From an optimization exercise on the open Yosys and OpenROAD flow, aimed at small area and a short achievable clock period; shortcuts taken in it are not production practice. Where RTL was checked, it was by simulation tests only, not by an equivalence proof against the original. The series may have gaps, and a smaller design here may also do less where the tests do not look. The RTL of runs 12 and 13 was laid out without a check of its function.

[flow/design.v]
module Decoder (
input  wire [1:0] IN ,
output reg  [3:0] OUT
);
always @(*)
  begin
  OUT = 4'b0000 ;
    case (IN)
     2'b00 : OUT = 4'b0001 ;
     2'b01 : OUT = 4'b0010 ;          
     2'b10 : OUT = 4'b0100 ;     
     2'b11 : OUT = 4'b1000 ;     
   endcase
 end 
 endmodule
module ARITHMETIC_UNIT 
#( parameter IN_DATA_WIDTH = 16,
             OUT_DATA_WIDTH = 32
)
(
input  wire [IN_DATA_WIDTH-1:0]   A   ,
input  wire [IN_DATA_WIDTH-1:0]   B   ,
input  wire [1:0]                 ALU_FUNC ,
input  wire                       CLK ,
input  wire                       RST ,
input  wire                       Arith_enable ,
output reg                        Carry_OUT,
output reg [OUT_DATA_WIDTH-1:0]   Arith_OUT,
output reg                        Arith_Flag
);
reg [OUT_DATA_WIDTH-1:0]  Arith_OUT_comb  ;
reg                       Arith_Flag_comb ;
wire                      Carry_OUT_comb  ;
always @ (posedge CLK or negedge RST)
 begin 
   if (!RST)
     begin
      Arith_OUT  <= 'b0 ;
      Carry_OUT  <= 'b0 ;	
      Arith_Flag <= 'b0 ;		  
	 end
   else
     begin   
      Arith_OUT  <= Arith_OUT_comb ;
      Carry_OUT  <= Carry_OUT_comb ;
      Arith_Flag <= Arith_Flag_comb ;
	 end
 end		
always @ (*)
 begin 
    Arith_OUT_comb = 1'b0 ;
    Arith_Flag_comb = 1'b0 ;
	if(Arith_enable)
      case (ALU_FUNC)
      2'b00 : begin
              Arith_OUT_comb = A + B ;
              Arith_Flag_comb = 1'b1 ;              
		      end
      2'b01 : begin
              Arith_OUT_comb = A - B ;
              Arith_Flag_comb = 1'b1 ;           
		      end
      2'b10 : begin
              Arith_OUT_comb = A * B ;
              Arith_Flag_comb = 1'b1 ;           
		      end
      2'b11 : begin
              Arith_OUT_comb = (B == 'b0) ? {{(OUT_DATA_WIDTH-IN_DATA_WIDTH){1'b0}}, {IN_DATA_WIDTH{1'b1}}} : A / B ;
              Arith_Flag_comb = 1'b1 ;           
		      end
      endcase
	else
	 begin
      Arith_OUT_comb = 'b0 ;
      Arith_Flag_comb = 1'b0 ;
     end
 end
assign Carry_OUT_comb = Arith_OUT_comb [IN_DATA_WIDTH] ;
 endmodule
module LOGIC_UNIT 
#( parameter IN_DATA_WIDTH = 16 ,
             OUT_DATA_WIDTH = 16
)
(
input  wire [IN_DATA_WIDTH-1:0]  A   ,
input  wire [IN_DATA_WIDTH-1:0]  B   ,
input  wire [1:0]                ALU_FUNC ,
input  wire                      CLK ,
input  wire                      RST ,
input  wire                      Logic_enable ,
output reg [OUT_DATA_WIDTH-1:0]  Logic_OUT,
output reg                       Logic_Flag
);
reg [OUT_DATA_WIDTH-1:0]  Logic_OUT_comb  ;
reg                       Logic_Flag_comb ;
always @ (posedge CLK or negedge RST)
 begin 
   if (!RST)
     begin
      Logic_OUT  <= 'b0 ;
      Logic_Flag <= 'b0 ;	
	 end
   else
     begin   
      Logic_OUT  <= Logic_OUT_comb ;
      Logic_Flag <= Logic_Flag_comb ;
	 end
 end	 
always @ (*)
 begin 
    Logic_OUT_comb = 1'b0 ;
    Logic_Flag_comb = 1'b0 ;
	if(Logic_enable)
      case (ALU_FUNC)
      2'b00 : begin
              Logic_OUT_comb = A & B ;
              Logic_Flag_comb = 1'b1 ;              
		      end
      2'b01 : begin
              Logic_OUT_comb = A | B ;
              Logic_Flag_comb = 1'b1 ;           
		      end
      2'b10 : begin
              Logic_OUT_comb = ~(A & B) ;
              Logic_Flag_comb = 1'b1 ;           
		      end
      2'b11 : begin
              Logic_OUT_comb = ~(A | B) ;
              Logic_Flag_comb = 1'b1 ;           
		      end
      endcase
	else
	 begin
      Logic_OUT_comb = 1'b0 ;
      Logic_Flag_comb = 1'b0 ;
     end
 end
 endmodule
module SHIFT_UNIT 
#( parameter IN_DATA_WIDTH = 16 ,
             OUT_DATA_WIDTH = 16
)
(
input  wire [IN_DATA_WIDTH-1:0]  A   ,
input  wire [IN_DATA_WIDTH-1:0]  B   ,
input  wire [1:0]                ALU_FUNC ,
input  wire                      CLK ,
input  wire                      RST ,
input  wire                      Shift_enable ,
output reg  [OUT_DATA_WIDTH-1:0] Shift_OUT,
output reg                       Shift_Flag
);
reg [OUT_DATA_WIDTH-1:0]  Shift_OUT_comb  ;
reg                       Shift_Flag_comb ;
always @ (posedge CLK or negedge RST)
 begin 
   if (!RST)
     begin
      Shift_OUT  <= 'b0 ;
      Shift_Flag <= 'b0 ;	
	 end
   else
     begin   
      Shift_OUT  <= Shift_OUT_comb ;
      Shift_Flag <= Shift_Flag_comb ;
	 end
 end	
always @ (*)
 begin 
    Shift_OUT_comb = 1'b0 ;
    Shift_Flag_comb = 1'b0 ;
	if(Shift_enable)
      case (ALU_FUNC)
      2'b00 : begin
              Shift_OUT_comb = A >> 1  ;
              Shift_Flag_comb = 1'b1 ;              
		      end
      2'b01 : begin
              Shift_OUT_comb = A << 1 ;
              Shift_Flag_comb = 1'b1 ;           
		      end
      2'b10 : begin
              Shift_OUT_comb = B >> 1 ;
              Shift_Flag_comb = 1'b1 ;           
		      end
      2'b11 : begin
              Shift_OUT_comb = B << 1 ;
              Shift_Flag_comb = 1'b1 ;           
		      end
      endcase
	else
	 begin
      Shift_OUT_comb = 'b0 ;
      Shift_Flag_comb = 1'b0 ;
     end
 end
 endmodule
module CMP_UNIT 
#( parameter IN_DATA_WIDTH  = 16,
             OUT_DATA_WIDTH = 16
)
(
input  wire [IN_DATA_WIDTH-1:0]   A   ,
input  wire [IN_DATA_WIDTH-1:0]   B   ,
input  wire [1:0]                 ALU_FUNC ,
input  wire                       CLK ,
input  wire                       RST ,
input  wire                       CMP_enable ,
output reg  [OUT_DATA_WIDTH-1:0]  CMP_OUT ,
output reg                        CMP_Flag
);
reg [OUT_DATA_WIDTH-1:0]  CMP_OUT_comb  ;
reg                       CMP_Flag_comb ;
always @ (posedge CLK or negedge RST)
 begin 
   if (!RST)
     begin
      CMP_OUT  <= 'b0 ;
      CMP_Flag <= 'b0 ;	
	 end
   else
     begin   
      CMP_OUT  <= CMP_OUT_comb ;
      CMP_Flag <= CMP_Flag_comb ;
	 end
 end	
always @ (*)
 begin 
    CMP_OUT_comb = 1'b0 ;
    CMP_Flag_comb = 1'b0 ;
	if(CMP_enable)
      case (ALU_FUNC)
      2'b00 : begin
              CMP_OUT_comb = 'b0  ;
              CMP_Flag_comb = 1'b1 ;              
		      end
      2'b01 : begin
              CMP_Flag_comb = 1'b1 ;  
              if (A==B)
                CMP_OUT_comb = 'b1;
              else
                CMP_OUT_comb = 'b0;			  
		      end
      2'b10 : begin
              CMP_Flag_comb = 1'b1 ;  
              if (A>B)
                CMP_OUT_comb = 'b10;
              else
                CMP_OUT_comb = 'b0;			  
		      end
      2'b11 : begin
              CMP_Flag_comb = 1'b1 ; 
              if (A<B)
                CMP_OUT_comb = 'b11;
              else
                CMP_OUT_comb = 'b0;			  
		      end
      endcase
	else
	 begin
      CMP_OUT_comb = 'b0 ;
      CMP_Flag_comb = 1'b0 ;
     end
 end
 endmodule
module ALU_TOP 
#( parameter OP_DATA_WIDTH = 16 ,
             Arith_OUT_WIDTH = OP_DATA_WIDTH + OP_DATA_WIDTH ,            
             Logic_OUT_WIDTH = OP_DATA_WIDTH ,
             Shift_OUT_WIDTH = OP_DATA_WIDTH ,
             CMP_OUT_WIDTH = 3 
)
(
input  wire [OP_DATA_WIDTH-1:0]    A   ,
input  wire [OP_DATA_WIDTH-1:0]    B   ,
input  wire [3:0]                  ALU_FUNC ,
input  wire                        CLK ,
input  wire                        RST ,
output wire [Arith_OUT_WIDTH-1:0]  Arith_OUT,
output wire                        Carry_OUT,
output wire                        Arith_Flag,
output wire [Logic_OUT_WIDTH-1:0]  Logic_OUT,
output wire                        Logic_Flag,
output wire [Shift_OUT_WIDTH-1:0]  Shift_OUT,
output wire                        Shift_Flag,
output wire [CMP_OUT_WIDTH-1:0]    CMP_OUT,
output wire                        CMP_Flag
);
wire                  CMP_enable ;
wire                  Shift_enable ;
wire                  Logic_enable ;
wire                  Arith_enable ;
Decoder U0 (
.IN(ALU_FUNC[3:2]),
.OUT({Shift_enable,CMP_enable,Logic_enable,Arith_enable})
);
ARITHMETIC_UNIT # ( .IN_DATA_WIDTH(OP_DATA_WIDTH), .OUT_DATA_WIDTH(Arith_OUT_WIDTH)) U0_ARITHMETIC_UNIT (
.A(A),
.B(B),
.ALU_FUNC(ALU_FUNC[1:0]),
.CLK(CLK),
.RST(RST),
.Arith_enable(Arith_enable),
.Arith_OUT(Arith_OUT),
.Carry_OUT(Carry_OUT),
.Arith_Flag(Arith_Flag)
);
LOGIC_UNIT # ( .IN_DATA_WIDTH(OP_DATA_WIDTH), .OUT_DATA_WIDTH(Logic_OUT_WIDTH)) U0_LOGIC_UNIT (
.A(A),
.B(B),
.ALU_FUNC(ALU_FUNC[1:0]),
.CLK(CLK),
.RST(RST),
.Logic_enable(Logic_enable),
.Logic_OUT(Logic_OUT),
.Logic_Flag(Logic_Flag)
);
SHIFT_UNIT # ( .IN_DATA_WIDTH(OP_DATA_WIDTH), .OUT_DATA_WIDTH(Shift_OUT_WIDTH)) U0_SHIFT_UNIT (
.A(A),
.B(B),
.ALU_FUNC(ALU_FUNC[1:0]),
.CLK(CLK),
.RST(RST),
.Shift_enable(Shift_enable),
.Shift_OUT(Shift_OUT),
.Shift_Flag(Shift_Flag)
);
CMP_UNIT # ( .IN_DATA_WIDTH(OP_DATA_WIDTH), .OUT_DATA_WIDTH(CMP_OUT_WIDTH)) U0_CMP_UNIT (
.A(A),
.B(B),
.ALU_FUNC(ALU_FUNC[1:0]),
.CLK(CLK),
.RST(RST),
.CMP_enable(CMP_enable),
.CMP_OUT(CMP_OUT),
.CMP_Flag(CMP_Flag)
);
endmodule
[flow/run.sh]
#!/bin/bash
# synth_recipe.tcl (not shown) runs the flow's synth.tcl, then flattens the netlist and writes it again
# the make line also repeats each setting of config.mk as NAME=value (left out here)
make -C /OpenROAD-flow-scripts/flow DESIGN_CONFIG=/design/flow/config.mk WORK_HOME=/design/flow/orfs CLKGATE_MAP_FILE= SYNTH_SCRIPT=/design/flow/synth_recipe.tcl finish
[flow/config.mk]
export PLATFORM = sky130hd
export DESIGN_NAME = ALU_TOP
export DESIGN_NICKNAME = ALU_TOP
export VERILOG_FILES = /design/flow/design.v
export SDC_FILE = /design/flow/constraint.sdc
export NUM_CORES = 4
export LEC_CHECK = 0
export CAP_MARGIN = 20
export CORE_MARGIN = 2
export CORE_UTILIZATION = 40
export SLEW_MARGIN = 20
[flow/constraint.sdc]
create_clock -name core_clock -period 106.0 [get_ports {CLK}]
set_input_delay 21.2000 -clock core_clock [delete_from_list [all_inputs] [get_ports {CLK}]]
set_output_delay 21.2000 -clock core_clock [all_outputs]
set_load 0.01 [all_outputs]
Figure 1. Selected gate families (run 1).
The bar under the picture is 100 um long.
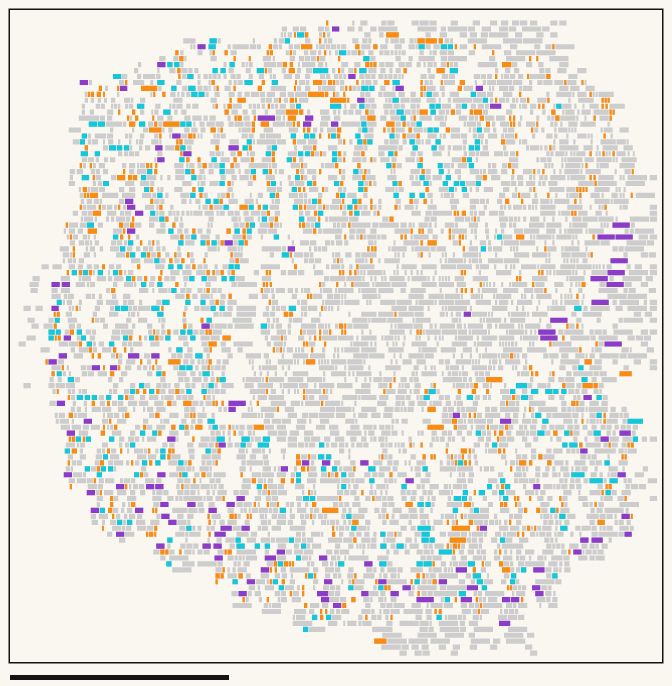
Orange is NOR gates, cells 789, most used nor2_1, where widely spread. Cyan is AND-OR and OR-AND gates, cells 378, most used o21a_1. Purple is multiplexers, cells 124, most used mux2_2, where widely spread.

Figure 2. I/O nets highlighted (run 1).
The bar under the picture is 100 um long.
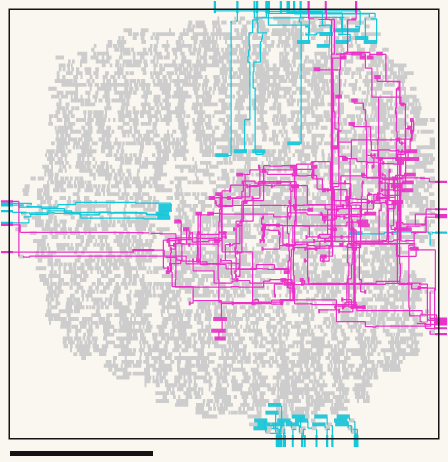
Cyan is `Arith_OUT`, bits 32, direction output, end cells 32, buffers 32, wire 1,800 um. Magenta is `B`, bits 16, direction input, end cells 225, buffers 33, wire 7,470 um.

Figure 3. Wires after detailed routing (run 1).
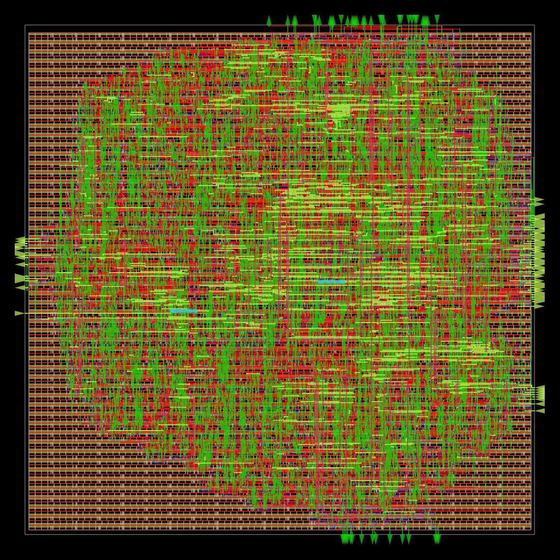
Via Count: 36,300
Routed WL: 129 mm
routed wl met3: 9.34 mm
met1 wire length: 58.5 mm
metal2 WL: 57.7 mm

==> run summary, run 1 <==
vias in the first global route=33,900; Synth top cells by count=ha_1, nor2_1, nand2_1, inv_1, a21oi_1; gr ovfl total=0; layout cells sized above 1=0.199; Yosys cell types=119; die height=298 um; multiplexer share of the synthesized area=0.0437; max FFs per register=32; WP buf/inv=21; first-pass GRT wire length=196 mm; CTS Hold Bufs=0; fillers=a little over 8,000; # clk buffers=9; ClkCell Share=0.00722; fin crit period=a little over 100,000 ps; Slew Limit Fails=0; Setup TNS=0 ps; EDFF count, synth=0; Final HPWL DP=99.8 mm; Worst path depth=434; Worst Setup Start Kind=input port; slew margin rel.=0.374; Seq/total area=0.0414; met3 Use GR=0.0318; commonest cells after routing, fill and taps aside=ha_1, nor2_1, buf_4, nand2_1, inv_1; Reg clk slew, reported paths=70 ps; cell repeated most along the worst path=o21a_1; top_reg_cell synth=dfrtp_1; Place WS=-2240 ps; initial antenna violation count=4; RD Place Congestion=between 0.9 and 1; Post-Place Cells=6,027; Async S/R FF share, synth=1.00; Top class by area=multi-input combinational cells; CTS H-Tree Depth=3; CP Max Fanout=7; RSZ-0062 raised after global routing=yes; Mapped Area=0.0347 mm^2; setup ws final=3070 ps; placed inst area=0.0394 mm^2; outcome=complete, no violations; Area contributors post-synth=ha_1, fa_1, nor2_1; grt peak-use layer=met2; ANT nets after route=0; final hold slack=roughly 21,000 ps; CP delay by family, top=compound AO/OA/AOI/OAI gates; diode count=0; top cell type's share of synthesized area=0.197; Multi-In Gates=4,034
==> run 2: a larger rewrite; changed files in full <==
==> flow/design.v <==
module Decoder (
input  wire [1:0] IN ,
output wire [3:0] OUT
);
assign OUT = 4'b0001 << IN;
endmodule
module ARITHMETIC_UNIT (
input  wire [15:0] A ,
input  wire [15:0] B ,
input  wire [3:0]  ALU_FUNC ,
input  wire        Arith_enable ,
input  wire        CMP_enable ,
output reg  [31:0] Arith_OUT ,
output wire [1:0]  CMP_OUT
);
wire sub = ALU_FUNC[0] | ALU_FUNC[3];
wire [15:0] s;
wire        co;
ADDSUB16 u_add (.A(A), .B(B), .sub(sub), .S(s), .CO(co));
CMP_UNIT u_cmp (.ge(co), .zero(~|s), .ALU_FUNC(ALU_FUNC[1:0]),
                .CMP_enable(CMP_enable), .CMP_OUT(CMP_OUT));
wire [31:0] p;
MUL16 u_mul (.A(A), .B(B), .P(p));
wire [15:0] q;
DIV16 u_div (.A(A), .B(B), .Q(q));
always @(*) begin
  Arith_OUT = 32'b0;
  if (Arith_enable)
    case (ALU_FUNC[1:0])
      2'b00: Arith_OUT = {15'b0, co, s};
      2'b01: Arith_OUT = {{16{~co}}, s};
      2'b10: Arith_OUT = p;
      default: Arith_OUT = {16'b0, q};
    endcase
end
endmodule
module ADDSUB16 (
input  wire [15:0] A ,
input  wire [15:0] B ,
input  wire        sub ,
output wire [15:0] S ,
output wire        CO
);
wire [15:0] b = B ^ {16{sub}};
wire [16:0] c;
assign c[0] = sub;
genvar j;
generate for (j = 0; j < 16; j = j + 1) begin : g_bit
  assign S[j]   = A[j] ^ b[j] ^ c[j];
  assign c[j+1] = (A[j] & b[j]) | (A[j] & c[j]) | (b[j] & c[j]);
end endgenerate
assign CO = c[16];
endmodule
module MUL16 (
input  wire [15:0] A ,
input  wire [15:0] B ,
output wire [31:0] P
);
wire [15:0] s [0:15];
wire [15:0] c [0:15];
assign s[0] = A & {16{B[0]}};
assign c[0] = 16'b0;
assign P[0] = s[0][0];
genvar j, k;
generate for (j = 1; j < 16; j = j + 1) begin : g_row
  for (k = 0; k < 16; k = k + 1) begin : g_cell
    wire x = A[k] & B[j];
    wire y = (k == 15) ? 1'b0 : s[j-1][(k == 15) ? 0 : k+1];
    wire z = c[j-1][k];
    assign s[j][k] = x ^ y ^ z;
    assign c[j][k] = (x & y) | (x & z) | (y & z);
  end
  assign P[j] = s[j][0];
end endgenerate
wire [16:0] fc;
assign fc[0] = 1'b0;
generate for (k = 0; k < 16; k = k + 1) begin : g_fin
  wire x = (k == 15) ? 1'b0 : s[15][(k == 15) ? 0 : k+1];
  wire y = c[15][k];
  assign P[16+k] = x ^ y ^ fc[k];
  assign fc[k+1] = (x & y) | (x & fc[k]) | (y & fc[k]);
end endgenerate
endmodule
module DIV16 (
input  wire [15:0] A ,
input  wire [15:0] B ,
output wire [15:0] Q
);
wire [16:0] bz;
assign bz[16] = 1'b1;
genvar i, j;
generate for (j = 15; j >= 1; j = j - 1) begin : g_bz
  assign bz[j] = bz[j+1] & ~B[j];
end endgenerate
assign bz[0] = 1'b0;
wire [15:0] rem [0:16];
assign rem[16] = 16'b0;
generate for (i = 15; i >= 0; i = i - 1) begin : g_row
  localparam W = 16 - i;
  wire [W-1:0] t;
  wire [15:0] tw = {rem[i+1][14:0], A[i]};
  assign t = tw[W-1:0];
  wire [W:0] c;
  wire [W-1:0] d;
  assign c[0] = 1'b1;
  for (j = 0; j < W; j = j + 1) begin : g_bit
    wire nb = ~B[j];
    assign d[j]   = t[j] ^ nb ^ c[j];
    assign c[j+1] = (t[j] & nb) | (t[j] & c[j]) | (nb & c[j]);
  end
  assign Q[i] = c[W] & bz[W];
  if (W < 16) begin : g_r
    assign rem[i] = {{(16-W){1'b0}}, Q[i] ? d : t};
  end else begin : g_r
    assign rem[i] = 16'b0;
  end
end endgenerate
endmodule
module LOGIC_UNIT (
input  wire [15:0] A ,
input  wire [15:0] B ,
input  wire [1:0]  ALU_FUNC ,
input  wire        Logic_enable ,
output wire [15:0] Logic_OUT
);
wire [15:0] r = (ALU_FUNC[0] ? (A | B) : (A & B)) ^ {16{ALU_FUNC[1]}};
assign Logic_OUT = Logic_enable ? r : 16'b0;
endmodule
module SHIFT_UNIT (
input  wire [15:0] A ,
input  wire [15:0] B ,
input  wire [1:0]  ALU_FUNC ,
input  wire        Shift_enable ,
output wire [15:0] Shift_OUT
);
wire [15:0] x = ALU_FUNC[1] ? B : A;
wire [15:0] r = ALU_FUNC[0] ? {x[14:0], 1'b0} : {1'b0, x[15:1]};
assign Shift_OUT = Shift_enable ? r : 16'b0;
endmodule
module CMP_UNIT (
input  wire       ge ,
input  wire       zero ,
input  wire [1:0] ALU_FUNC ,
input  wire       CMP_enable ,
output wire [1:0] CMP_OUT
);
wire eq = zero;
wire lt = ~ge;
wire gt = ge & ~zero;
reg [1:0] r;
always @(*)
  case (ALU_FUNC)
    2'b00: r = 2'b00;
    2'b01: r = {1'b0, eq};
    2'b10: r = {gt, 1'b0};
    default: r = {lt, lt};
  endcase
assign CMP_OUT = CMP_enable ? r : 2'b00;
endmodule
module ALU_TOP
#( parameter OP_DATA_WIDTH = 16 ,
             Arith_OUT_WIDTH = OP_DATA_WIDTH + OP_DATA_WIDTH ,
             Logic_OUT_WIDTH = OP_DATA_WIDTH ,
             Shift_OUT_WIDTH = OP_DATA_WIDTH ,
             CMP_OUT_WIDTH = 3
)
(
input  wire [OP_DATA_WIDTH-1:0]    A   ,
input  wire [OP_DATA_WIDTH-1:0]    B   ,
input  wire [3:0]                  ALU_FUNC ,
input  wire                        CLK ,
input  wire                        RST ,
output reg  [Arith_OUT_WIDTH-1:0]  Arith_OUT,
output wire                        Carry_OUT,
output reg                         Arith_Flag,
output reg  [Logic_OUT_WIDTH-1:0]  Logic_OUT,
output reg                         Logic_Flag,
output reg  [Shift_OUT_WIDTH-1:0]  Shift_OUT,
output reg                         Shift_Flag,
output wire [CMP_OUT_WIDTH-1:0]    CMP_OUT,
output reg                         CMP_Flag
);
wire CMP_enable, Shift_enable, Logic_enable, Arith_enable;
Decoder U0 (
.IN(ALU_FUNC[3:2]),
.OUT({Shift_enable,CMP_enable,Logic_enable,Arith_enable})
);
wire [31:0] arith_d;
wire [15:0] logic_d, shift_d;
wire [1:0]  cmp_d;
ARITHMETIC_UNIT U0_ARITHMETIC_UNIT (
.A(A), .B(B), .ALU_FUNC(ALU_FUNC), .Arith_enable(Arith_enable),
.CMP_enable(CMP_enable), .Arith_OUT(arith_d), .CMP_OUT(cmp_d)
);
LOGIC_UNIT U0_LOGIC_UNIT (
.A(A), .B(B), .ALU_FUNC(ALU_FUNC[1:0]), .Logic_enable(Logic_enable),
.Logic_OUT(logic_d)
);
SHIFT_UNIT U0_SHIFT_UNIT (
.A(A), .B(B), .ALU_FUNC(ALU_FUNC[1:0]), .Shift_enable(Shift_enable),
.Shift_OUT(shift_d)
);
reg [1:0] cmp_q;
always @(posedge CLK or negedge RST)
  if (!RST) begin
    Arith_OUT  <= 32'b0;
    Arith_Flag <= 1'b0;
    Logic_OUT  <= 16'b0;
    Logic_Flag <= 1'b0;
    Shift_OUT  <= 16'b0;
    Shift_Flag <= 1'b0;
    cmp_q      <= 2'b0;
    CMP_Flag   <= 1'b0;
  end else begin
    Arith_OUT  <= arith_d;
    Arith_Flag <= Arith_enable;
    Logic_OUT  <= logic_d;
    Logic_Flag <= Logic_enable;
    Shift_OUT  <= shift_d;
    Shift_Flag <= Shift_enable;
    cmp_q      <= cmp_d;
    CMP_Flag   <= CMP_enable;
  end
assign Carry_OUT = Arith_OUT[16];
assign CMP_OUT = {1'b0, cmp_q};
endmodule
==> flow/config.mk <==
export PLATFORM = sky130hd
export DESIGN_NAME = ALU_TOP
export DESIGN_NICKNAME = ALU_TOP
export VERILOG_FILES = /design/flow/design.v
export SDC_FILE = /design/flow/constraint.sdc
export NUM_CORES = 4
export LEC_CHECK = 0
export ABC_AREA = 1
export CAP_MARGIN = 20
export CORE_MARGIN = 2
export CORE_UTILIZATION = 40
export SLEW_MARGIN = 20
==> run 2 against run 1 <==
  * Sequential share of layout area increased by 5.9 points
  * Cell count decreased by 60%
  * First-iteration DRC count decreased by 71%
==> run summary, run 2 <==
top_reg_cell synth=dfrtp_1; routed wl met3=~3.1 mm; Place WS=31,700 ps; die height=203 um; max FFs per register=32; outcome=complete, no violations; Slew Limit Fails=0; largest reg by FF count=Arith_OUT; Area contributors post-synth=fa_1, nand2_1, dfrtp_1; CTS H-Tree Depth=3; Seq/total area=0.100; CTS resizes=0; WP buf/inv=19; multiplexer share of the synthesized area=0; cell area after layout=0.0175 mm^2; Worst Hold Class=in2async; CP Max Fanout=29; top cell type's share of synthesized area=0.428; slew margin rel.=0.344; vias in the first global route=13,000; setup ws final=31,820 ps; die area=0.0411 mm^2; gr ovfl total=0; Reg clk slew, reported paths=60 ps; Top class by area=multi-input combinational cells; grt peak-use layer=met2; commonest cells after routing, fill and taps aside=nand2_1, inv_1, fa_1, clkdlybuf4s50_1, nand3_1; fin crit period=74,180 ps; Mapped Area=0.0158 mm^2; Worst path depth=between 200 and 250; cell repeated most along the worst path=fa_1; CP delay by family, top=adder cells; Root Driver=clkbuf_16; RSZ-0062 raised after global routing=no; ClkCell Share=0.0173; placed inst area=0.0172 mm^2; first-pass GRT wire length=71.4 mm; diode count=0; Multi-In Gates=1,304; final period utilization=0.700; met1 wire length=between 15 and 20 mm; sequential share of the synthesized area=0.111; RD Place Congestion=0.870; Synth top cells by count=nand2_1, inv_1, fa_1, nand3_1, dfrtp_1; Post-Place Cells=2,439; Routed WL=43.8 mm; metal2 WL=20.3 mm; most common cell in the synthesized netlist=nand2_1; Critical Path Start=B[11]; Worst Setup Start Kind=input port; Setup TNS=0 ps; endpoints failing hold=0; Yosys cell types=45; Async S/R FF share, synth=1.00; final hold slack=about 21,000 ps; ANT nets after route=0; EDFF count, synth=0; met3 Use GR=0.0292; Final HPWL DP=33.8 mm; layout cells sized above 1=0.0888; CTS Hold Bufs=0; Via Count=12,300; row count=around 70; Initial Util=0.407; fillers=roughly 3,800; # clk buffers=13
Figure 4. Wiring heat map (run 2).
The die is cut into 20 by 20 equal tiles; white is low, dark blue is high, scaled to the fullest tile. Values are wire area over tile area, all layers added.
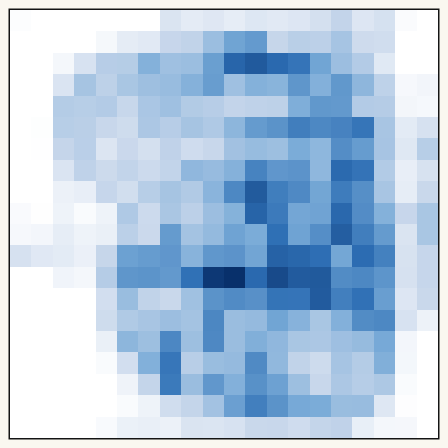
The mean over all tiles is 0.17. 17% of the tiles are nearly empty. 25% of the tiles are over half the peak. The emptiest ninth of the die: bottom left. The densest ninth of the die: middle.

Figure 5. Selected gate families (run 2).
The bar under the picture is 50 um long.
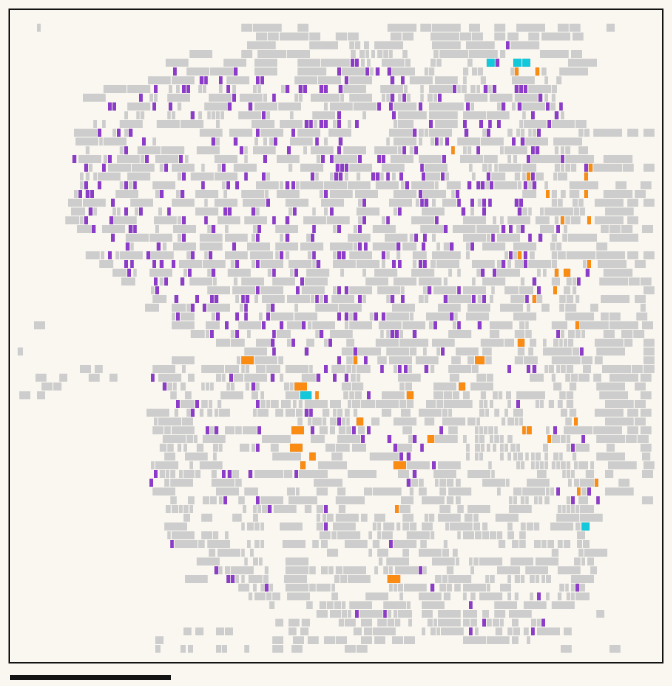
commonest non-fill, non-tap cell in the layout: nand2_1
Non-Filler Instances: 2,455

Figure 6. Placement by cell class (run 2).
The bar under the picture is 50 um long. Fill, decap, tap and diode cells in gray.
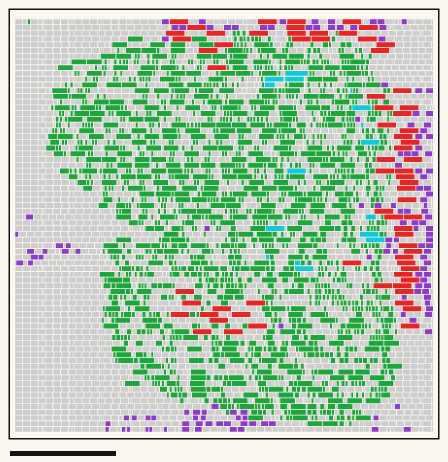
Cyan is clock drivers and dummy loads, cells 16, share of their area 1.8%. Red is flops, cells 70, share of their area 10%. Purple is other buffers and delay cells, cells 141, share of their area 7.7%. Green is combinational and other logic, cells 1,710, share of their area 80%.

==> run 3: changes to the inputs <==
--- a/flow/design.v
+++ b/flow/design.v
@@ -94,22 +94,30 @@
 end endgenerate
 assign bz[0] = 1'b0;
+wire [15:0] nb = ~B;
 wire [15:0] rem [0:16];
 assign rem[16] = 16'b0;
 generate for (i = 15; i >= 0; i = i - 1) begin : g_row
   localparam W = 16 - i;
-  wire [W-1:0] t;
   wire [15:0] tw = {rem[i+1][14:0], A[i]};
-  assign t = tw[W-1:0];
-  wire [W:0] c;
-  wire [W-1:0] d;
-  assign c[0] = 1'b1;
-  for (j = 0; j < W; j = j + 1) begin : g_bit
-    wire nb = ~B[j];
-    assign d[j]   = t[j] ^ nb ^ c[j];
-    assign c[j+1] = (t[j] & nb) | (t[j] & c[j]) | (nb & c[j]);
+  wire [W-1:0] t = tw[W-1:0];
+  reg  [W-1:0] g, p, d;
+  reg  [W:0]   c;
+  integer k, s;
+  always @(*) begin
+    p = t | nb[W-1:0];
+    g = t & nb[W-1:0];
+    g[0] = p[0];                   
+    for (s = 1; s < W; s = s * 2)
+      for (k = 0; k < W; k = k + 1)
+        if ((k & s) != 0) begin
+          g[k] = g[k] | (p[k] & g[(k & ~(2*s-1)) + s - 1]);
+          p[k] = p[k] & p[(k & ~(2*s-1)) + s - 1];
+        end
+    c = {g, 1'b1};                 
+    d = B[W-1:0] ~^ c[W-1:0];
   end
   assign Q[i] = c[W] & bz[W];
   if (W < 16) begin : g_r
-    assign rem[i] = {{(16-W){1'b0}}, Q[i] ? d : t};
+    assign rem[i] = {{(16-W){1'b0}}, t ^ ({W{Q[i]}} & d)};
   end else begin : g_r
     assign rem[i] = 16'b0;
Figure 7. Wiring heat map (run 3).
The die is cut into 22 by 22 equal tiles; white is low, dark blue is high, scaled to the fullest tile. Values are wire area over tile area, all layers added.
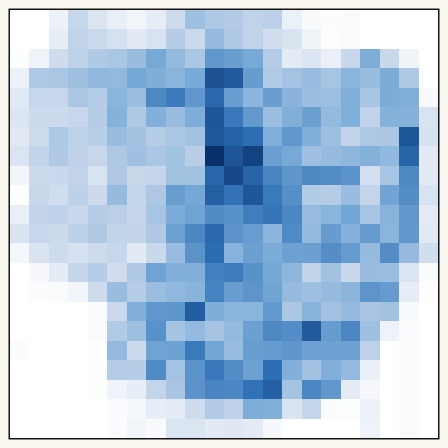
The densest ninth of the die: middle. 24% of the tiles are over half the peak. The fullest tile reaches 0.58.

Figure 8. Placement view (run 3).
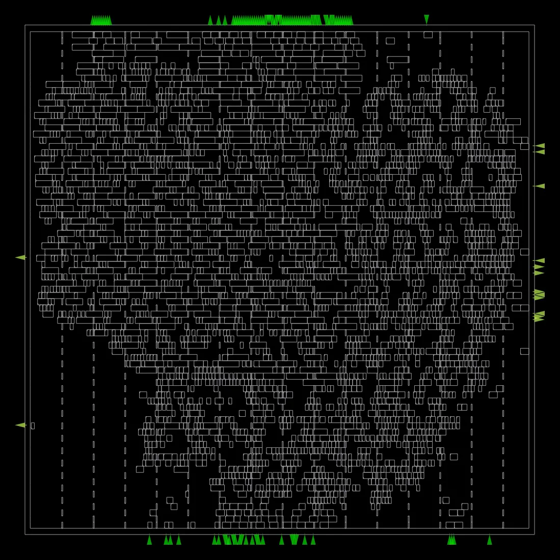
Non-Filler Instances: 3,590
fillers: 4,903

==> run 3 against run 2 <==
  * Still clean
  * Critical path depth fell by 65
  * Worst setup slack improved by 36000 ps
  * Worst hold slack improved by 30 ps
  * Largest cell class unchanged
==> run summary, run 3 <==
gr ovfl total=0; Worst path depth=136; ANT nets after route=0; commonest cells after routing, fill and taps aside=nand2_1, inv_1, nand3_1, fa_1, nor2_1; Yosys cell types=62; top cell type's share of synthesized area=0.249; Worst Setup Start Kind=input port; CP delay by family, top=simple AND/OR/NAND/NOR gates; Root Driver=clkbuf_16; Initial Util=0.404; ClkCell Share=0.0133; most common cell in the synthesized netlist=nand2_1; RSZ-0062 raised after global routing=no; commonest non-fill, non-tap cell in the layout=nand2_1; layout cells sized above 1=0.0948; Via Count=18,600; CTS H-Tree Depth=3; setup ws final=just under 70,000 ps; Post-Place Cells=3,573; RD Place Congestion=0.895; first-pass GRT wire length=98.2 mm; final hold slack=about 21,000 ps; multiplexer share of the synthesized area=0; Reg clk slew, reported paths=60 ps; Place WS=68,130 ps; row count=80; die height=223 um; CTS Hold Bufs=0; initial antenna violation count=0; Final HPWL DP=44.2 mm; # clk buffers=10; slew margin rel.=0.349; final period utilization=0.356; Multi-In Gates=approximately 2,100; CP Max Fanout=24; EDFF count, synth=0; diode count=0; metal2 WL=29.4 mm; WP buf/inv=10; Synth top cells by count=nand2_1, inv_1, nand3_1, fa_1, nor2_1; fin crit period=about 38,000 ps; endpoints failing hold=0; Routed WL=58.7 mm; Setup TNS=0 ps; max FFs per register=32; Top class by area=multi-input combinational cells; CTS resizes=0; outcome=complete, no violations; Mapped Area=~0.019 mm^2; cell area after layout=0.0206 mm^2; cell repeated most along the worst path=nand2_1; die area=0.0498 mm^2; met3 Use GR=0.0170; Async S/R FF share, synth=1.00
Figure 9. Placement by cell class (run 3).
The bar under the picture is 50 um long. Fill, decap, tap and diode cells in gray.
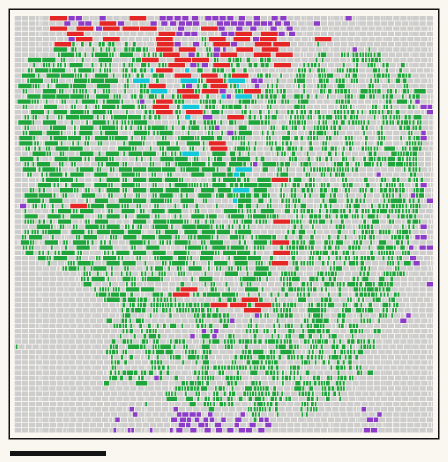
Green is combinational and other logic, cells 2,738, share of their area 83%. Cyan is clock drivers and dummy loads, cells 16, share of their area 1.4%. Red is flops, cells 70, share of their area 8.8%. Purple is other buffers and delay cells, cells 151, share of their area 6.9%.

Figure 10. Selected gate families (run 3).
The bar under the picture is 50 um long.
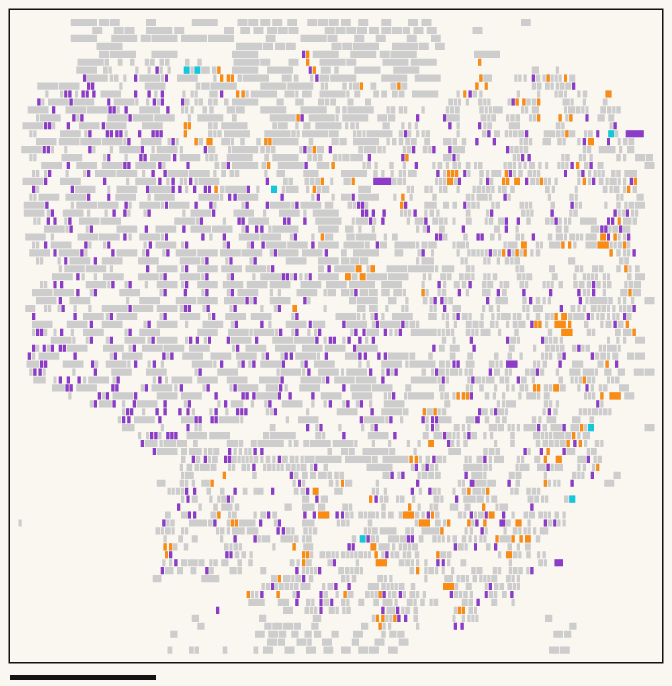

==> run 4: changes to the inputs <==
--- a/flow/design.v
+++ b/flow/design.v
@@ -51,34 +51,4 @@
 end endgenerate
 assign CO = c[16];
-endmodule
-module MUL16 (
-input  wire [15:0] A ,
-input  wire [15:0] B ,
-output wire [31:0] P
-);
-wire [15:0] s [0:15];
-wire [15:0] c [0:15];
-assign s[0] = A & {16{B[0]}};
-assign c[0] = 16'b0;
-assign P[0] = s[0][0];
-genvar j, k;
-generate for (j = 1; j < 16; j = j + 1) begin : g_row
-  for (k = 0; k < 16; k = k + 1) begin : g_cell
-    wire x = A[k] & B[j];
-    wire y = (k == 15) ? 1'b0 : s[j-1][(k == 15) ? 0 : k+1];
-    wire z = c[j-1][k];
-    assign s[j][k] = x ^ y ^ z;
-    assign c[j][k] = (x & y) | (x & z) | (y & z);
-  end
-  assign P[j] = s[j][0];
-end endgenerate
-wire [16:0] fc;
-assign fc[0] = 1'b0;
-generate for (k = 0; k < 16; k = k + 1) begin : g_fin
-  wire x = (k == 15) ? 1'b0 : s[15][(k == 15) ? 0 : k+1];
-  wire y = c[15][k];
-  assign P[16+k] = x ^ y ^ fc[k];
-  assign fc[k+1] = (x & y) | (x & fc[k]) | (y & fc[k]);
-end endgenerate
 endmodule
 module DIV16 (
@@ -125,4 +95,26 @@
 end endgenerate
 endmodule
+module MUL16 (
+input  wire [15:0] A ,
+input  wire [15:0] B ,
+output wire [31:0] P
+);
+wire [15:0] s [0:15];
+wire [15:0] c [0:15];
+assign s[0] = A & {16{B[0]}};
+assign c[0] = 16'b0;
+assign P[0] = s[0][0];
+genvar j, k;
+generate for (j = 1; j < 16; j = j + 1) begin : g_row
+  for (k = 0; k < 16; k = k + 1) begin : g_cell
+    wire x = A[k] & B[j];
+    wire y = (k == 15) ? 1'b0 : s[j-1][(k == 15) ? 0 : k+1];
+    wire z = c[j-1][k];
+    assign {c[j][k], s[j][k]} = x + y + z;
+  end
+  assign P[j] = s[j][0];
+end endgenerate
+assign P[31:16] = {1'b0, s[15][15:1]} + c[15];
+endmodule
 module LOGIC_UNIT (
 input  wire [15:0] A ,
--- a/flow/config.mk
+++ b/flow/config.mk
@@ -9,4 +9,5 @@
 export CAP_MARGIN = 20
 export CORE_MARGIN = 2
-export CORE_UTILIZATION = 40
+export CORE_UTILIZATION = 70
+export PLACE_DENSITY = 0.85
 export SLEW_MARGIN = 20
Figure 11. Selected gate families (run 4).
The bar under the picture is 50 um long.
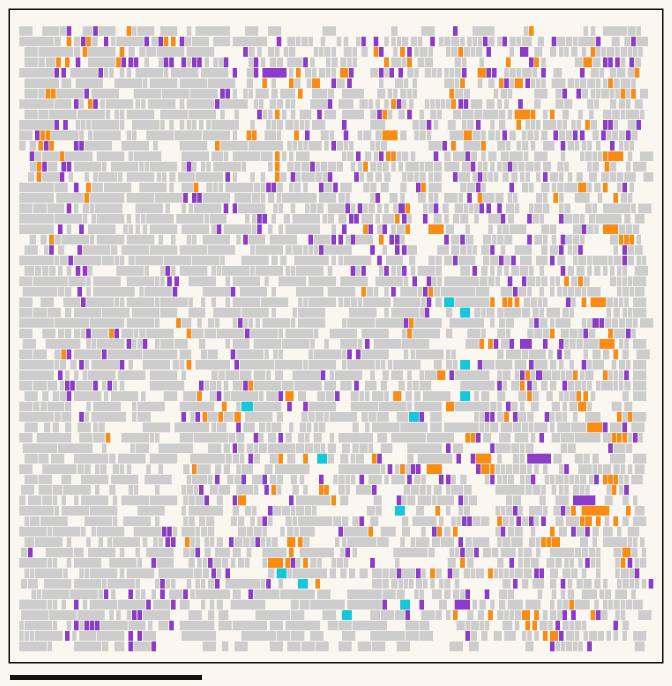
Purple is inverters, cells 400, most used inv_1, where widely spread. Cyan is AND-OR and OR-AND gates, cells 12, most used o21a_1. Orange is NOR gates, cells 199, most used nor2_1, where widely spread.

Figure 12. Placement view (run 4).
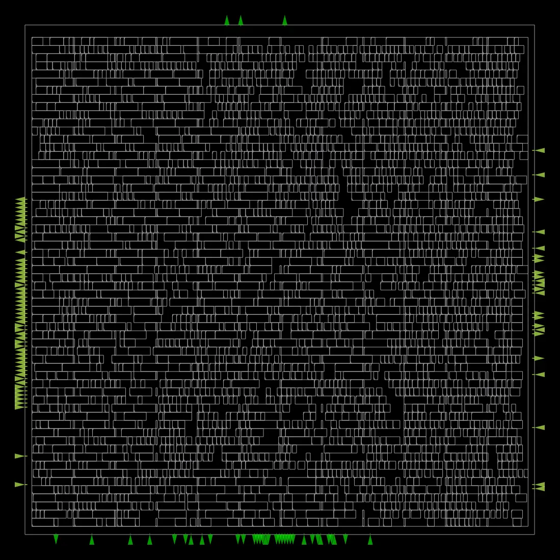
Tapcell Cnt: 341
core area: 0.0270 mm^2

Figure 13. Placement by cell class (run 4).
The bar under the picture is 50 um long. Fill, decap, tap and diode cells in gray.
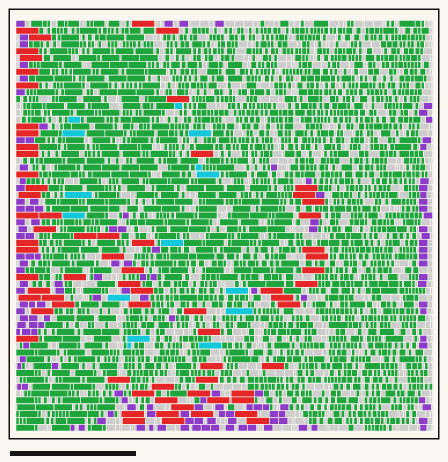
Green is combinational and other logic, cells 2,616, share of their area 83%. Purple is other buffers and delay cells, cells 142, share of their area 6.7%. Cyan is clock drivers and dummy loads, cells 15, share of their area 1.6%. Red is flops, cells 70, share of their area 8.9%.

==> run 4 against run 3 <==
  * Synthesized cell count down 4.0%
  * Highest routed layer is now met5
  * First-iteration DRC count is 79% higher
  * Wire length is 2.9% higher
  * Sequential share of layout area is 0.22 points higher
  * Cell count is 11% lower
  * Design area is 2.5% lower
  * Global-route usage increased by 19 points
  * Die area is 42% lower
  * Area after synthesis is 0.38% higher
==> run summary, run 4 <==
Yosys cell types=67; Setup TNS=0 ps; max FFs per register=32; slew margin rel.=0.225; Slew Limit Fails=0; layout cells sized above 1=0.121; outcome=complete, no violations; setup bufs post-CTS=0; ANT nets after route=0; final period utilization=0.356; met1 wire length=22.1 mm; Nets=3,136; Critical Path Start=B[14]; WP data arrival=38,040 ps; metal2 WL=27.6 mm; CP Max Fanout=22; Worst path depth=130; commonest cells after routing, fill and taps aside=nand2_1, inv_1, nand3_1, fa_1, nor2_1; CTS resizes=0; EDFF count, synth=0; Async S/R FF share, synth=1.00; CP delay by family, top=simple AND/OR/NAND/NOR gates; fillers=2,199; commonest non-fill, non-tap cell in the layout=nand2_1; die height=170 um; RD Place Congestion=slightly below 1; RSZ-0062 raised after global routing=no; Area contributors post-synth=fa_1, nand2_1, dfrtp_1; endpoints failing hold=0; met3 Use GR=0.0816; ClkCell Share=0.0159; most common cell in the synthesized netlist=nand2_1; Reg clk slew, reported paths=60 ps; multiplexer share of the synthesized area=0; Boundary Pins=between 100 and 150; row count=60; gr ovfl total=0; Worst Setup EP=Arith_OUT[0]$_DFF_PN0_; setup ws final=68,240 ps; placed inst area=0.0198 mm^2; sequential share of the synthesized area=0.0908; Worst Hold Class=in2async; # clk buffers=10; Worst Setup Start Kind=input port; Root Driver=clkbuf_16; top cell type's share of synthesized area=0.234; diode count=0; fin crit period=37,760 ps; Seq/total area=0.0871; maxcap violations=0; initial antenna violation count=2; first-pass GRT wire length=96.9 mm; top_reg_cell synth=dfrtp_1; cell repeated most along the worst path=nand2_1; Synth top cells by count=nand2_1, inv_1, nand3_1, fa_1, nor2_1; largest net degree at the start of global routing=71; f_max=26.5 MHz; WP buf/inv=9; routed wl met3=6.36 mm; Routed WL=60.4 mm; Via Count=between 15,000 and 20,000; grt peak-use layer=met2; Multi-In Gates=~2,200; Top class by area=multi-input combinational cells; cell area after layout=0.0201 mm^2; die area=between 0.02 and 0.03 mm^2; Mapped Area=0.0193 mm^2; vias in the first global route=19,100; final hold slack=~21,000 ps; Synth Area in Compound Gates=0.0714; Non-Filler Instances=~3,200; CTS Hold Bufs=0; Initial Util=0.714; largest reg by FF count=Arith_OUT; Mean Syn Cell Area=a little under 7 um^2; Place WS=68,360 ps; max incr delay on CP=between 700 and 800 ps; Final HPWL DP=44.0 mm; CTS H-Tree Depth=3; Post-Place Cells=between 3,000 and 4,000
==> run 5: changes to the inputs <==
--- a/flow/config.mk
+++ b/flow/config.mk
@@ -9,5 +9,4 @@
 export CAP_MARGIN = 20
 export CORE_MARGIN = 2
-export CORE_UTILIZATION = 70
-export PLACE_DENSITY = 0.85
+export CORE_UTILIZATION = 40
 export SLEW_MARGIN = 20
Figure 14. I/O nets highlighted (run 5).
The bar under the picture is 50 um long.
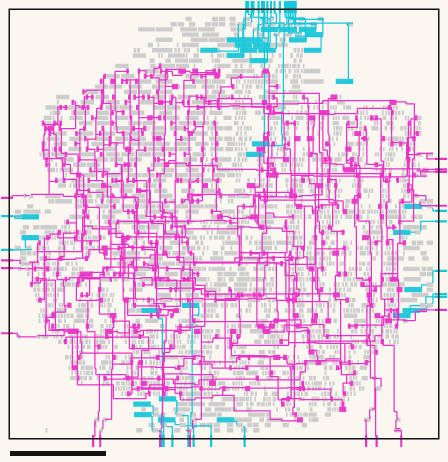
count of input and output buffers: 108
Boundary Pins: 110

Figure 15. Wiring heat map (run 5).
The die is cut into 22 by 22 equal tiles; white is low, dark blue is high, scaled to the fullest tile. Values are wire area over tile area, all layers added.
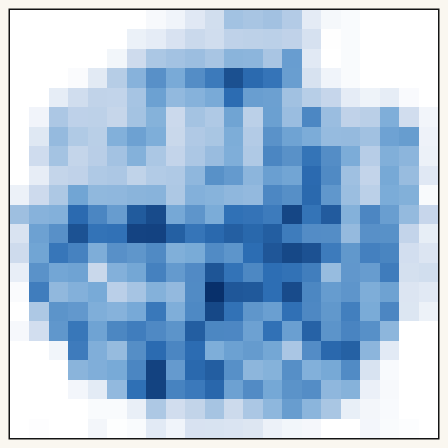
Overall Global Routing Usage: 0.249
Via Count: 18,500
Routed WL: 60.9 mm

Figure 16. Placement by cell class (run 5).
The bar under the picture is 50 um long. Fill, decap, tap and diode cells in gray.
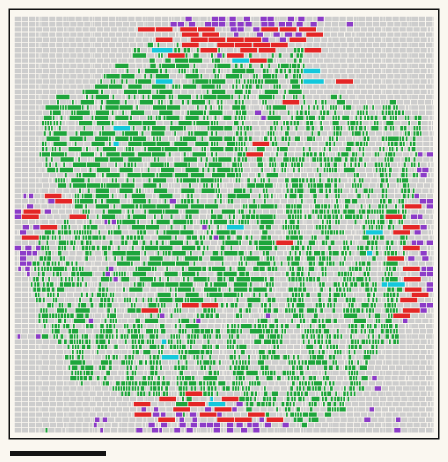
Cyan is clock drivers and dummy loads, cells 16, share of their area 1.6%. Red is flops, cells 70, share of their area 8.9%. Green is combinational and other logic, cells 2,616, share of their area 83%. Purple is other buffers and delay cells, cells 149, share of their area 6.8%.

==> run 5 against run 4 <==
  * Highest routed layer unchanged
  * Global-route usage down 18 points
  * Wire length increased by 0.79%
  * Worst setup slack got worse by 640 ps
  * Sequential cell count unchanged
  * Still clean
  * Via count down 4.4%
==> run summary, run 5 <==
f_max=approximately 26 MHz; setup ws final=67,600 ps; die height=224 um; fillers=around 5,100; final period utilization=0.362; Nets=roughly 3,100; Async S/R FF share, synth=1.00; RD Place Congestion=0.905; Slew Limit Fails=0; maxcap violations=0; top cell type's share of synthesized area=0.234; vias in the first global route=about 19,000; layout cells sized above 1=0.125; Place WS=67,470 ps; most common cell in the synthesized netlist=nand2_1; grt peak-use layer=met2; Mapped Area=0.0193 mm^2; EDFF count, synth=0; placed inst area=~0.020 mm^2; Non-Filler Instances=3,467; endpoints failing hold=0; Initial Util=0.405; CP delay by family, top=simple AND/OR/NAND/NOR gates; Mean Syn Cell Area=6.82 um^2; Synth Area in Compound Gates=0.0714; row count=80; routed wl met3=3.92 mm; Final HPWL DP=46.1 mm; sequential share of the synthesized area=0.0908; Top class by area=multi-input combinational cells; CTS Hold Bufs=0; slew margin rel.=0.281; ClkCell Share=0.0158; WP data arrival=38,660 ps; final hold slack=20,840 ps; met1 wire length=26.5 mm; outcome=complete, no violations; Worst Setup EP=Arith_OUT[0]$_DFF_PN0_; Setup TNS=0 ps; WP buf/inv=5; Area contributors post-synth=fa_1, nand2_1, dfrtp_1; Synth top cells by count=nand2_1, inv_1, nand3_1, fa_1, nor2_1; max FFs per register=32; CP Max Fanout=22; die area=0.0500 mm^2; top_reg_cell synth=dfrtp_1; Tapcell Cnt=about 620; fin crit period=38,400 ps; Yosys cell types=between 60 and 70; cell repeated most along the worst path=nand2_1
==> run 6: changes to the inputs <==
--- a/flow/design.v
+++ b/flow/design.v
@@ -57,4 +57,73 @@
 output wire [15:0] Q
 );
+function automatic [5:0] topq (input [5:0] x);
+  case (x)
+    6'd0: topq = 6'd56;
+    6'd1: topq = 6'd0;
+    6'd2: topq = 6'd0;
+    6'd3: topq = 6'd0;
+    6'd4: topq = 6'd0;
+    6'd5: topq = 6'd0;
+    6'd6: topq = 6'd0;
+    6'd7: topq = 6'd0;
+    6'd8: topq = 6'd57;
+    6'd9: topq = 6'd8;
+    6'd10: topq = 6'd1;
+    6'd11: topq = 6'd1;
+    6'd12: topq = 6'd1;
+    6'd13: topq = 6'd1;
+    6'd14: topq = 6'd1;
+    6'd15: topq = 6'd1;
+    6'd16: topq = 6'd58;
+    6'd17: topq = 6'd16;
+    6'd18: topq = 6'd8;
+    6'd19: topq = 6'd2;
+    6'd20: topq = 6'd2;
+    6'd21: topq = 6'd2;
+    6'd22: topq = 6'd2;
+    6'd23: topq = 6'd2;
+    6'd24: topq = 6'd59;
+    6'd25: topq = 6'd24;
+    6'd26: topq = 6'd9;
+    6'd27: topq = 6'd8;
+    6'd28: topq = 6'd3;
+    6'd29: topq = 6'd3;
+    6'd30: topq = 6'd3;
+    6'd31: topq = 6'd3;
+    6'd32: topq = 6'd60;
+    6'd33: topq = 6'd32;
+    6'd34: topq = 6'd16;
+    6'd35: topq = 6'd9;
+    6'd36: topq = 6'd8;
+    6'd37: topq = 6'd4;
+    6'd38: topq = 6'd4;
+    6'd39: topq = 6'd4;
+    6'd40: topq = 6'd61;
+    6'd41: topq = 6'd40;
+    6'd42: topq = 6'd17;
+    6'd43: topq = 6'd10;
+    6'd44: topq = 6'd9;
+    6'd45: topq = 6'd8;
+    6'd46: topq = 6'd5;
+    6'd47: topq = 6'd5;
+    6'd48: topq = 6'd62;
+    6'd49: topq = 6'd48;
+    6'd50: topq = 6'd24;
+    6'd51: topq = 6'd16;
+    6'd52: topq = 6'd10;
+    6'd53: topq = 6'd9;
+    6'd54: topq = 6'd8;
+    6'd55: topq = 6'd6;
+    6'd56: topq = 6'd63;
+    6'd57: topq = 6'd56;
+    6'd58: topq = 6'd25;
+    6'd59: topq = 6'd17;
+    6'd60: topq = 6'd11;
+    6'd61: topq = 6'd10;
+    6'd62: topq = 6'd9;
+    6'd63: topq = 6'd8;
+    default: topq = 6'd0;
+  endcase
+endfunction
 wire [16:0] bz;
 assign bz[16] = 1'b1;
@@ -66,6 +135,8 @@
 wire [15:0] nb = ~B;
 wire [15:0] rem [0:16];
-assign rem[16] = 16'b0;
-generate for (i = 15; i >= 0; i = i - 1) begin : g_row
+wire [5:0] tq = topq({A[15:13], B[2:0]});
+assign Q[15:13] = bz[3] ? tq[5:3] : 3'd0;
+assign rem[13] = {13'b0, bz[3] ? tq[2:0] : A[15:13]};
+generate for (i = 12; i >= 0; i = i - 1) begin : g_row
   localparam W = 16 - i;
   wire [15:0] tw = {rem[i+1][14:0], A[i]};
--- a/flow/config.mk
+++ b/flow/config.mk
@@ -7,6 +7,7 @@
 export LEC_CHECK = 0
 export ABC_AREA = 1
-export CAP_MARGIN = 20
+export CAP_MARGIN = 70
 export CORE_MARGIN = 2
-export CORE_UTILIZATION = 40
-export SLEW_MARGIN = 20
+export CORE_UTILIZATION = 70
+export PLACE_DENSITY = 0.85
+export SLEW_MARGIN = 70
Figure 17. Wires after detailed routing (run 6).
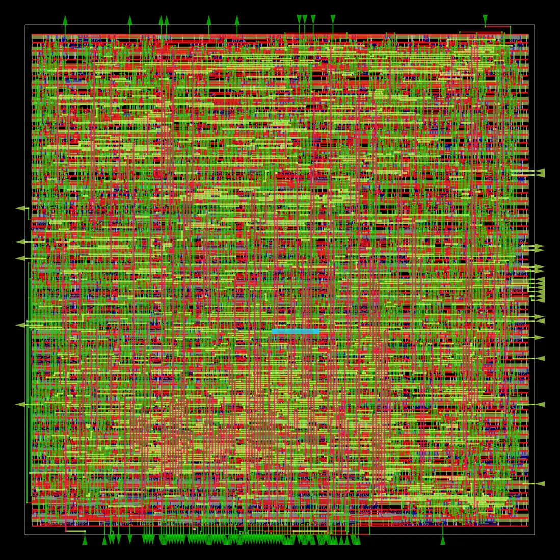
WL per Instance: 19.9 um
Overall Global Routing Usage: 0.459
met1 wire length: 21.4 mm
Routed WL: 63.8 mm

Figure 18. Wiring heat map (run 6).
The die is cut into 33 by 33 equal tiles; white is low, dark blue is high, scaled to the fullest tile. Values are wire area over tile area, all layers added.
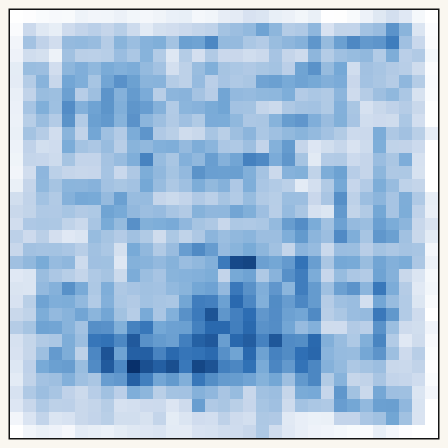
Via Count: 20,300

Figure 19. Placement by cell class (run 6).
The bar under the picture is 50 um long. Fill, decap, tap and diode cells in gray.
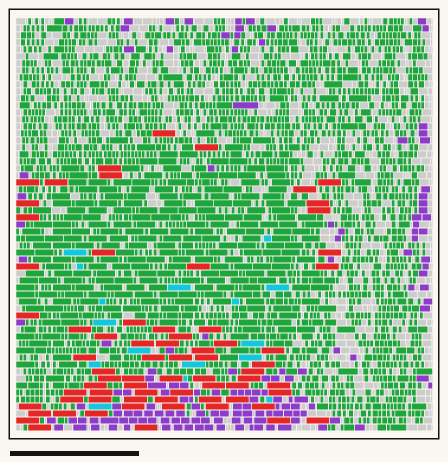
row count: 59
cell area after layout: 0.0199 mm^2

==> run 6 against run 5 <==
  * Non-clock buffer count up 1
  * Sequential share of layout area up 0.26 points
  * Global-route usage up 21 points
  * Wire length up 4.8%
  * Cell count down 7.4%
  * Highest routed layer unchanged
  * Still clean on timing, DRC and antenna
  * Worst hold slack worse by 170 ps
  * Critical path type unchanged
  * Critical endpoint unchanged
==> run summary, run 6 <==
top_reg_cell synth=dfrtp_1; Worst Hold Class=in2async; cell repeated most along the worst path=nand2_1; ClkCell Share=0.0143; WP data arrival=36,670 ps; multiplexer share of the synthesized area=0; WP buf/inv=7; Place WS=~70,000 ps; ANT nets after route=0; Yosys cell types=63; die height=166 um; vias in the first global route=19,900; fillers=between 1,500 and 2,000; CP Max Fanout=25; placed inst area=between 0.015 and 0.02 mm^2; core area=0.0260 mm^2; largest net degree at the start of global routing=47; CTS resizes=0; endpoints failing hold=0; Reg clk slew, reported paths=roughly 70 ps; Worst path depth=123; CTS H-Tree Depth=3; # clk buffers=10; met3 Use GR=0.112; fin crit period=36,380 ps; CP delay by family, top=simple AND/OR/NAND/NOR gates; largest reg by FF count=Arith_OUT; gr ovfl total=0; Multi-In Gates=roughly 2,200; first-pass GRT wire length=101 mm; Boundary Pins=110; grt peak-use layer=met2; Seq/total area=0.0881; Tapcell Cnt=around 340; Non-Filler Instances=3,212; outcome=complete, no violations; Worst Setup Start Kind=input port; commonest cells after routing, fill and taps aside=nand2_1, inv_1, nand3_1, fa_1, nor2_1; sequential share of the synthesized area=0.0950; Root Driver=clkbuf_16; Top class by area=multi-input combinational cells; setup ws final=69,620 ps; EDFF count, synth=0; max incr delay on CP=roughly 400 ps; Setup TNS=0 ps; count of input and output buffers=108
==> run 7: changes to the inputs <==
--- a/flow/config.mk
+++ b/flow/config.mk
@@ -7,7 +7,8 @@
 export LEC_CHECK = 0
 export ABC_AREA = 1
-export CAP_MARGIN = 70
+export CAP_MARGIN = 20
 export CORE_MARGIN = 2
 export CORE_UTILIZATION = 70
+export GPL_TIMING_DRIVEN = 0
 export PLACE_DENSITY = 0.85
-export SLEW_MARGIN = 70
+export SLEW_MARGIN = 20
Figure 20. Wiring heat map (run 7).
The die is cut into 33 by 33 equal tiles; white is low, dark blue is high, scaled to the fullest tile. Values are wire area over tile area, all layers added.
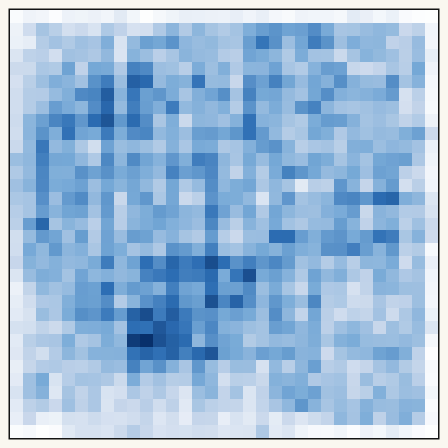
27% of the tiles are over half the peak. The densest ninth of the die: middle. The fullest tile reaches 0.97. The mean over all tiles is 0.39. 0.70% of the tiles are nearly empty.

Figure 21. Selected gate families (run 7).
The bar under the picture is 50 um long.
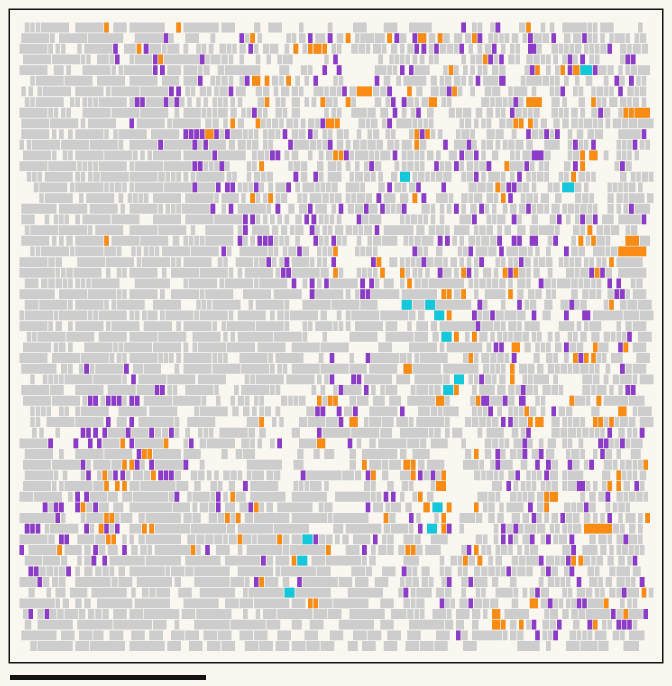
Purple is inverters, cells 401, most used inv_1, where widely spread. Cyan is AND-OR and OR-AND gates, cells 14, most used o21a_1. Orange is NOR gates, cells 184, most used nor2_1, where widely spread.

==> run 7 against run 6 <==
  * Still clean
  * Critical endpoint unchanged
  * Non-clock buffer count rose by 98
  * Highest routed layer unchanged
  * Critical path type unchanged
  * Worst hold slack improved by 70 ps
==> run summary, run 7 <==
outcome=complete, no violations; Worst Setup Start Kind=input port; Worst Hold Class=in2async; Top class by area=multi-input combinational cells; sequential share of the synthesized area=0.0950; Boundary Pins=110; Seq. cell area=0.00175 mm^2; initial antenna violation count=1; multiplexer share of the synthesized area=0; EDFF count, synth=0; placed inst area=0.0199 mm^2; Nets=around 3,300; Synth Area in Compound Gates=0.0754; setup ws final=69,310 ps; most common cell in the synthesized netlist=nand2_1; largest family of logic cells by synthesized area=simple AND/OR/NAND/NOR gates; count of input and output buffers=99; largest net degree at the start of global routing=54; WP buf/inv=11; setup bufs post-CTS=0; layout cells sized above 1=0.0776; Worst Setup EP=Arith_OUT[0]$_DFF_PN0_; Critical Path Start=B[0]; Routed WL=61.3 mm; Root Driver=clkbuf_16; met3 Use GR=0.0765; CTS resizes=0; top cell type's share of synthesized area=0.245; commonest cells after routing, fill and taps aside=nand2_1, inv_1, nand3_1, fa_1, nor2_1; biggest regs=Arith_OUT: 32 flops, Logic_OUT: 16 flops, Shift_OUT: 16 flops; cell repeated most along the worst path=nand2_1; top_reg_cell synth=dfrtp_1; Yosys cell types=63; CTS H-Tree Depth=3; die height=roughly 170 um; vias in the first global route=20,000; Initial Util=0.710; cell area after layout=0.0202 mm^2; Place WS=69,560 ps; WP data arrival=between 30,000 and 40,000 ps; Worst-Margin Slew=1080 ps; invs w/o clock=401; # clk buffers=10; Mapped Area=0.0184 mm^2; first-pass GRT wire length=97.8 mm; Final HPWL DP=49.3 mm; Async S/R FF share, synth=1.00; RD Place Congestion=slightly below 1; largest reg by FF count=Arith_OUT; Tapcell Cnt=~340; met2 usage=0.750; Worst EP required=106,220 ps; WL per Instance=18.5 um; row count=59; die area=0.0277 mm^2; endpoints failing hold=0; final hold slack=20,740 ps; Setup TNS=0 ps; clock sink total=70; Mean Syn Cell Area=6.45 um^2; RSZ-0062 raised after global routing=no; Post-Synthesis Cells=2,859; diode count=0; Non-Filler Instances=roughly 3,300; routed wl met3=6.29 mm; slew margin rel.=0.278; ANT nets after route=0; CP delay by family, top=simple AND/OR/NAND/NOR gates; metal2 WL=roughly 29 mm; Via Count=20,200; maxcap violations=0; Reg clk slew, reported paths=70 ps; number of non-clock buffers=about 250; Synth top cells by count=nand2_1, inv_1, nand3_1, fa_1, nor2_1; Multi-In Gates=between 2,000 and 2,500; max FFs per register=32; Slew Limit Fails=0; fin crit period=36,690 ps; CP Max Fanout=12; Overall Global Routing Usage=0.443; Area contributors post-synth=fa_1, nand2_1, dfrtp_1; final period utilization=0.346; ClkCell Share=0.0153; core area=0.0260 mm^2; Worst path depth=120; commonest non-fill, non-tap cell in the layout=nand2_1; # setup viols final=0; Seq/total area=0.0868; fillers=2,069; f_max=27.3 MHz; max incr delay on CP=890 ps; gr ovfl total=0; CTS Hold Bufs=0; met1 wire length=21.8 mm; grt peak-use layer=met2; Post-Place Cells=3,294
Figure 22. I/O nets highlighted (run 7).
The bar under the picture is 50 um long.
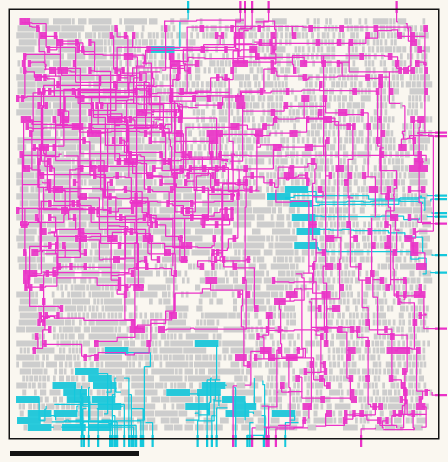
Cyan is `Arith_OUT`, bits 32, direction output, end cells 32, buffers 33, wire 1,070 um. Magenta is `B`, bits 16, direction input, end cells 538, buffers 66, wire 8,500 um.

==> run 8: changes to the inputs <==
--- a/flow/config.mk
+++ b/flow/config.mk
@@ -10,5 +10,4 @@
 export CORE_MARGIN = 2
 export CORE_UTILIZATION = 70
-export GPL_TIMING_DRIVEN = 0
 export PLACE_DENSITY = 0.85
 export SLEW_MARGIN = 20
==> run 8 against run 7 <==
  * Largest cell class unchanged
  * Critical path depth unchanged
  * Cell count down 3.1%
  * First-iteration DRC count up 15%
  * Area after synthesis unchanged
  * Highest routed layer is now met4
  * Sequential cell count unchanged
  * Wire length up 0.67%
==> run summary, run 8 <==
maxcap violations=0; met2 usage=0.718; CTS resizes=0; vias in the first global route=19,500; # setup viols final=0; Worst Setup EP=Arith_OUT[0]$_DFF_PN0_; clock sink total=70; largest net degree at the start of global routing=71; first-pass GRT wire length=97.9 mm; WL per Instance=just under 20 um; Post-Place Cells=3,191; Final HPWL DP=43.9 mm; slew margin rel.=0.208; setup ws final=68,940 ps; commonest cells after routing, fill and taps aside=nand2_1, inv_1, nand3_1, fa_1, nor2_1; WP data arrival=around 37,000 ps; EDFF count, synth=0; Seq/total area=0.0890; CP Max Fanout=23; outcome=complete, no violations; final period utilization=0.350; Root Driver=clkbuf_16; ClkCell Share=0.0151; final hold slack=21,020 ps; ANT nets after route=0; multiplexer share of the synthesized area=0; Nets=3,170; Worst-Margin Slew=1170 ps; Mapped Area=0.0184 mm^2; Seq. cell area=0.00175 mm^2; RSZ-0062 raised after global routing=no; Synth Area in Compound Gates=0.0754; Slew Limit Fails=0; Routed WL=approximately 62 mm; f_max=between 20 and 30 MHz; grt peak-use layer=met2; max FFs per register=32; layout cells sized above 1=0.0724; largest family of logic cells by synthesized area=simple AND/OR/NAND/NOR gates; Tapcell Cnt=approximately 340; WP buf/inv=5; Non-Filler Instances=about 3,200; die height=166 um; Top class by area=multi-input combinational cells; endpoints failing hold=0; Initial Util=0.710; commonest non-fill, non-tap cell in the layout=nand2_1; Multi-In Gates=2,240; count of input and output buffers=108; Worst Setup Start Kind=input port; fin crit period=37,060 ps; CTS H-Tree Depth=3; diode count=0; CP delay by family, top=simple AND/OR/NAND/NOR gates; number of non-clock buffers=145; Boundary Pins=110; max incr delay on CP=620 ps; Synth top cells by count=nand2_1, inv_1, nand3_1, fa_1, nor2_1; core area=~0.026 mm^2; Area contributors post-synth=fa_1, nand2_1, dfrtp_1; setup bufs post-CTS=0; top_reg_cell synth=dfrtp_1; Reg clk slew, reported paths=70 ps; Critical Path Start=B[12]; Via Count=approximately 20,000; # clk buffers=10; largest reg by FF count=Arith_OUT; Mean Syn Cell Area=6.45 um^2; most common cell in the synthesized netlist=nand2_1; die area=0.0277 mm^2; gr ovfl total=0; biggest regs=Arith_OUT: 32 flops, Logic_OUT: 16 flops, Shift_OUT: 16 flops; sequential share of the synthesized area=0.0950; Worst Hold Class=in2async; top cell type's share of synthesized area=0.245; RD Place Congestion=roughly 1.0; cell area after layout=0.0197 mm^2; row count=59
Figure 23. I/O nets highlighted (run 8).
The bar under the picture is 50 um long.
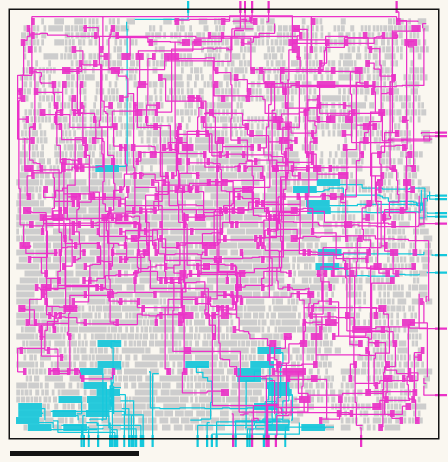
Magenta is `B`, bits 16, direction input, end cells 538, buffers 31, wire 9,530 um. Cyan is `Arith_OUT`, bits 32, direction output, end cells 32, buffers 32, wire 1,230 um.

Figure 24. Wires after detailed routing (run 8).
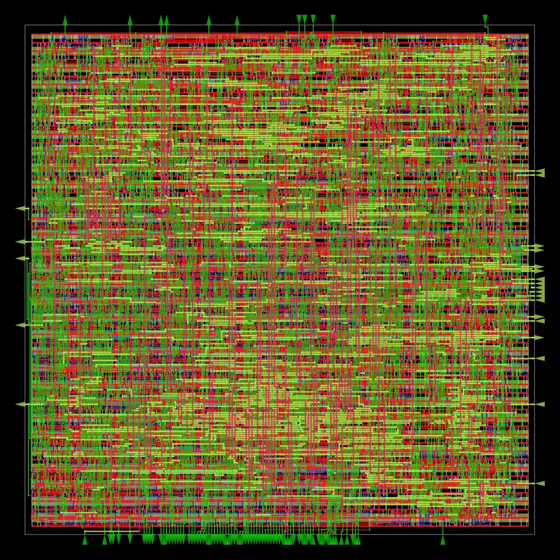
Overall Global Routing Usage: 0.445
met1 wire length: 21.2 mm

Figure 25. Placement by cell class (run 8).
The bar under the picture is 50 um long. Fill, decap, tap and diode cells in gray.
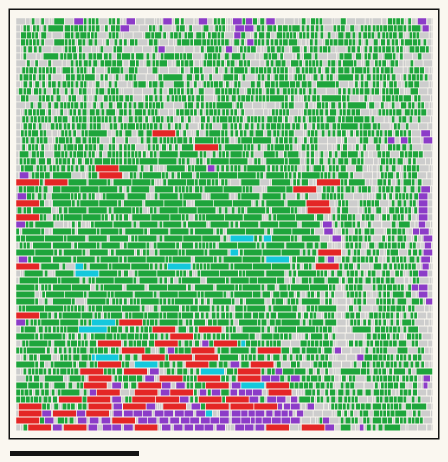
Red is flops, cells 70, share of their area 9.1%. Green is combinational and other logic, cells 2,641, share of their area 82%. Cyan is clock drivers and dummy loads, cells 16, share of their area 1.5%. Purple is other buffers and delay cells, cells 145, share of their area 6.9%.

==> run 9: changes to the inputs <==
==> flow/flow/run.sh (new file) <==
#!/bin/bash
# The standard layout, except that the port buffers are plain buffers
# (buf_4 on inputs, buf_2 on outputs) instead of ORFS's default delay cells.
set -euo pipefail
here=$(pwd)
export BUFFER_PORTS_ARGS="-buffer_cell sky130_fd_sc_hd__buf_2"
export PRE_RESIZE_TCL="$here/flow/port_buffers.tcl"
bash standard.sh > "$here/standard_flow.log" 2>&1
==> flow/flow/port_buffers.tcl (new file) <==
# Before repair_design: input port buffers drive the operands' large fanout,
# so make them buf_4; output port buffers stay buf_2.
set n 0
foreach inst [get_cells input*] {
  if {[get_property $inst ref_name] == "sky130_fd_sc_hd__buf_2"} {
    replace_cell $inst sky130_fd_sc_hd__buf_4
    incr n
  }
}
puts "port_buffers.tcl: $n input port buffers made buf_4"
==> flow/standard.sh (new file) <==
#!/bin/bash
# synth_recipe.tcl (not shown) runs the flow's synth.tcl, then flattens the netlist and writes it again
# the make line also repeats each setting of config.mk as NAME=value (left out here)
make -C /OpenROAD-flow-scripts/flow DESIGN_CONFIG=/design/flow/config.mk WORK_HOME=/design/flow/orfs CLKGATE_MAP_FILE= SYNTH_SCRIPT=/design/flow/synth_recipe.tcl "${@:-finish}"
removed: flow/run.sh
Figure 26. Placement view (run 9).
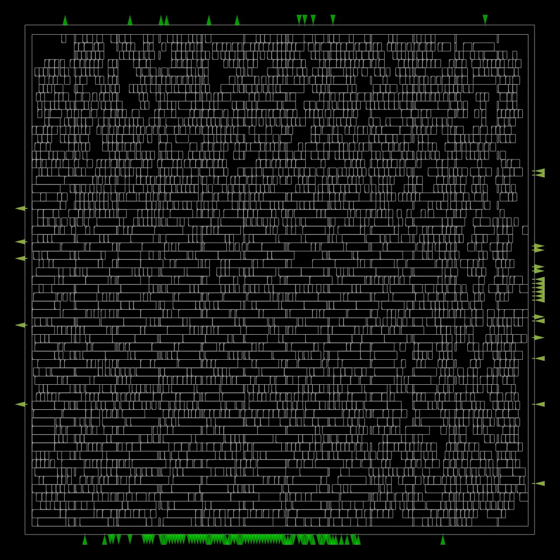
Seq/total area: 0.0915
flip-flop and latch count: 70
final core occ: 0.737
Tapcell Cnt: 335

Figure 27. Selected gate families (run 9).
The bar under the picture is 50 um long.
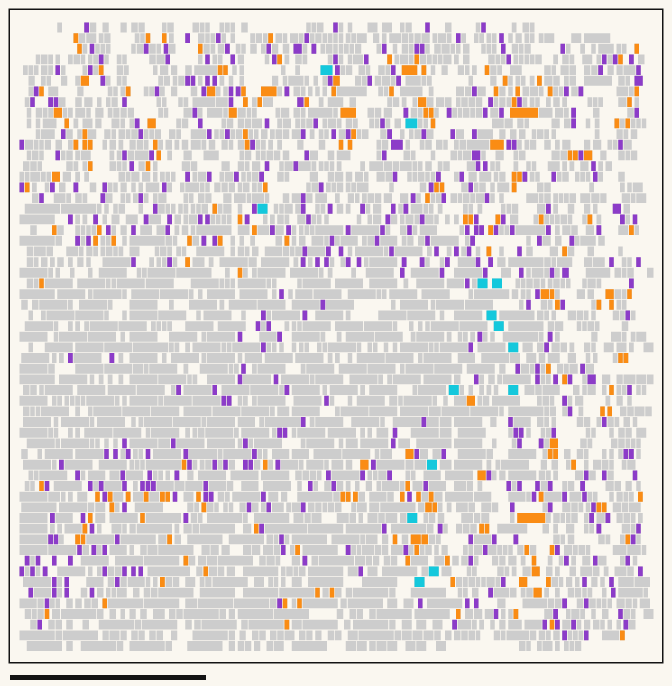
Purple is inverters, cells 401, most used inv_1, where widely spread. Orange is NOR gates, cells 184, most used nor2_1, where widely spread. Cyan is AND-OR and OR-AND gates, cells 14, most used o21a_1.

==> run 9 against run 8 <==
  * Worst setup slack improved by 440 ps
  * Synthesized cell count stayed put
  * Sequential share of layout area is 0.25 points higher
  * Highest routed layer is now met5
==> run summary, run 9 <==
diode count=2; ClkCell Share=0.0171; CTS H-Tree Depth=3; die height=166 um; metal2 WL=26.8 mm; CP Max Fanout=39; Worst path depth=around 120; Multi-In Gates=2,240; Initial Util=0.710; Synth Area in Compound Gates=0.0754; Critical Path Start=B[0]; WP data arrival=36,840 ps; CTS Hold Bufs=0; clock sink total=70; Final HPWL DP=42.6 mm; # setup viols final=0; count of input and output buffers=between 100 and 150; ANT nets after route=0; slew margin rel.=0.329; outcome=complete, no violations; initial antenna violation count=0; Async S/R FF share, synth=1.00; top cell type's share of synthesized area=0.245; Mean Syn Cell Area=6.45 um^2; Seq. cell area=0.00175 mm^2; number of non-clock buffers=124; Worst-Margin Slew=between 1000 and 1500 ps; largest family of logic cells by synthesized area=simple AND/OR/NAND/NOR gates; Setup TNS=0 ps; final period utilization=0.345; first-pass GRT wire length=96.5 mm; setup bufs post-CTS=0; RSZ-0062 raised after global routing=no; RD Place Congestion=0.980; routed wl met3=just under 7 mm; Worst EP required=106,220 ps; Worst Hold Class=in2async; cell area after layout=0.0191 mm^2; fin crit period=approximately 37,000 ps; biggest regs=Arith_OUT: 32 flops, Logic_OUT: 16 flops, Shift_OUT: 16 flops; largest reg by FF count=Arith_OUT; Non-Filler Instances=~3,200; most common cell in the synthesized netlist=nand2_1; Top class by area=multi-input combinational cells; Post-Place Cells=around 3,200; Area contributors post-synth=fa_1, nand2_1, dfrtp_1; Mapped Area=0.0184 mm^2; cell repeated most along the worst path=nand2_1; vias in the first global route=19,500; placed inst area=0.0188 mm^2; Root Driver=clkbuf_16; Synth top cells by count=nand2_1, inv_1, nand3_1, fa_1, nor2_1; Place WS=69,530 ps
Figure 28. Wires after detailed routing (run 9).
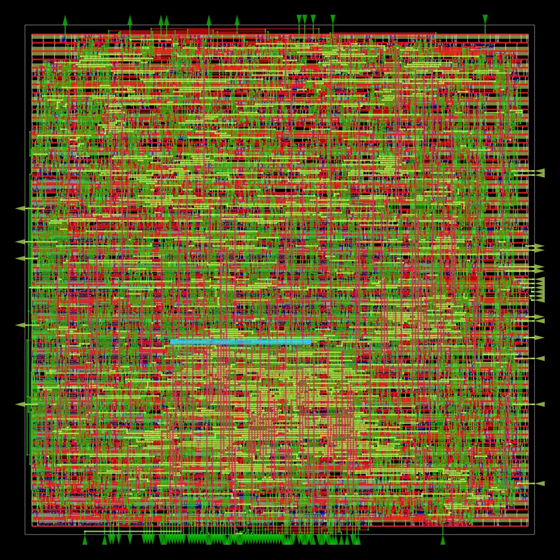
met1 wire length: 21.8 mm
Routed WL: 59.8 mm
Via Count: 19,700
WL per Instance: 18.8 um

==> run 10: changes to the inputs <==
--- a/flow/config.mk
+++ b/flow/config.mk
@@ -7,7 +7,8 @@
 export LEC_CHECK = 0
 export ABC_AREA = 1
-export CAP_MARGIN = 20
+export CAP_MARGIN = 70
 export CORE_MARGIN = 2
 export CORE_UTILIZATION = 70
+export CTS_BUF_LIST = sky130_fd_sc_hd__clkbuf_8
 export PLACE_DENSITY = 0.85
-export SLEW_MARGIN = 20
+export SLEW_MARGIN = 70
Figure 29. Wires after detailed routing (run 10).
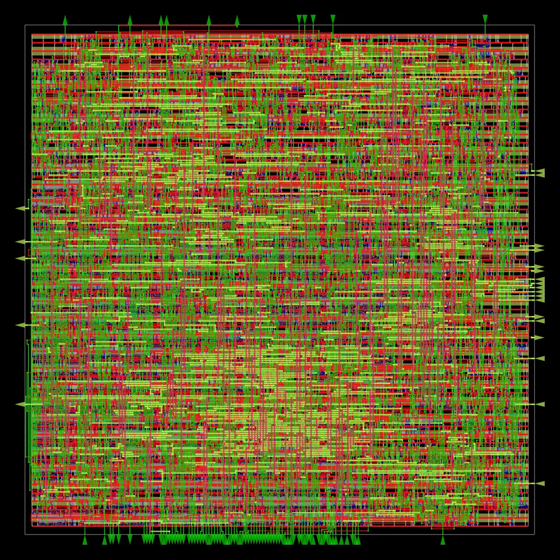
metal2 WL: 27.0 mm
top routing layer used: met4
routed wl met3: 6.99 mm
Routed WL: 59.5 mm

Figure 30. I/O nets highlighted (run 10).
The bar under the picture is 50 um long.
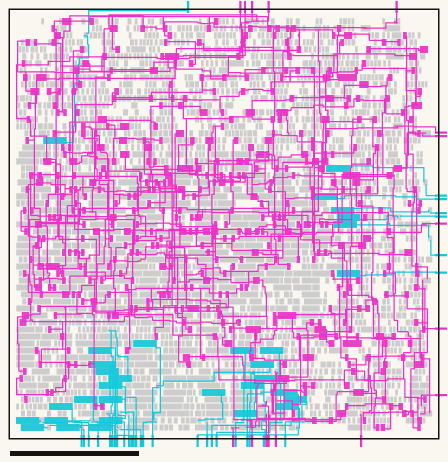

==> run 10 against run 9 <==
  * Still clean
  * Cell count about the same
  * Critical endpoint unchanged
  * Sequential cell count unchanged
  * Sequential share of layout area about the same
  * Utilization up 0.13 points
  * Design area up 0.17%
  * Critical path depth up 1
  * Highest routed layer is now met4
==> run summary, run 10 <==
Worst Setup Start Kind=input port; final hold slack=around 21,000 ps; clock sink total=70; Seq. cell area=about 0.0018 mm^2; die height=166 um; Critical Path Start=B[11]; outcome=complete, no violations; WP buf/inv=8; max incr delay on CP=approximately 350 ps; EDFF count, synth=0; met3 Use GR=0.0775; placed inst area=0.0189 mm^2; ANT nets after route=0; # clk buffers=9; Mean Syn Cell Area=6.45 um^2; sequential share of the synthesized area=0.0950; CP delay by family, top=simple AND/OR/NAND/NOR gates; core area=0.0260 mm^2; Place WS=70,060 ps; Worst Setup EP=Arith_OUT[0]$_DFF_PN0_; count of input and output buffers=around 110; RSZ-0062 raised after global routing=no; setup bufs post-CTS=0; CTS resizes=0; CP Max Fanout=29; die area=around 0.028 mm^2; Worst path depth=124; multiplexer share of the synthesized area=0; Post-Synthesis Cells=2,859; vias in the first global route=between 15,000 and 20,000; top_reg_cell synth=dfrtp_1; max FFs per register=32; biggest regs=Arith_OUT: 32 flops, Logic_OUT: 16 flops, Shift_OUT: 16 flops; top cell type's share of synthesized area=0.245; grt peak-use layer=met2; Async S/R FF share, synth=1.00; Syn. warnings=5; maxcap violations=0; diode count=0; critical setup path kind=in2reg; cell repeated most along the worst path=nand2_1; RD Place Congestion=0.980; CTS Buf Count=9; Overall Global Routing Usage=0.430; number of non-clock buffers=127; Post-Place Cells=around 3,200; Setup TNS=0 ps; Initial Util=0.710; post-synthesis register bit count=70; clock buffer depth=2; Slew Limit Fails=0; Mapped Area=0.0184 mm^2; Boundary Pins=110; CTS Hold Bufs=0; flip-flop and latch count=70; Root Driver=clkbuf_8; f_max=27.9 MHz; met1 wire length=21.5 mm; cell area after layout=0.0192 mm^2; Reg clk slew, reported paths=around 100 ps; Worst Hold Class=in2async; Synth top cells by count=nand2_1, inv_1, nand3_1, fa_1, nor2_1; ClkCell Share=0.0106; CTS H-Tree Depth=3; first-pass GRT wire length=95.5 mm; commonest non-fill, non-tap cell in the layout=nand2_1; # setup viols final=0; Via Count=19,700; gr ovfl total=0; Nets=3,152; final period utilization=0.338; WL per Instance=18.6 um; row count=59; commonest cells after routing, fill and taps aside=nand2_1, inv_1, nand3_1, fa_1, nor2_1; invs w/o clock=401; Tapcell Cnt=335; fin crit period=roughly 36,000 ps; Top class by area=multi-input combinational cells; endpoints failing hold=0; Multi-In Gates=2,240; initial antenna violation count=1; met2 usage=0.699; Synth Area in Compound Gates=0.0754
Figure 31. Placement view (run 10).
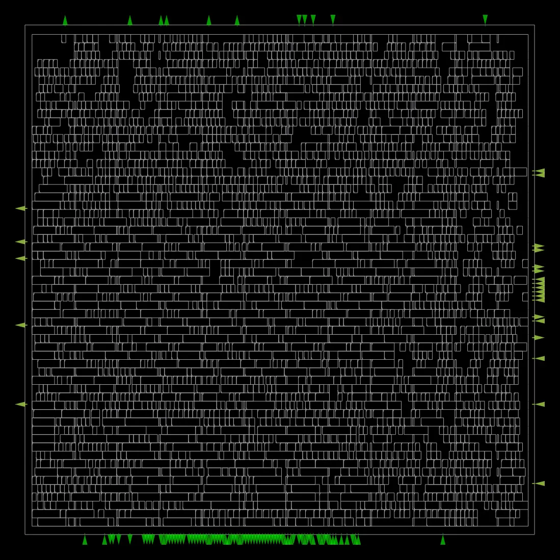
Non-Filler Instances: 3,189
final core occ: 0.738
Seq/total area: 0.0913
fillers: 2,157

==> run 11: changes to the inputs <==
==> flow/flow/port_buffers.tcl (replaced) <==
# Before repair_design: input port buffers drive the operands' large fanout,
# so make them buf_4; output port buffers stay buf_2.
set n 0
foreach port [get_ports -filter "direction == input"] {
  set net [get_nets -of_objects $port]
  foreach pin [get_pins -of_objects $net -filter "direction == input"] {
    set inst [get_cells -of_objects $pin]
    if {[get_property $inst ref_name] == "sky130_fd_sc_hd__buf_2"} {
      replace_cell $inst sky130_fd_sc_hd__buf_4
      incr n
    }
  }
}
puts "port_buffers.tcl: $n input port buffers made buf_4"
--- a/flow/config.mk
+++ b/flow/config.mk
@@ -7,8 +7,7 @@
 export LEC_CHECK = 0
 export ABC_AREA = 1
-export CAP_MARGIN = 70
+export CAP_MARGIN = 20
 export CORE_MARGIN = 2
 export CORE_UTILIZATION = 70
-export CTS_BUF_LIST = sky130_fd_sc_hd__clkbuf_8
 export PLACE_DENSITY = 0.85
-export SLEW_MARGIN = 70
+export SLEW_MARGIN = 20
==> run 11 against run 10 <==
  * The flow now stops in 3_4_place_resized
  * Synthesized cell count stayed put
  * Area after synthesis stayed put
==> run summary, run 11 <==
Area contributors post-synth=fa_1, nand2_1, dfrtp_1; Yosys cell types=63; EDFF count, synth=0; Synth top cells by count=nand2_1, inv_1, nand3_1, fa_1, nor2_1; Mapped Area=roughly 0.018 mm^2; top cell type's share of synthesized area=0.245; largest family of logic cells by synthesized area=simple AND/OR/NAND/NOR gates; die height=between 150 and 200 um; most common cell in the synthesized netlist=nand2_1; Post-Synth Adder-Cell Area=0.272; Initial Util=0.710; RD Place Congestion=slightly below 1; stop err=[ERROR STA-0100] unsupported object type Port.; post-synthesis xor/xnor area fraction=0.0238; count of input and output buffers=108; Mean Syn Cell Area=roughly 6.4 um^2; Async S/R FF share, synth=1.00; Boundary Pins=between 100 and 150; Synth Area in Compound Gates=0.0754; Yosys top cell by area=fa_1; outcome=aborted with a tool error; Syn. warnings=5; row count=59; post-synthesis register bit count=70; top_reg_cell synth=dfrtp_1; Synth Area in Simple Gates=0.408; die width=around 170 um; Last stage=3_4_place_resized; sequential share of the synthesized area=0.0950; multiplexer share of the synthesized area=0; Post-Synthesis Cells=2,859
==> run 12: changes to the inputs <==
--- a/flow/design.v
+++ b/flow/design.v
@@ -151,7 +151,13 @@
     for (s = 1; s < W; s = s * 2)
       for (k = 0; k < W; k = k + 1)
-        if ((k & s) != 0) begin
-          g[k] = g[k] | (p[k] & g[(k & ~(2*s-1)) + s - 1]);
-          p[k] = p[k] & p[(k & ~(2*s-1)) + s - 1];
+        if ((k + 1) % (2 * s) == 0) begin
+          g[k] = g[k] | (p[k] & g[k-s]);
+          p[k] = p[k] & p[k-s];
+        end
+    for (s = 8; s >= 1; s = s / 2)
+      for (k = 0; k < W; k = k + 1)
+        if (((k + 1) % (2 * s) == s) && (k + 1 > 2 * s)) begin
+          g[k] = g[k] | (p[k] & g[k-s]);
+          p[k] = p[k] & p[k-s];
         end
     c = {g, 1'b1};                 
--- a/flow/flow/run.sh
+++ b/flow/flow/run.sh
@@ -1,5 +1,5 @@
 #!/bin/bash
 # The standard layout, except that the port buffers are plain buffers
-# (buf_4 on inputs, buf_2 on outputs) instead of ORFS's default delay cells.
+# (buf_4 on inputs, buf_1 on outputs) instead of ORFS's default delay cells.
 set -euo pipefail
 here=$(pwd)
==> flow/flow/port_buffers.tcl (replaced) <==
# Runs before repair_design. buffer_ports put a buf_2 on every port: input
# port buffers drive the operands' large fanout, so make them buf_4; output
# port buffers drive only the port, so make them buf_1.
set n_in 0
set n_out 0
foreach inst [get_cells input*] {
  if {[get_property $inst ref_name] == "sky130_fd_sc_hd__buf_2"} {
    replace_cell $inst sky130_fd_sc_hd__buf_4
    incr n_in
  }
}
foreach inst [get_cells output*] {
  if {[get_property $inst ref_name] == "sky130_fd_sc_hd__buf_2"} {
    replace_cell $inst sky130_fd_sc_hd__buf_1
    incr n_out
  }
}
puts "port_buffers.tcl: $n_in input port buffers made buf_4, $n_out output port buffers made buf_1"
--- a/flow/config.mk
+++ b/flow/config.mk
@@ -7,7 +7,8 @@
 export LEC_CHECK = 0
 export ABC_AREA = 1
-export CAP_MARGIN = 20
+export CAP_MARGIN = 70
 export CORE_MARGIN = 2
 export CORE_UTILIZATION = 70
+export CTS_BUF_LIST = sky130_fd_sc_hd__clkbuf_8
 export PLACE_DENSITY = 0.85
-export SLEW_MARGIN = 20
+export SLEW_MARGIN = 70
==> run 12 against run 11 <==
  * Now clean on timing, DRC and antenna
  * Synthesized cell count decreased by 5.0%
  * Area after synthesis decreased by 2.6%
==> run summary, run 12 <==
Synth top cells by count=nand2_1, inv_1, nand3_1, fa_1, nor2_1; post-synthesis register bit count=70; initial antenna violation count=1; Async S/R FF share, synth=1.00; CP Max Fanout=24; Post-Synth Adder-Cell Area=0.279; commonest cells after routing, fill and taps aside=nand2_1, inv_1, nand3_1, fa_1, nor2_1; largest reg by FF count=Arith_OUT; placed inst area=0.0185 mm^2; routed wl met3=approximately 7.4 mm; Slew Limit Fails=0; commonest non-fill, non-tap cell in the layout=nand2_1; largest family of logic cells by synthesized area=simple AND/OR/NAND/NOR gates; Root Driver=clkbuf_8; first-pass GRT wire length=91.1 mm; Place WS=around 70,000 ps; Mean Syn Cell Area=6.61 um^2; fillers=2,053; CTS H-Tree Depth=3; RSZ-0062 raised after global routing=no; Boundary Pins=110; EDFF count, synth=0; setup bufs post-CTS=0; Non-Filler Instances=3,053; Setup TNS=0 ps; Reg clk slew, reported paths=roughly 100 ps; outcome=complete, no violations; WP data arrival=approximately 37,000 ps; Worst path depth=120; critical setup path kind=in2reg; met2 usage=0.685; Worst EP required=106,320 ps; met3 Use GR=0.0987; clock buffer depth=2; final core occ=0.746; fin crit period=~36,000 ps; invs w/o clock=~360; top cell type's share of synthesized area=0.252; Synth Area in Compound Gates=0.0734; CTS Hold Bufs=0; top routing layer used=met4; setup ws final=69,560 ps; sequential share of the synthesized area=0.0976; post-synthesis xor/xnor area fraction=0.0385; flip-flop and latch count=70; layout cells sized above 1=0.0940; max incr delay on CP=340 ps; Worst Setup EP=Arith_OUT[0]$_DFF_PN0_; final period utilization=0.344; die height=164 um; die width=164 um; Seq. cell area=0.00175 mm^2; Top class by area=multi-input combinational cells; grt peak-use layer=met2; Worst Hold Class=in2async; number of non-clock buffers=138; Synth Area in Simple Gates=0.395; count of input and output buffers=108; ClkCell Share=0.0106; Worst Setup Start Kind=input port; Nets=3,021; Tapcell Cnt=330; top_reg_cell synth=dfrtp_1; Yosys top cell by area=fa_1; Multi-In Gates=2,144; Critical Path Start=B[14]; biggest regs=Arith_OUT: 32 flops, Logic_OUT: 16 flops, Shift_OUT: 16 flops; Area contributors post-synth=fa_1, nand2_1, dfrtp_1; vias in the first global route=17,800; most common cell in the synthesized netlist=nand2_1; clock sink total=70; Syn. warnings=5; maxcap violations=0; final hold slack=roughly 21,000 ps; Final HPWL DP=approximately 42 mm; die area=0.0269 mm^2; gr ovfl total=0; Post-Place Cells=3,035; CTS resizes=0; RD Place Congestion=1.00; ANT nets after route=0; largest net degree at the start of global routing=49
Figure 32. Wires after detailed routing (run 12).
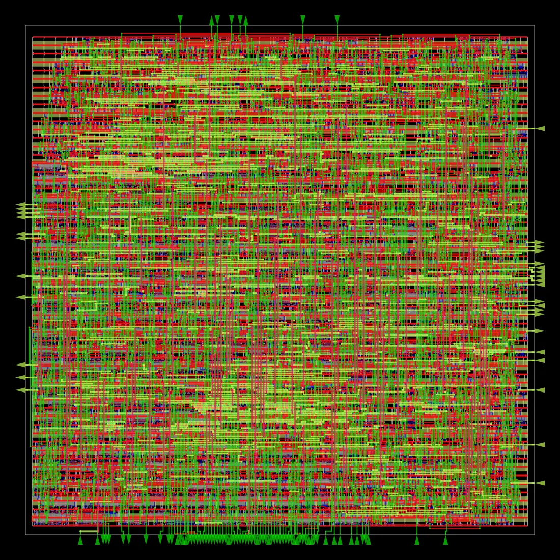
WL per Instance: 18.7 um
metal2 WL: 25.5 mm

Figure 33. Wiring heat map (run 12).
The die is cut into 33 by 33 equal tiles; white is low, dark blue is high, scaled to the fullest tile. Values are wire area over tile area, all layers added.
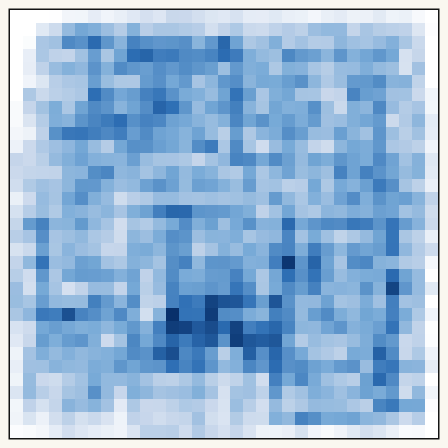
Overall Global Routing Usage: 0.437
Via Count: 18,600
Routed WL: 57.1 mm

Figure 34. Placement by cell class (run 12).
The bar under the picture is 50 um long. Fill, decap, tap and diode cells in gray.
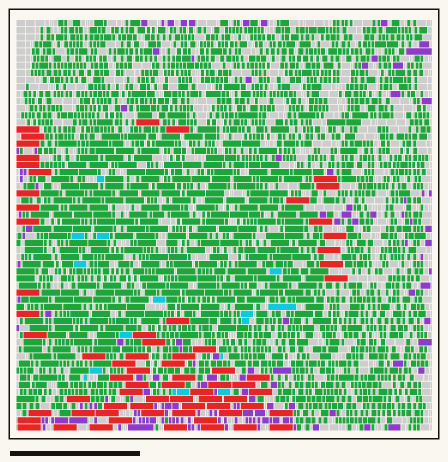
cell area after layout: 0.0188 mm^2
core area: 0.0252 mm^2
row count: 58
Seq/total area: 0.0932

==> run 13: changes to the inputs <==
--- a/flow/config.mk
+++ b/flow/config.mk
@@ -9,6 +9,6 @@
 export CAP_MARGIN = 70
 export CORE_MARGIN = 2
-export CORE_UTILIZATION = 70
+export CORE_UTILIZATION = 80
 export CTS_BUF_LIST = sky130_fd_sc_hd__clkbuf_8
-export PLACE_DENSITY = 0.85
+export PLACE_DENSITY = 0.9
 export SLEW_MARGIN = 70
==> run 13 against run 12 <==
  * Area after synthesis stayed put
  * Cell count is 1.8% lower
  * Global-route usage is 11 points higher
  * Sequential share of layout area is 0.074 points higher
  * Worst setup slack worse by 350 ps
  * Maximum frequency is 0.96% lower
  * Critical path depth is 9 lower
  * Wire length is 12% higher
  * Critical endpoint unchanged
==> run summary, run 13 <==
Non-Filler Instances=2,997; Area contributors post-synth=fa_1, nand2_1, dfrtp_1; cell area after layout=0.0186 mm^2; placed inst area=0.0184 mm^2; Slew Limit Fails=0; Worst Setup Start Kind=input port; biggest regs=Arith_OUT: 32 flops, Logic_OUT: 16 flops, Shift_OUT: 16 flops; ClkCell Share=0.0105; Async S/R FF share, synth=1.00; max FFs per register=32; WL per Instance=21.3 um; critical setup path kind=in2reg; top_reg_cell synth=dfrtp_1; metal2 WL=around 27 mm; commonest cells after routing, fill and taps aside=nand2_1, inv_1, nand3_1, fa_1, nor2_1; endpoints failing hold=0; Tapcell Cnt=280; Mean Syn Cell Area=6.61 um^2; RD Place Congestion=1.01; CP delay by family, top=simple AND/OR/NAND/NOR gates; Critical Path Start=B[14]; Nets=about 3,000; WP data arrival=around 37,000 ps; multiplexer share of the synthesized area=0; core area=around 0.022 mm^2; outcome=complete, no violations; Worst path depth=111; Overall Global Routing Usage=0.550; Synth top cells by count=nand2_1, inv_1, nand3_1, fa_1, nor2_1; layout cells sized above 1=0.0924; Worst EP required=106,330 ps; WP buf/inv=8; CTS Hold Bufs=0; Root Driver=clkbuf_8; largest net degree at the start of global routing=49; CTS H-Tree Depth=3; CTS resizes=0; setup ws final=69,210 ps; row count=54; die height=154 um; sequential share of the synthesized area=0.0976; top cell type's share of synthesized area=0.252; invs w/o clock=355; CP Max Fanout=24; Post-Place Cells=2,982; number of non-clock buffers=133; maxcap violations=0
Figure 35. Selected gate families (run 13).
The bar under the picture is 50 um long.
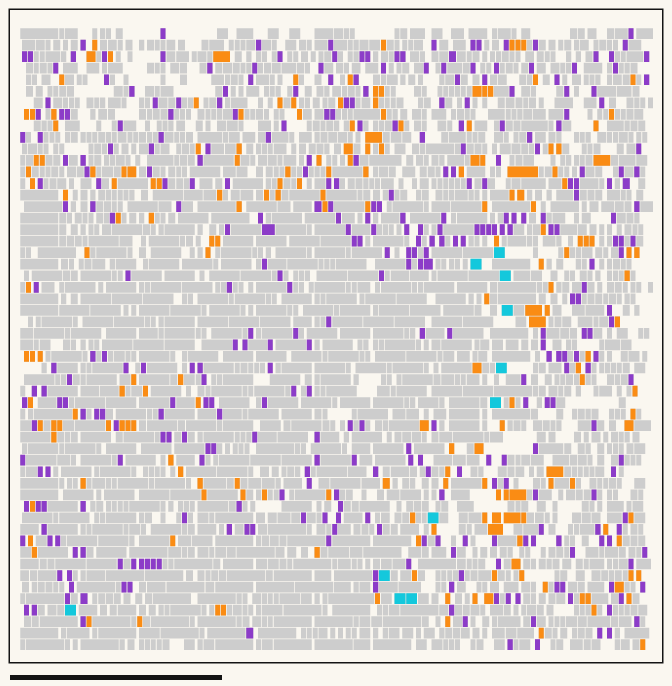
Orange is NOR gates, cells 192, most used nor2_1, where widely spread. Purple is inverters, cells 355, most used inv_1, where widely spread. Cyan is AND-OR and OR-AND gates, cells 11, most used o21a_1.

Figure 36. Wiring heat map (run 13).
The die is cut into 31 by 31 equal tiles; white is low, dark blue is high, scaled to the fullest tile. Values are wire area over tile area, all layers added.
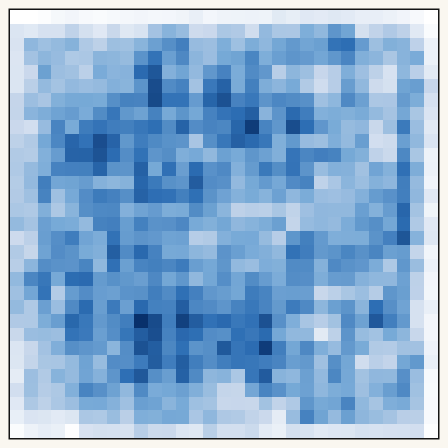
The fullest tile reaches 1.1. 48% of the tiles are over half the peak. 0.60% of the tiles are nearly empty.

Figure 37. Wires after detailed routing (run 13).
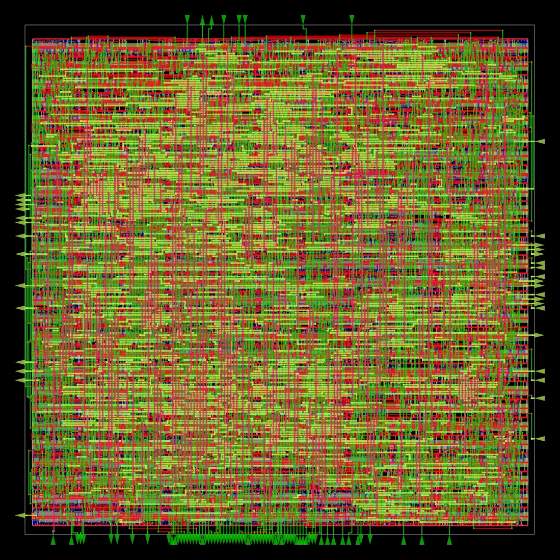
routed wl met3: 10.7 mm
Routed WL: 63.9 mm

Figure 38. Placement view (run 13).
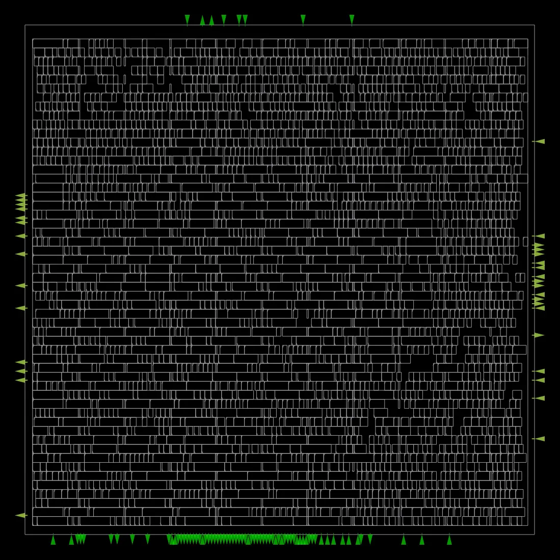

==> run 14: changes to the inputs <==
--- a/flow/design.v
+++ b/flow/design.v
@@ -149,20 +149,16 @@
     g = t & nb[W-1:0];
     g[0] = p[0];                   
+    g[W-1] = g[W-1] & bz[W];
+    p[W-1] = p[W-1] & bz[W];
     for (s = 1; s < W; s = s * 2)
       for (k = 0; k < W; k = k + 1)
-        if ((k + 1) % (2 * s) == 0) begin
-          g[k] = g[k] | (p[k] & g[k-s]);
-          p[k] = p[k] & p[k-s];
-        end
-    for (s = 8; s >= 1; s = s / 2)
-      for (k = 0; k < W; k = k + 1)
-        if (((k + 1) % (2 * s) == s) && (k + 1 > 2 * s)) begin
-          g[k] = g[k] | (p[k] & g[k-s]);
-          p[k] = p[k] & p[k-s];
+        if ((k & s) != 0) begin
+          g[k] = g[k] | (p[k] & g[(k & ~(2*s-1)) + s - 1]);
+          p[k] = p[k] & p[(k & ~(2*s-1)) + s - 1];
         end
     c = {g, 1'b1};                 
     d = B[W-1:0] ~^ c[W-1:0];
   end
-  assign Q[i] = c[W] & bz[W];
+  assign Q[i] = c[W];
   if (W < 16) begin : g_r
     assign rem[i] = {{(16-W){1'b0}}, t ^ ({W{Q[i]}} & d)};
--- a/flow/config.mk
+++ b/flow/config.mk
@@ -9,6 +9,6 @@
 export CAP_MARGIN = 70
 export CORE_MARGIN = 2
-export CORE_UTILIZATION = 80
+export CORE_UTILIZATION = 70
 export CTS_BUF_LIST = sky130_fd_sc_hd__clkbuf_8
-export PLACE_DENSITY = 0.9
+export PLACE_DENSITY = 0.85
 export SLEW_MARGIN = 70
Figure 39. Placement view (run 14).
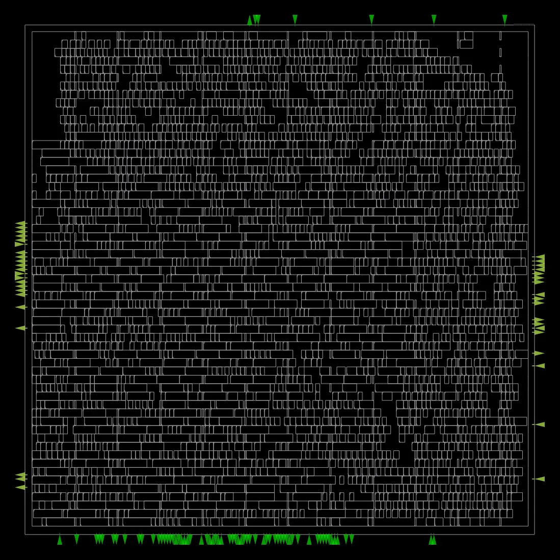
final core occ: 0.724
core area: 0.0258 mm^2
row count: 59
fillers: 2,179

Figure 40. I/O nets highlighted (run 14).
The bar under the picture is 50 um long.
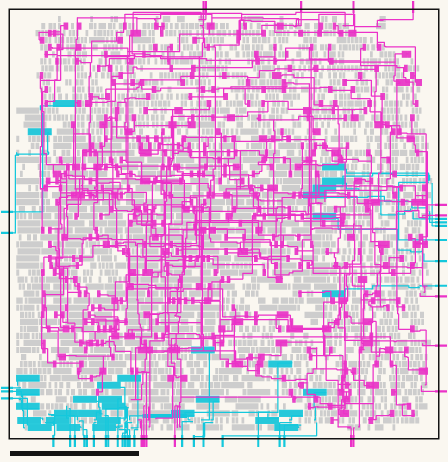
Magenta is `B`, bits 16, direction input, end cells 535, buffers 25, wire 9,140 um. Cyan is `Arith_OUT`, bits 32, direction output, end cells 32, buffers 32, wire 1,030 um.

==> run 14 against run 13 <==
  * Critical endpoint unchanged
  * Die area up 16%
  * Via count down 5.3%
  * Design area up 0.37%
  * Largest cell class unchanged
  * Non-clock buffer count down 8
  * Critical path type unchanged
  * Count of clock-buffer cells in the layout unchanged
  * Sequential cell count unchanged
  * First-iteration DRC count down 41%
  * Global-route usage down 13 points
==> run summary, run 14 <==
largest reg by FF count=Arith_OUT; met1 wire length=20.9 mm; CTS tree=yes; CTS Buf Count=9; Overall Global Routing Usage=0.422; die height=165 um; multiplexer share of the synthesized area=0; Via Count=between 15,000 and 20,000; layout cells sized above 1=0.0817; Setup TNS=0 ps; CTS resizes=0; setup ws final=70,530 ps; post-synthesis register bit count=70; Syn. warnings=5; Async S/R FF share, synth=1.00; initial antenna violation count=1; # setup viols final=0; top_reg_cell synth=dfrtp_1; CP delay by family, top=simple AND/OR/NAND/NOR gates; EDFF count, synth=0; # clk buffers=10; number of non-clock buffers=between 100 and 150; most common cell in the synthesized netlist=nand2_1; # DRC=0; maxcap violations=0; metal2 WL=roughly 25 mm; post-synthesis xor/xnor area fraction=0.0231; Routed WL=56.0 mm; Worst Hold Class=in2async; clock buffer depth=2; Slew Limit Fails=0; Area contributors post-synth=fa_1, nand2_1, nand3_1; Synth Area in Compound Gates=0.0644; Yosys top cell by area=fa_1; routed wl met3=6.45 mm; cell repeated most along the worst path=nand2_1; RSZ-0062 raised after global routing=no; largest family of logic cells by synthesized area=simple AND/OR/NAND/NOR gates; fin crit period=approximately 35,000 ps; Nets=roughly 3,100; Worst Setup Start Kind=input port; Post-Synthesis Cells=2,822; WL per Instance=17.8 um; Worst EP required=106,310 ps; Multi-In Gates=2,197; final hold slack=20,650 ps; Root Driver=clkbuf_8; CP Max Fanout=31; ANT nets after route=0; ClkCell Share=0.0102; Seq. cell area=between 0.0015 and 0.002 mm^2; Place WS=70,310 ps; Mapped Area=0.0182 mm^2; biggest regs=Arith_OUT: 32 flops, Logic_OUT: 16 flops, Shift_OUT: 16 flops; Worst path depth=between 100 and 150; grt peak-use layer=met2; Post-Synth Adder-Cell Area=0.275; met3 Use GR=0.106; WP data arrival=35,780 ps; Synth top cells by count=nand2_1, nand3_1, inv_1, fa_1, nor2_1; sequential share of the synthesized area=0.0961; commonest cells after routing, fill and taps aside=nand2_1, nand3_1, inv_1, fa_1, nor2_1; endpoints failing hold=0; max incr delay on CP=370 ps; max FFs per register=32; WP buf/inv=7; largest net degree at the start of global routing=57; Tapcell Cnt=roughly 340; met2 usage=0.658; Non-Filler Instances=approximately 3,100; RD Place Congestion=0.995; CTS H-Tree Depth=3; Reg clk slew, reported paths=100 ps; Final HPWL DP=41.7 mm; final period utilization=0.335; Top class by area=multi-input combinational cells; outcome=complete, no violations; commonest non-fill, non-tap cell in the layout=nand2_1; count of input and output buffers=108; Boundary Pins=110; Post-Place Cells=3,133; Synth Area in Simple Gates=0.403; Critical Path Start=B[12]; gr ovfl total=0; Yosys cell types=53; Initial Util=0.705; top cell type's share of synthesized area=0.248; setup bufs post-CTS=0; clock sink total=70; die area=between 0.02 and 0.03 mm^2; die width=165 um; vias in the first global route=18,200
Figure 41. Placement by cell class (run 14).
The bar under the picture is 50 um long. Fill, decap, tap and diode cells in gray.
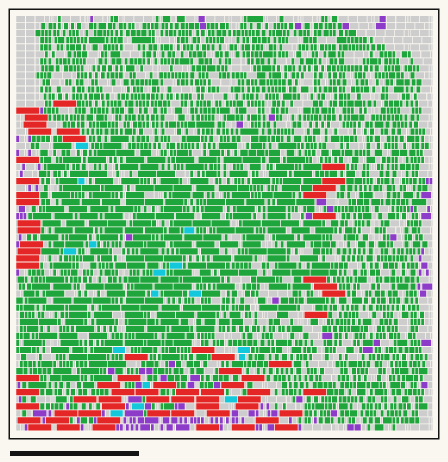
Seq/total area: 0.0936
cell area after layout: 0.0187 mm^2

Figure 42. Wiring heat map (run 14).
The die is cut into 33 by 33 equal tiles; white is low, dark blue is high, scaled to the fullest tile. Values are wire area over tile area, all layers added.
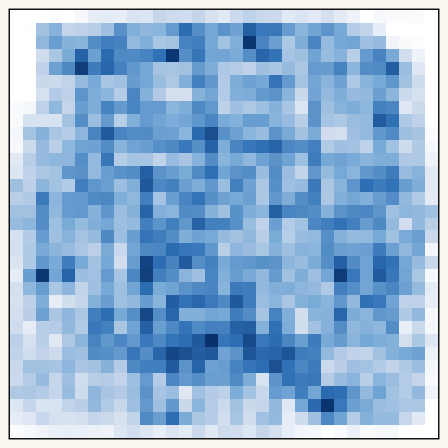

==> run 15: changes to the inputs <==
--- a/flow/design.v
+++ b/flow/design.v
@@ -138,5 +138,5 @@
 assign Q[15:13] = bz[3] ? tq[5:3] : 3'd0;
 assign rem[13] = {13'b0, bz[3] ? tq[2:0] : A[15:13]};
-generate for (i = 12; i >= 0; i = i - 1) begin : g_row
+generate for (i = 12; i >= 2; i = i - 1) begin : g_row
   localparam W = 16 - i;
   wire [15:0] tw = {rem[i+1][14:0], A[i]};
@@ -167,4 +167,40 @@
   end
 end endgenerate
+wire [15:0] T = {rem[2][13:0], A[1:0]};
+wire [17:0] b1 = {2'b00, B};
+wire [17:0] b2 = {1'b0, B, 1'b0};
+wire [17:0] b3;
+wire [17:0] b3c;
+assign b3[0]  = B[0];
+assign b3c[0] = 1'b0;
+generate for (j = 1; j < 18; j = j + 1) begin : g_b3
+  assign {b3c[j], b3[j]} = b1[j] + b2[j] + b3c[j-1];
+end endgenerate
+wire ge1, ge2, ge3;
+GE18 u_ge1 (.X({2'b00, T}), .Y(b1), .GE(ge1));
+GE18 u_ge2 (.X({2'b00, T}), .Y(b2), .GE(ge2));
+GE18 u_ge3 (.X({2'b00, T}), .Y(b3), .GE(ge3));
+assign Q[1] = ge2;
+assign Q[0] = ge3 | (ge1 & ~ge2);
+endmodule
+module GE18 (
+input  wire [17:0] X ,
+input  wire [17:0] Y ,
+output wire        GE
+);
+reg [17:0] g, p;
+integer k, s;
+always @(*) begin
+  p = X | ~Y;
+  g = X & ~Y;
+  g[0] = p[0];                     
+  for (s = 1; s < 18; s = s * 2)
+    for (k = 0; k < 18; k = k + 1)
+      if ((k & s) != 0) begin
+        g[k] = g[k] | (p[k] & g[(k & ~(2*s-1)) + s - 1]);
+        p[k] = p[k] & p[(k & ~(2*s-1)) + s - 1];
+      end
+end
+assign GE = g[17];
 endmodule
 module MUL16 (
Figure 43. Wiring heat map (run 15).
The die is cut into 33 by 33 equal tiles; white is low, dark blue is high, scaled to the fullest tile. Values are wire area over tile area, all layers added.
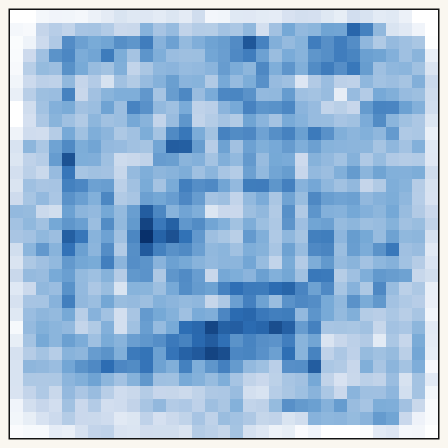
Overall Global Routing Usage: 0.432
Via Count: 18,700
Routed WL: 56.9 mm

Figure 44. Selected gate families (run 15).
The bar under the picture is 50 um long.
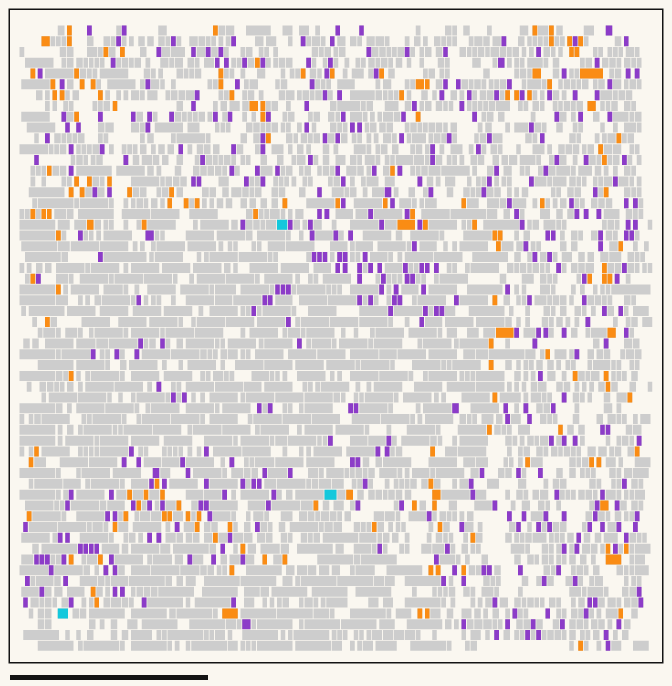
Orange is NOR gates, cells 154, most used nor2_1, where widely spread. Cyan is AND-OR and OR-AND gates, cells 3. Purple is inverters, cells 385, most used inv_1, where widely spread.

==> run 15 against run 14 <==
  * Utilization grew 1.6 points
  * First-iteration DRC count grew 7.1%
  * Highest routed layer is now met4
  * Non-clock buffer count grew 6
  * Still clean on timing, DRC and antenna
  * Critical path depth shrank 8
  * Count of clock-buffer cells in the layout is the same
  * Synthesized cell count shrank 2.2%
  * Global-route usage grew 1.0 points
  * Via count shrank 1.6%
  * Sequential cell count is the same
  * Sequential share of layout area is essentially flat
==> run summary, run 15 <==
routed wl met3=6.67 mm; top routing layer used=met4; Post-Synthesis Cells=2,761; CTS resizes=0; Boundary Pins=110; CTS H-Tree Depth=3; layout cells sized above 1=0.0716; final hold slack=around 21,000 ps; WL per Instance=18.4 um; max incr delay on CP=approximately 340 ps; fillers=2,115; Post-Synth Adder-Cell Area=0.295; final core occ=0.741; Root Driver=clkbuf_8; Non-Filler Instances=3,094; commonest cells after routing, fill and taps aside=nand2_1, nand3_1, inv_1, fa_1, nor2_1; CP delay by family, top=simple AND/OR/NAND/NOR gates; sequential share of the synthesized area=0.0974; Final HPWL DP=between 40 and 50 mm; Worst-Margin Slew=499 ps; Setup TNS=0 ps; setup bufs post-CTS=0; largest net degree at the start of global routing=58; Async S/R FF share, synth=1.00; # DRC=0; Critical Path Start=B[11]; clock sink total=70; top_reg_cell synth=dfrtp_1; first-pass GRT wire length=90.3 mm; largest family of logic cells by synthesized area=simple AND/OR/NAND/NOR gates; most common cell in the synthesized netlist=nand2_1; Syn. warnings=6; Area contributors post-synth=fa_1, nand2_1, nand3_1; EDFF count, synth=0; Worst path depth=110; WP buf/inv=6; Synth Area in Compound Gates=0.0639; met2 usage=0.701; largest reg by FF count=Arith_OUT; top cell type's share of synthesized area=0.267; Seq. cell area=0.00175 mm^2; CP Max Fanout=34; fin crit period=between 30,000 and 40,000 ps; clock buffer depth=2; Worst Hold Class=in2async; Multi-In Gates=2,162; Nets=between 3,000 and 4,000; maxcap violations=0; initial antenna violation count=0; outcome=complete, no violations; RD Place Congestion=0.933; Worst Setup EP=Arith_OUT[0]$_DFF_PN0_; core area=between 0.02 and 0.03 mm^2; WP data arrival=35,260 ps; metal2 WL=26.2 mm; Worst Setup Start Kind=input port; ClkCell Share=0.0111; setup ws final=71,040 ps; post-synthesis register bit count=70; multiplexer share of the synthesized area=0; Yosys top cell by area=fa_1; placed inst area=0.0184 mm^2; f_max=28.6 MHz; vias in the first global route=approximately 18,000; grt peak-use layer=met2; Top class by area=multi-input combinational cells; critical setup path kind=in2reg; Synth Area in Simple Gates=0.392; Reg clk slew, reported paths=100 ps; ANT nets after route=0; Synth top cells by count=nand2_1, nand3_1, inv_1, fa_1, nor2_1; cell area after layout=0.0187 mm^2; die width=about 160 um; final period utilization=0.330; Post-Place Cells=3,078; CTS Buf Count=9; Yosys cell types=53; Mapped Area=0.0180 mm^2; cell repeated most along the worst path=nand2_1; commonest non-fill, non-tap cell in the layout=nand2_1; die height=164 um; # setup viols final=0; RSZ-0062 raised after global routing=no; count of input and output buffers=108; number of non-clock buffers=131; met3 Use GR=0.0944; endpoints failing hold=0; die area=about 0.027 mm^2
Figure 45. Placement view (run 15).
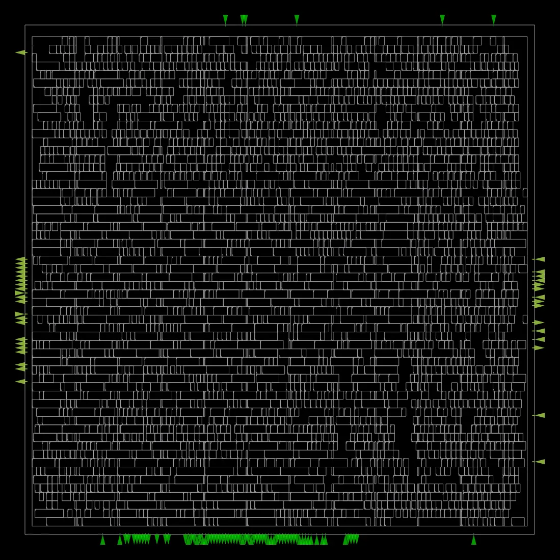
row count: 58
Seq/total area: 0.0939
Tapcell Cnt: 330


==> notes/layouts.md <==
Pictures saved along the way, in no particular order.

Selected gate families.
The bar under the picture is 50 um long.
(a)
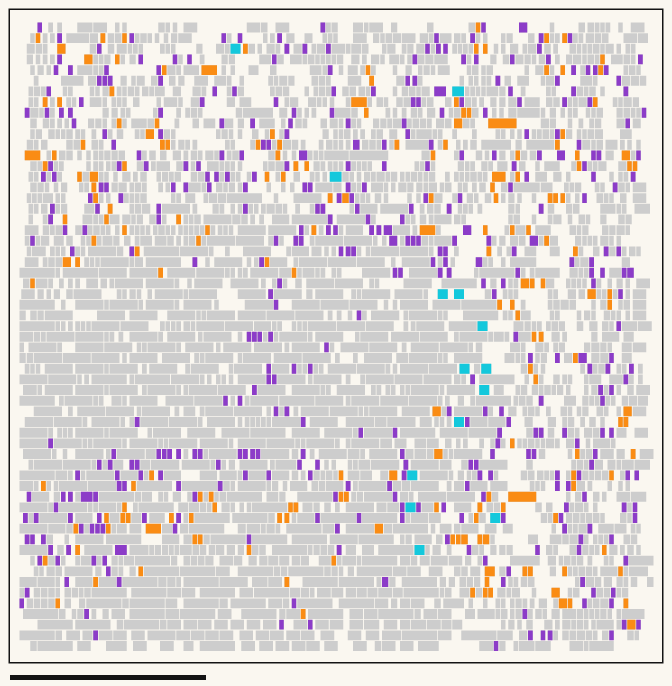
(b)
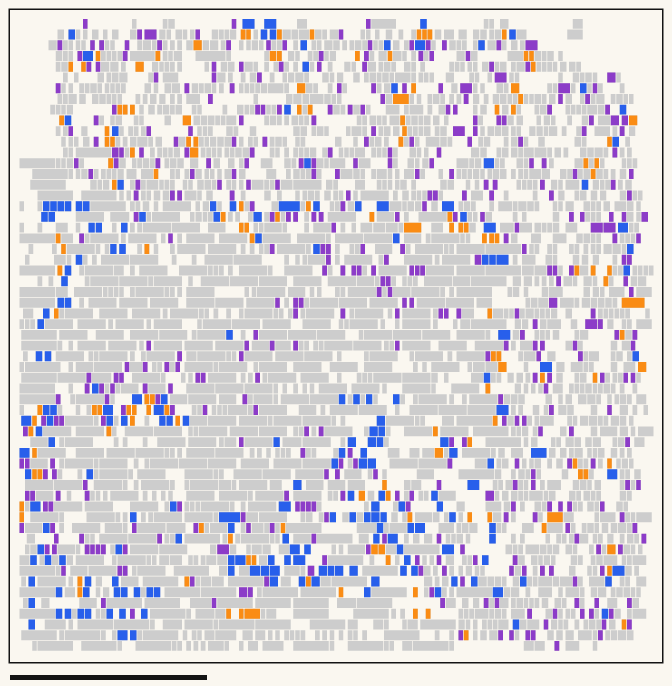
(c)
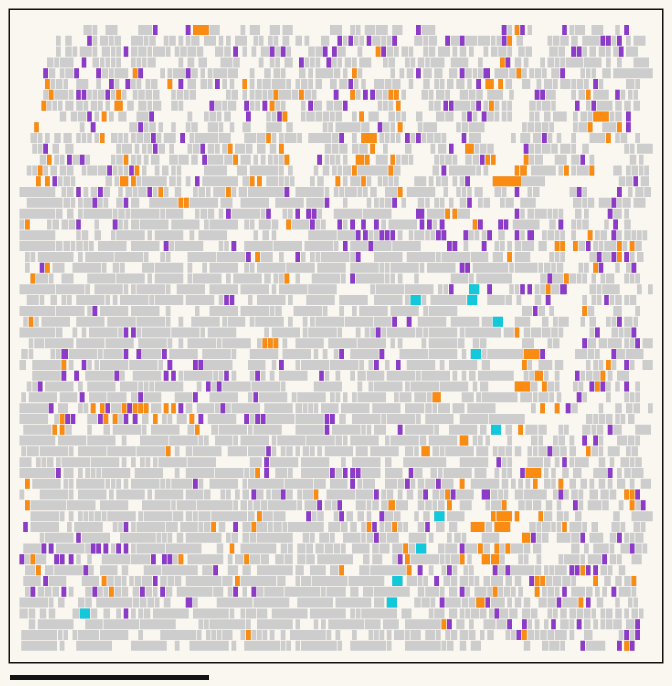
(d)
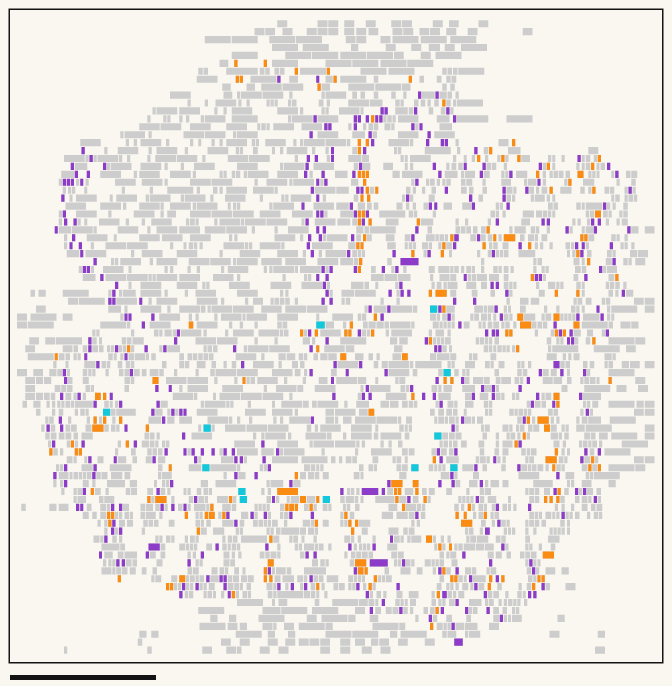
(e)
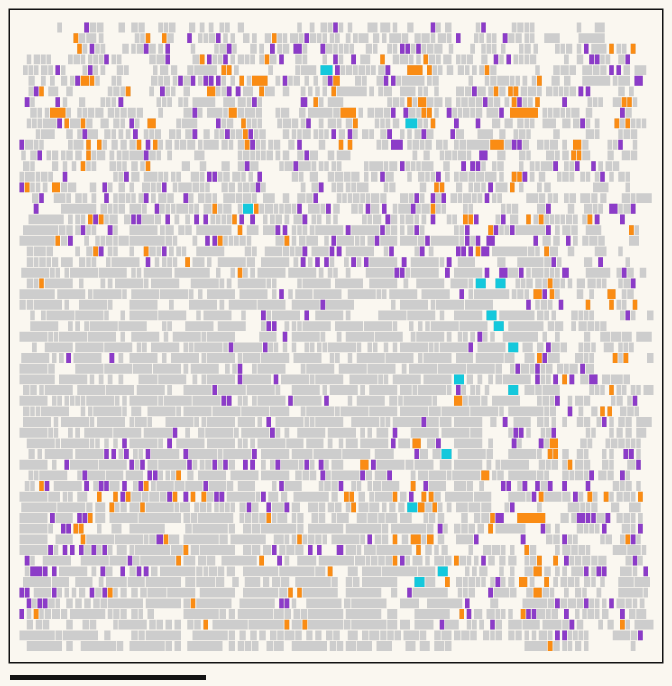
The one with the largest die is (d).
For run 14, see (b).
For run 5, see (d).
For run 6, see (a).
For run 10, see (e).
For run 12, see (c).


==> gallery <==
Wiring heat map.
shot_01.png
The die is cut into 33 by 33 equal tiles; white is low, dark blue is high, scaled to the fullest tile. Values are wire area over tile area, all layers added.
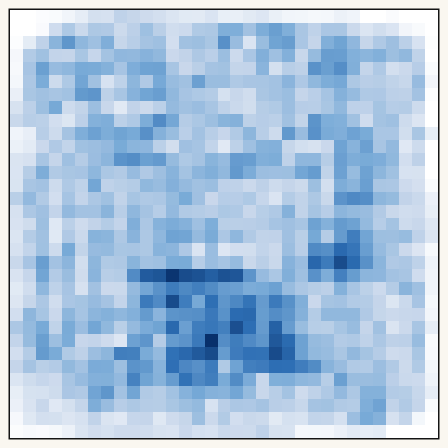
shot_02.png
The die is cut into 30 by 30 equal tiles; white is low, dark blue is high, scaled to the fullest tile. Values are wire area over tile area, all layers added.
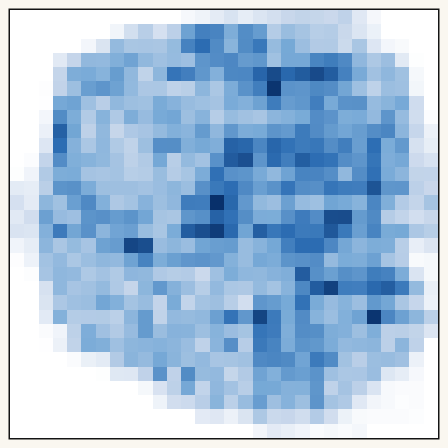
shot_03.png
The die is cut into 33 by 33 equal tiles; white is low, dark blue is high, scaled to the fullest tile. Values are wire area over tile area, all layers added.
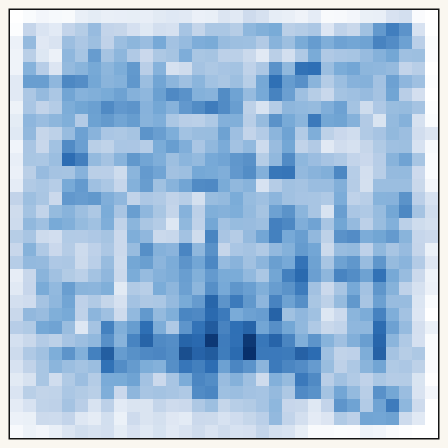
shot_04.png
The die is cut into 34 by 34 equal tiles; white is low, dark blue is high, scaled to the fullest tile. Values are wire area over tile area, all layers added.
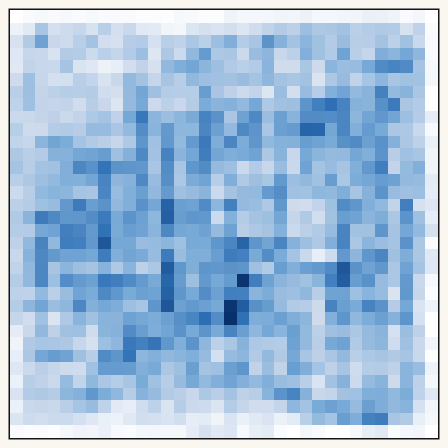
shot_01.png -> run 9
shot_02.png -> run 1
shot_03.png -> run 8
shot_04.png -> run 4

## port drivers added, routing unchanged
The flow's constraints put no driver on any port. The routed layouts listed below were extracted and timed again, unchanged, in two steps. Step 1: set_driving_cell puts a clkbuf_16 on CLK and a buf_2 on each other input, an assumption about the parent block. Step 2 also shifts input and output timing later by t, the mid clock arrival at the registers, as if the neighbouring blocks saw the same clock. Three values: ideal, step 1, step 2; two values: the first two.
run | shift t [ns] | setup WS [ns] | hold slack, ns
run 1 | 0.448 | 3.073 / 3.099 / 2.652 | 20.678 / 20.650 / 21.098
run 2 | 0.382 | 31.816 / 31.841 / 31.459 | 20.980 / 20.960 / 21.342
run 3 | 0.387 | 68.274 / 68.299 / 67.912 | 21.011 / 20.990 / 21.377
run 4 | 0.393 | 68.242 / 68.224 / 67.831 | 21.015 / 21.001 / 21.394
run 5 | 0.435 | 67.605 / 67.624 / 67.189 | 20.836 / 20.833 / 21.269
run 6 | 0.397 | 69.620 / 69.641 / 69.244 | 20.666 / 20.671 / 21.068
run 7 | 0.394 | 69.305 / 69.312 / 68.918 | 20.737 / 20.722 / 21.116
run 8 | 0.391 | 68.938 / 68.959 / 68.568 | 21.024 / 21.018 / 21.409
run 9 | 0.391 | 69.382 / 69.398 / 69.007 | 20.998 / 20.984 / 21.375
run 10 | 0.412 | 70.195 / 70.211 / 69.799 | 20.737 / 20.761 / 21.173
run 12 | 0.407 | 69.558 / 69.569 / 69.162 | 20.634 / 20.656 / 21.063
run 13 | 0.437 | 69.206 / 69.225 / 68.788 | 20.653 / 20.664 / 21.101
run 14 | 0.418 | 70.532 / 70.544 / 70.125 | 20.648 / 20.666 / 21.084
run 15 | 0.401 | 71.043 / 71.050 / 70.648 | 20.768 / 20.765 / 21.166
After both steps setup and hold are still met in every run listed. For run 1, which loses most, drivers alone change the setup slack by +0.026 ns; drivers and shift together by -0.421 ns.
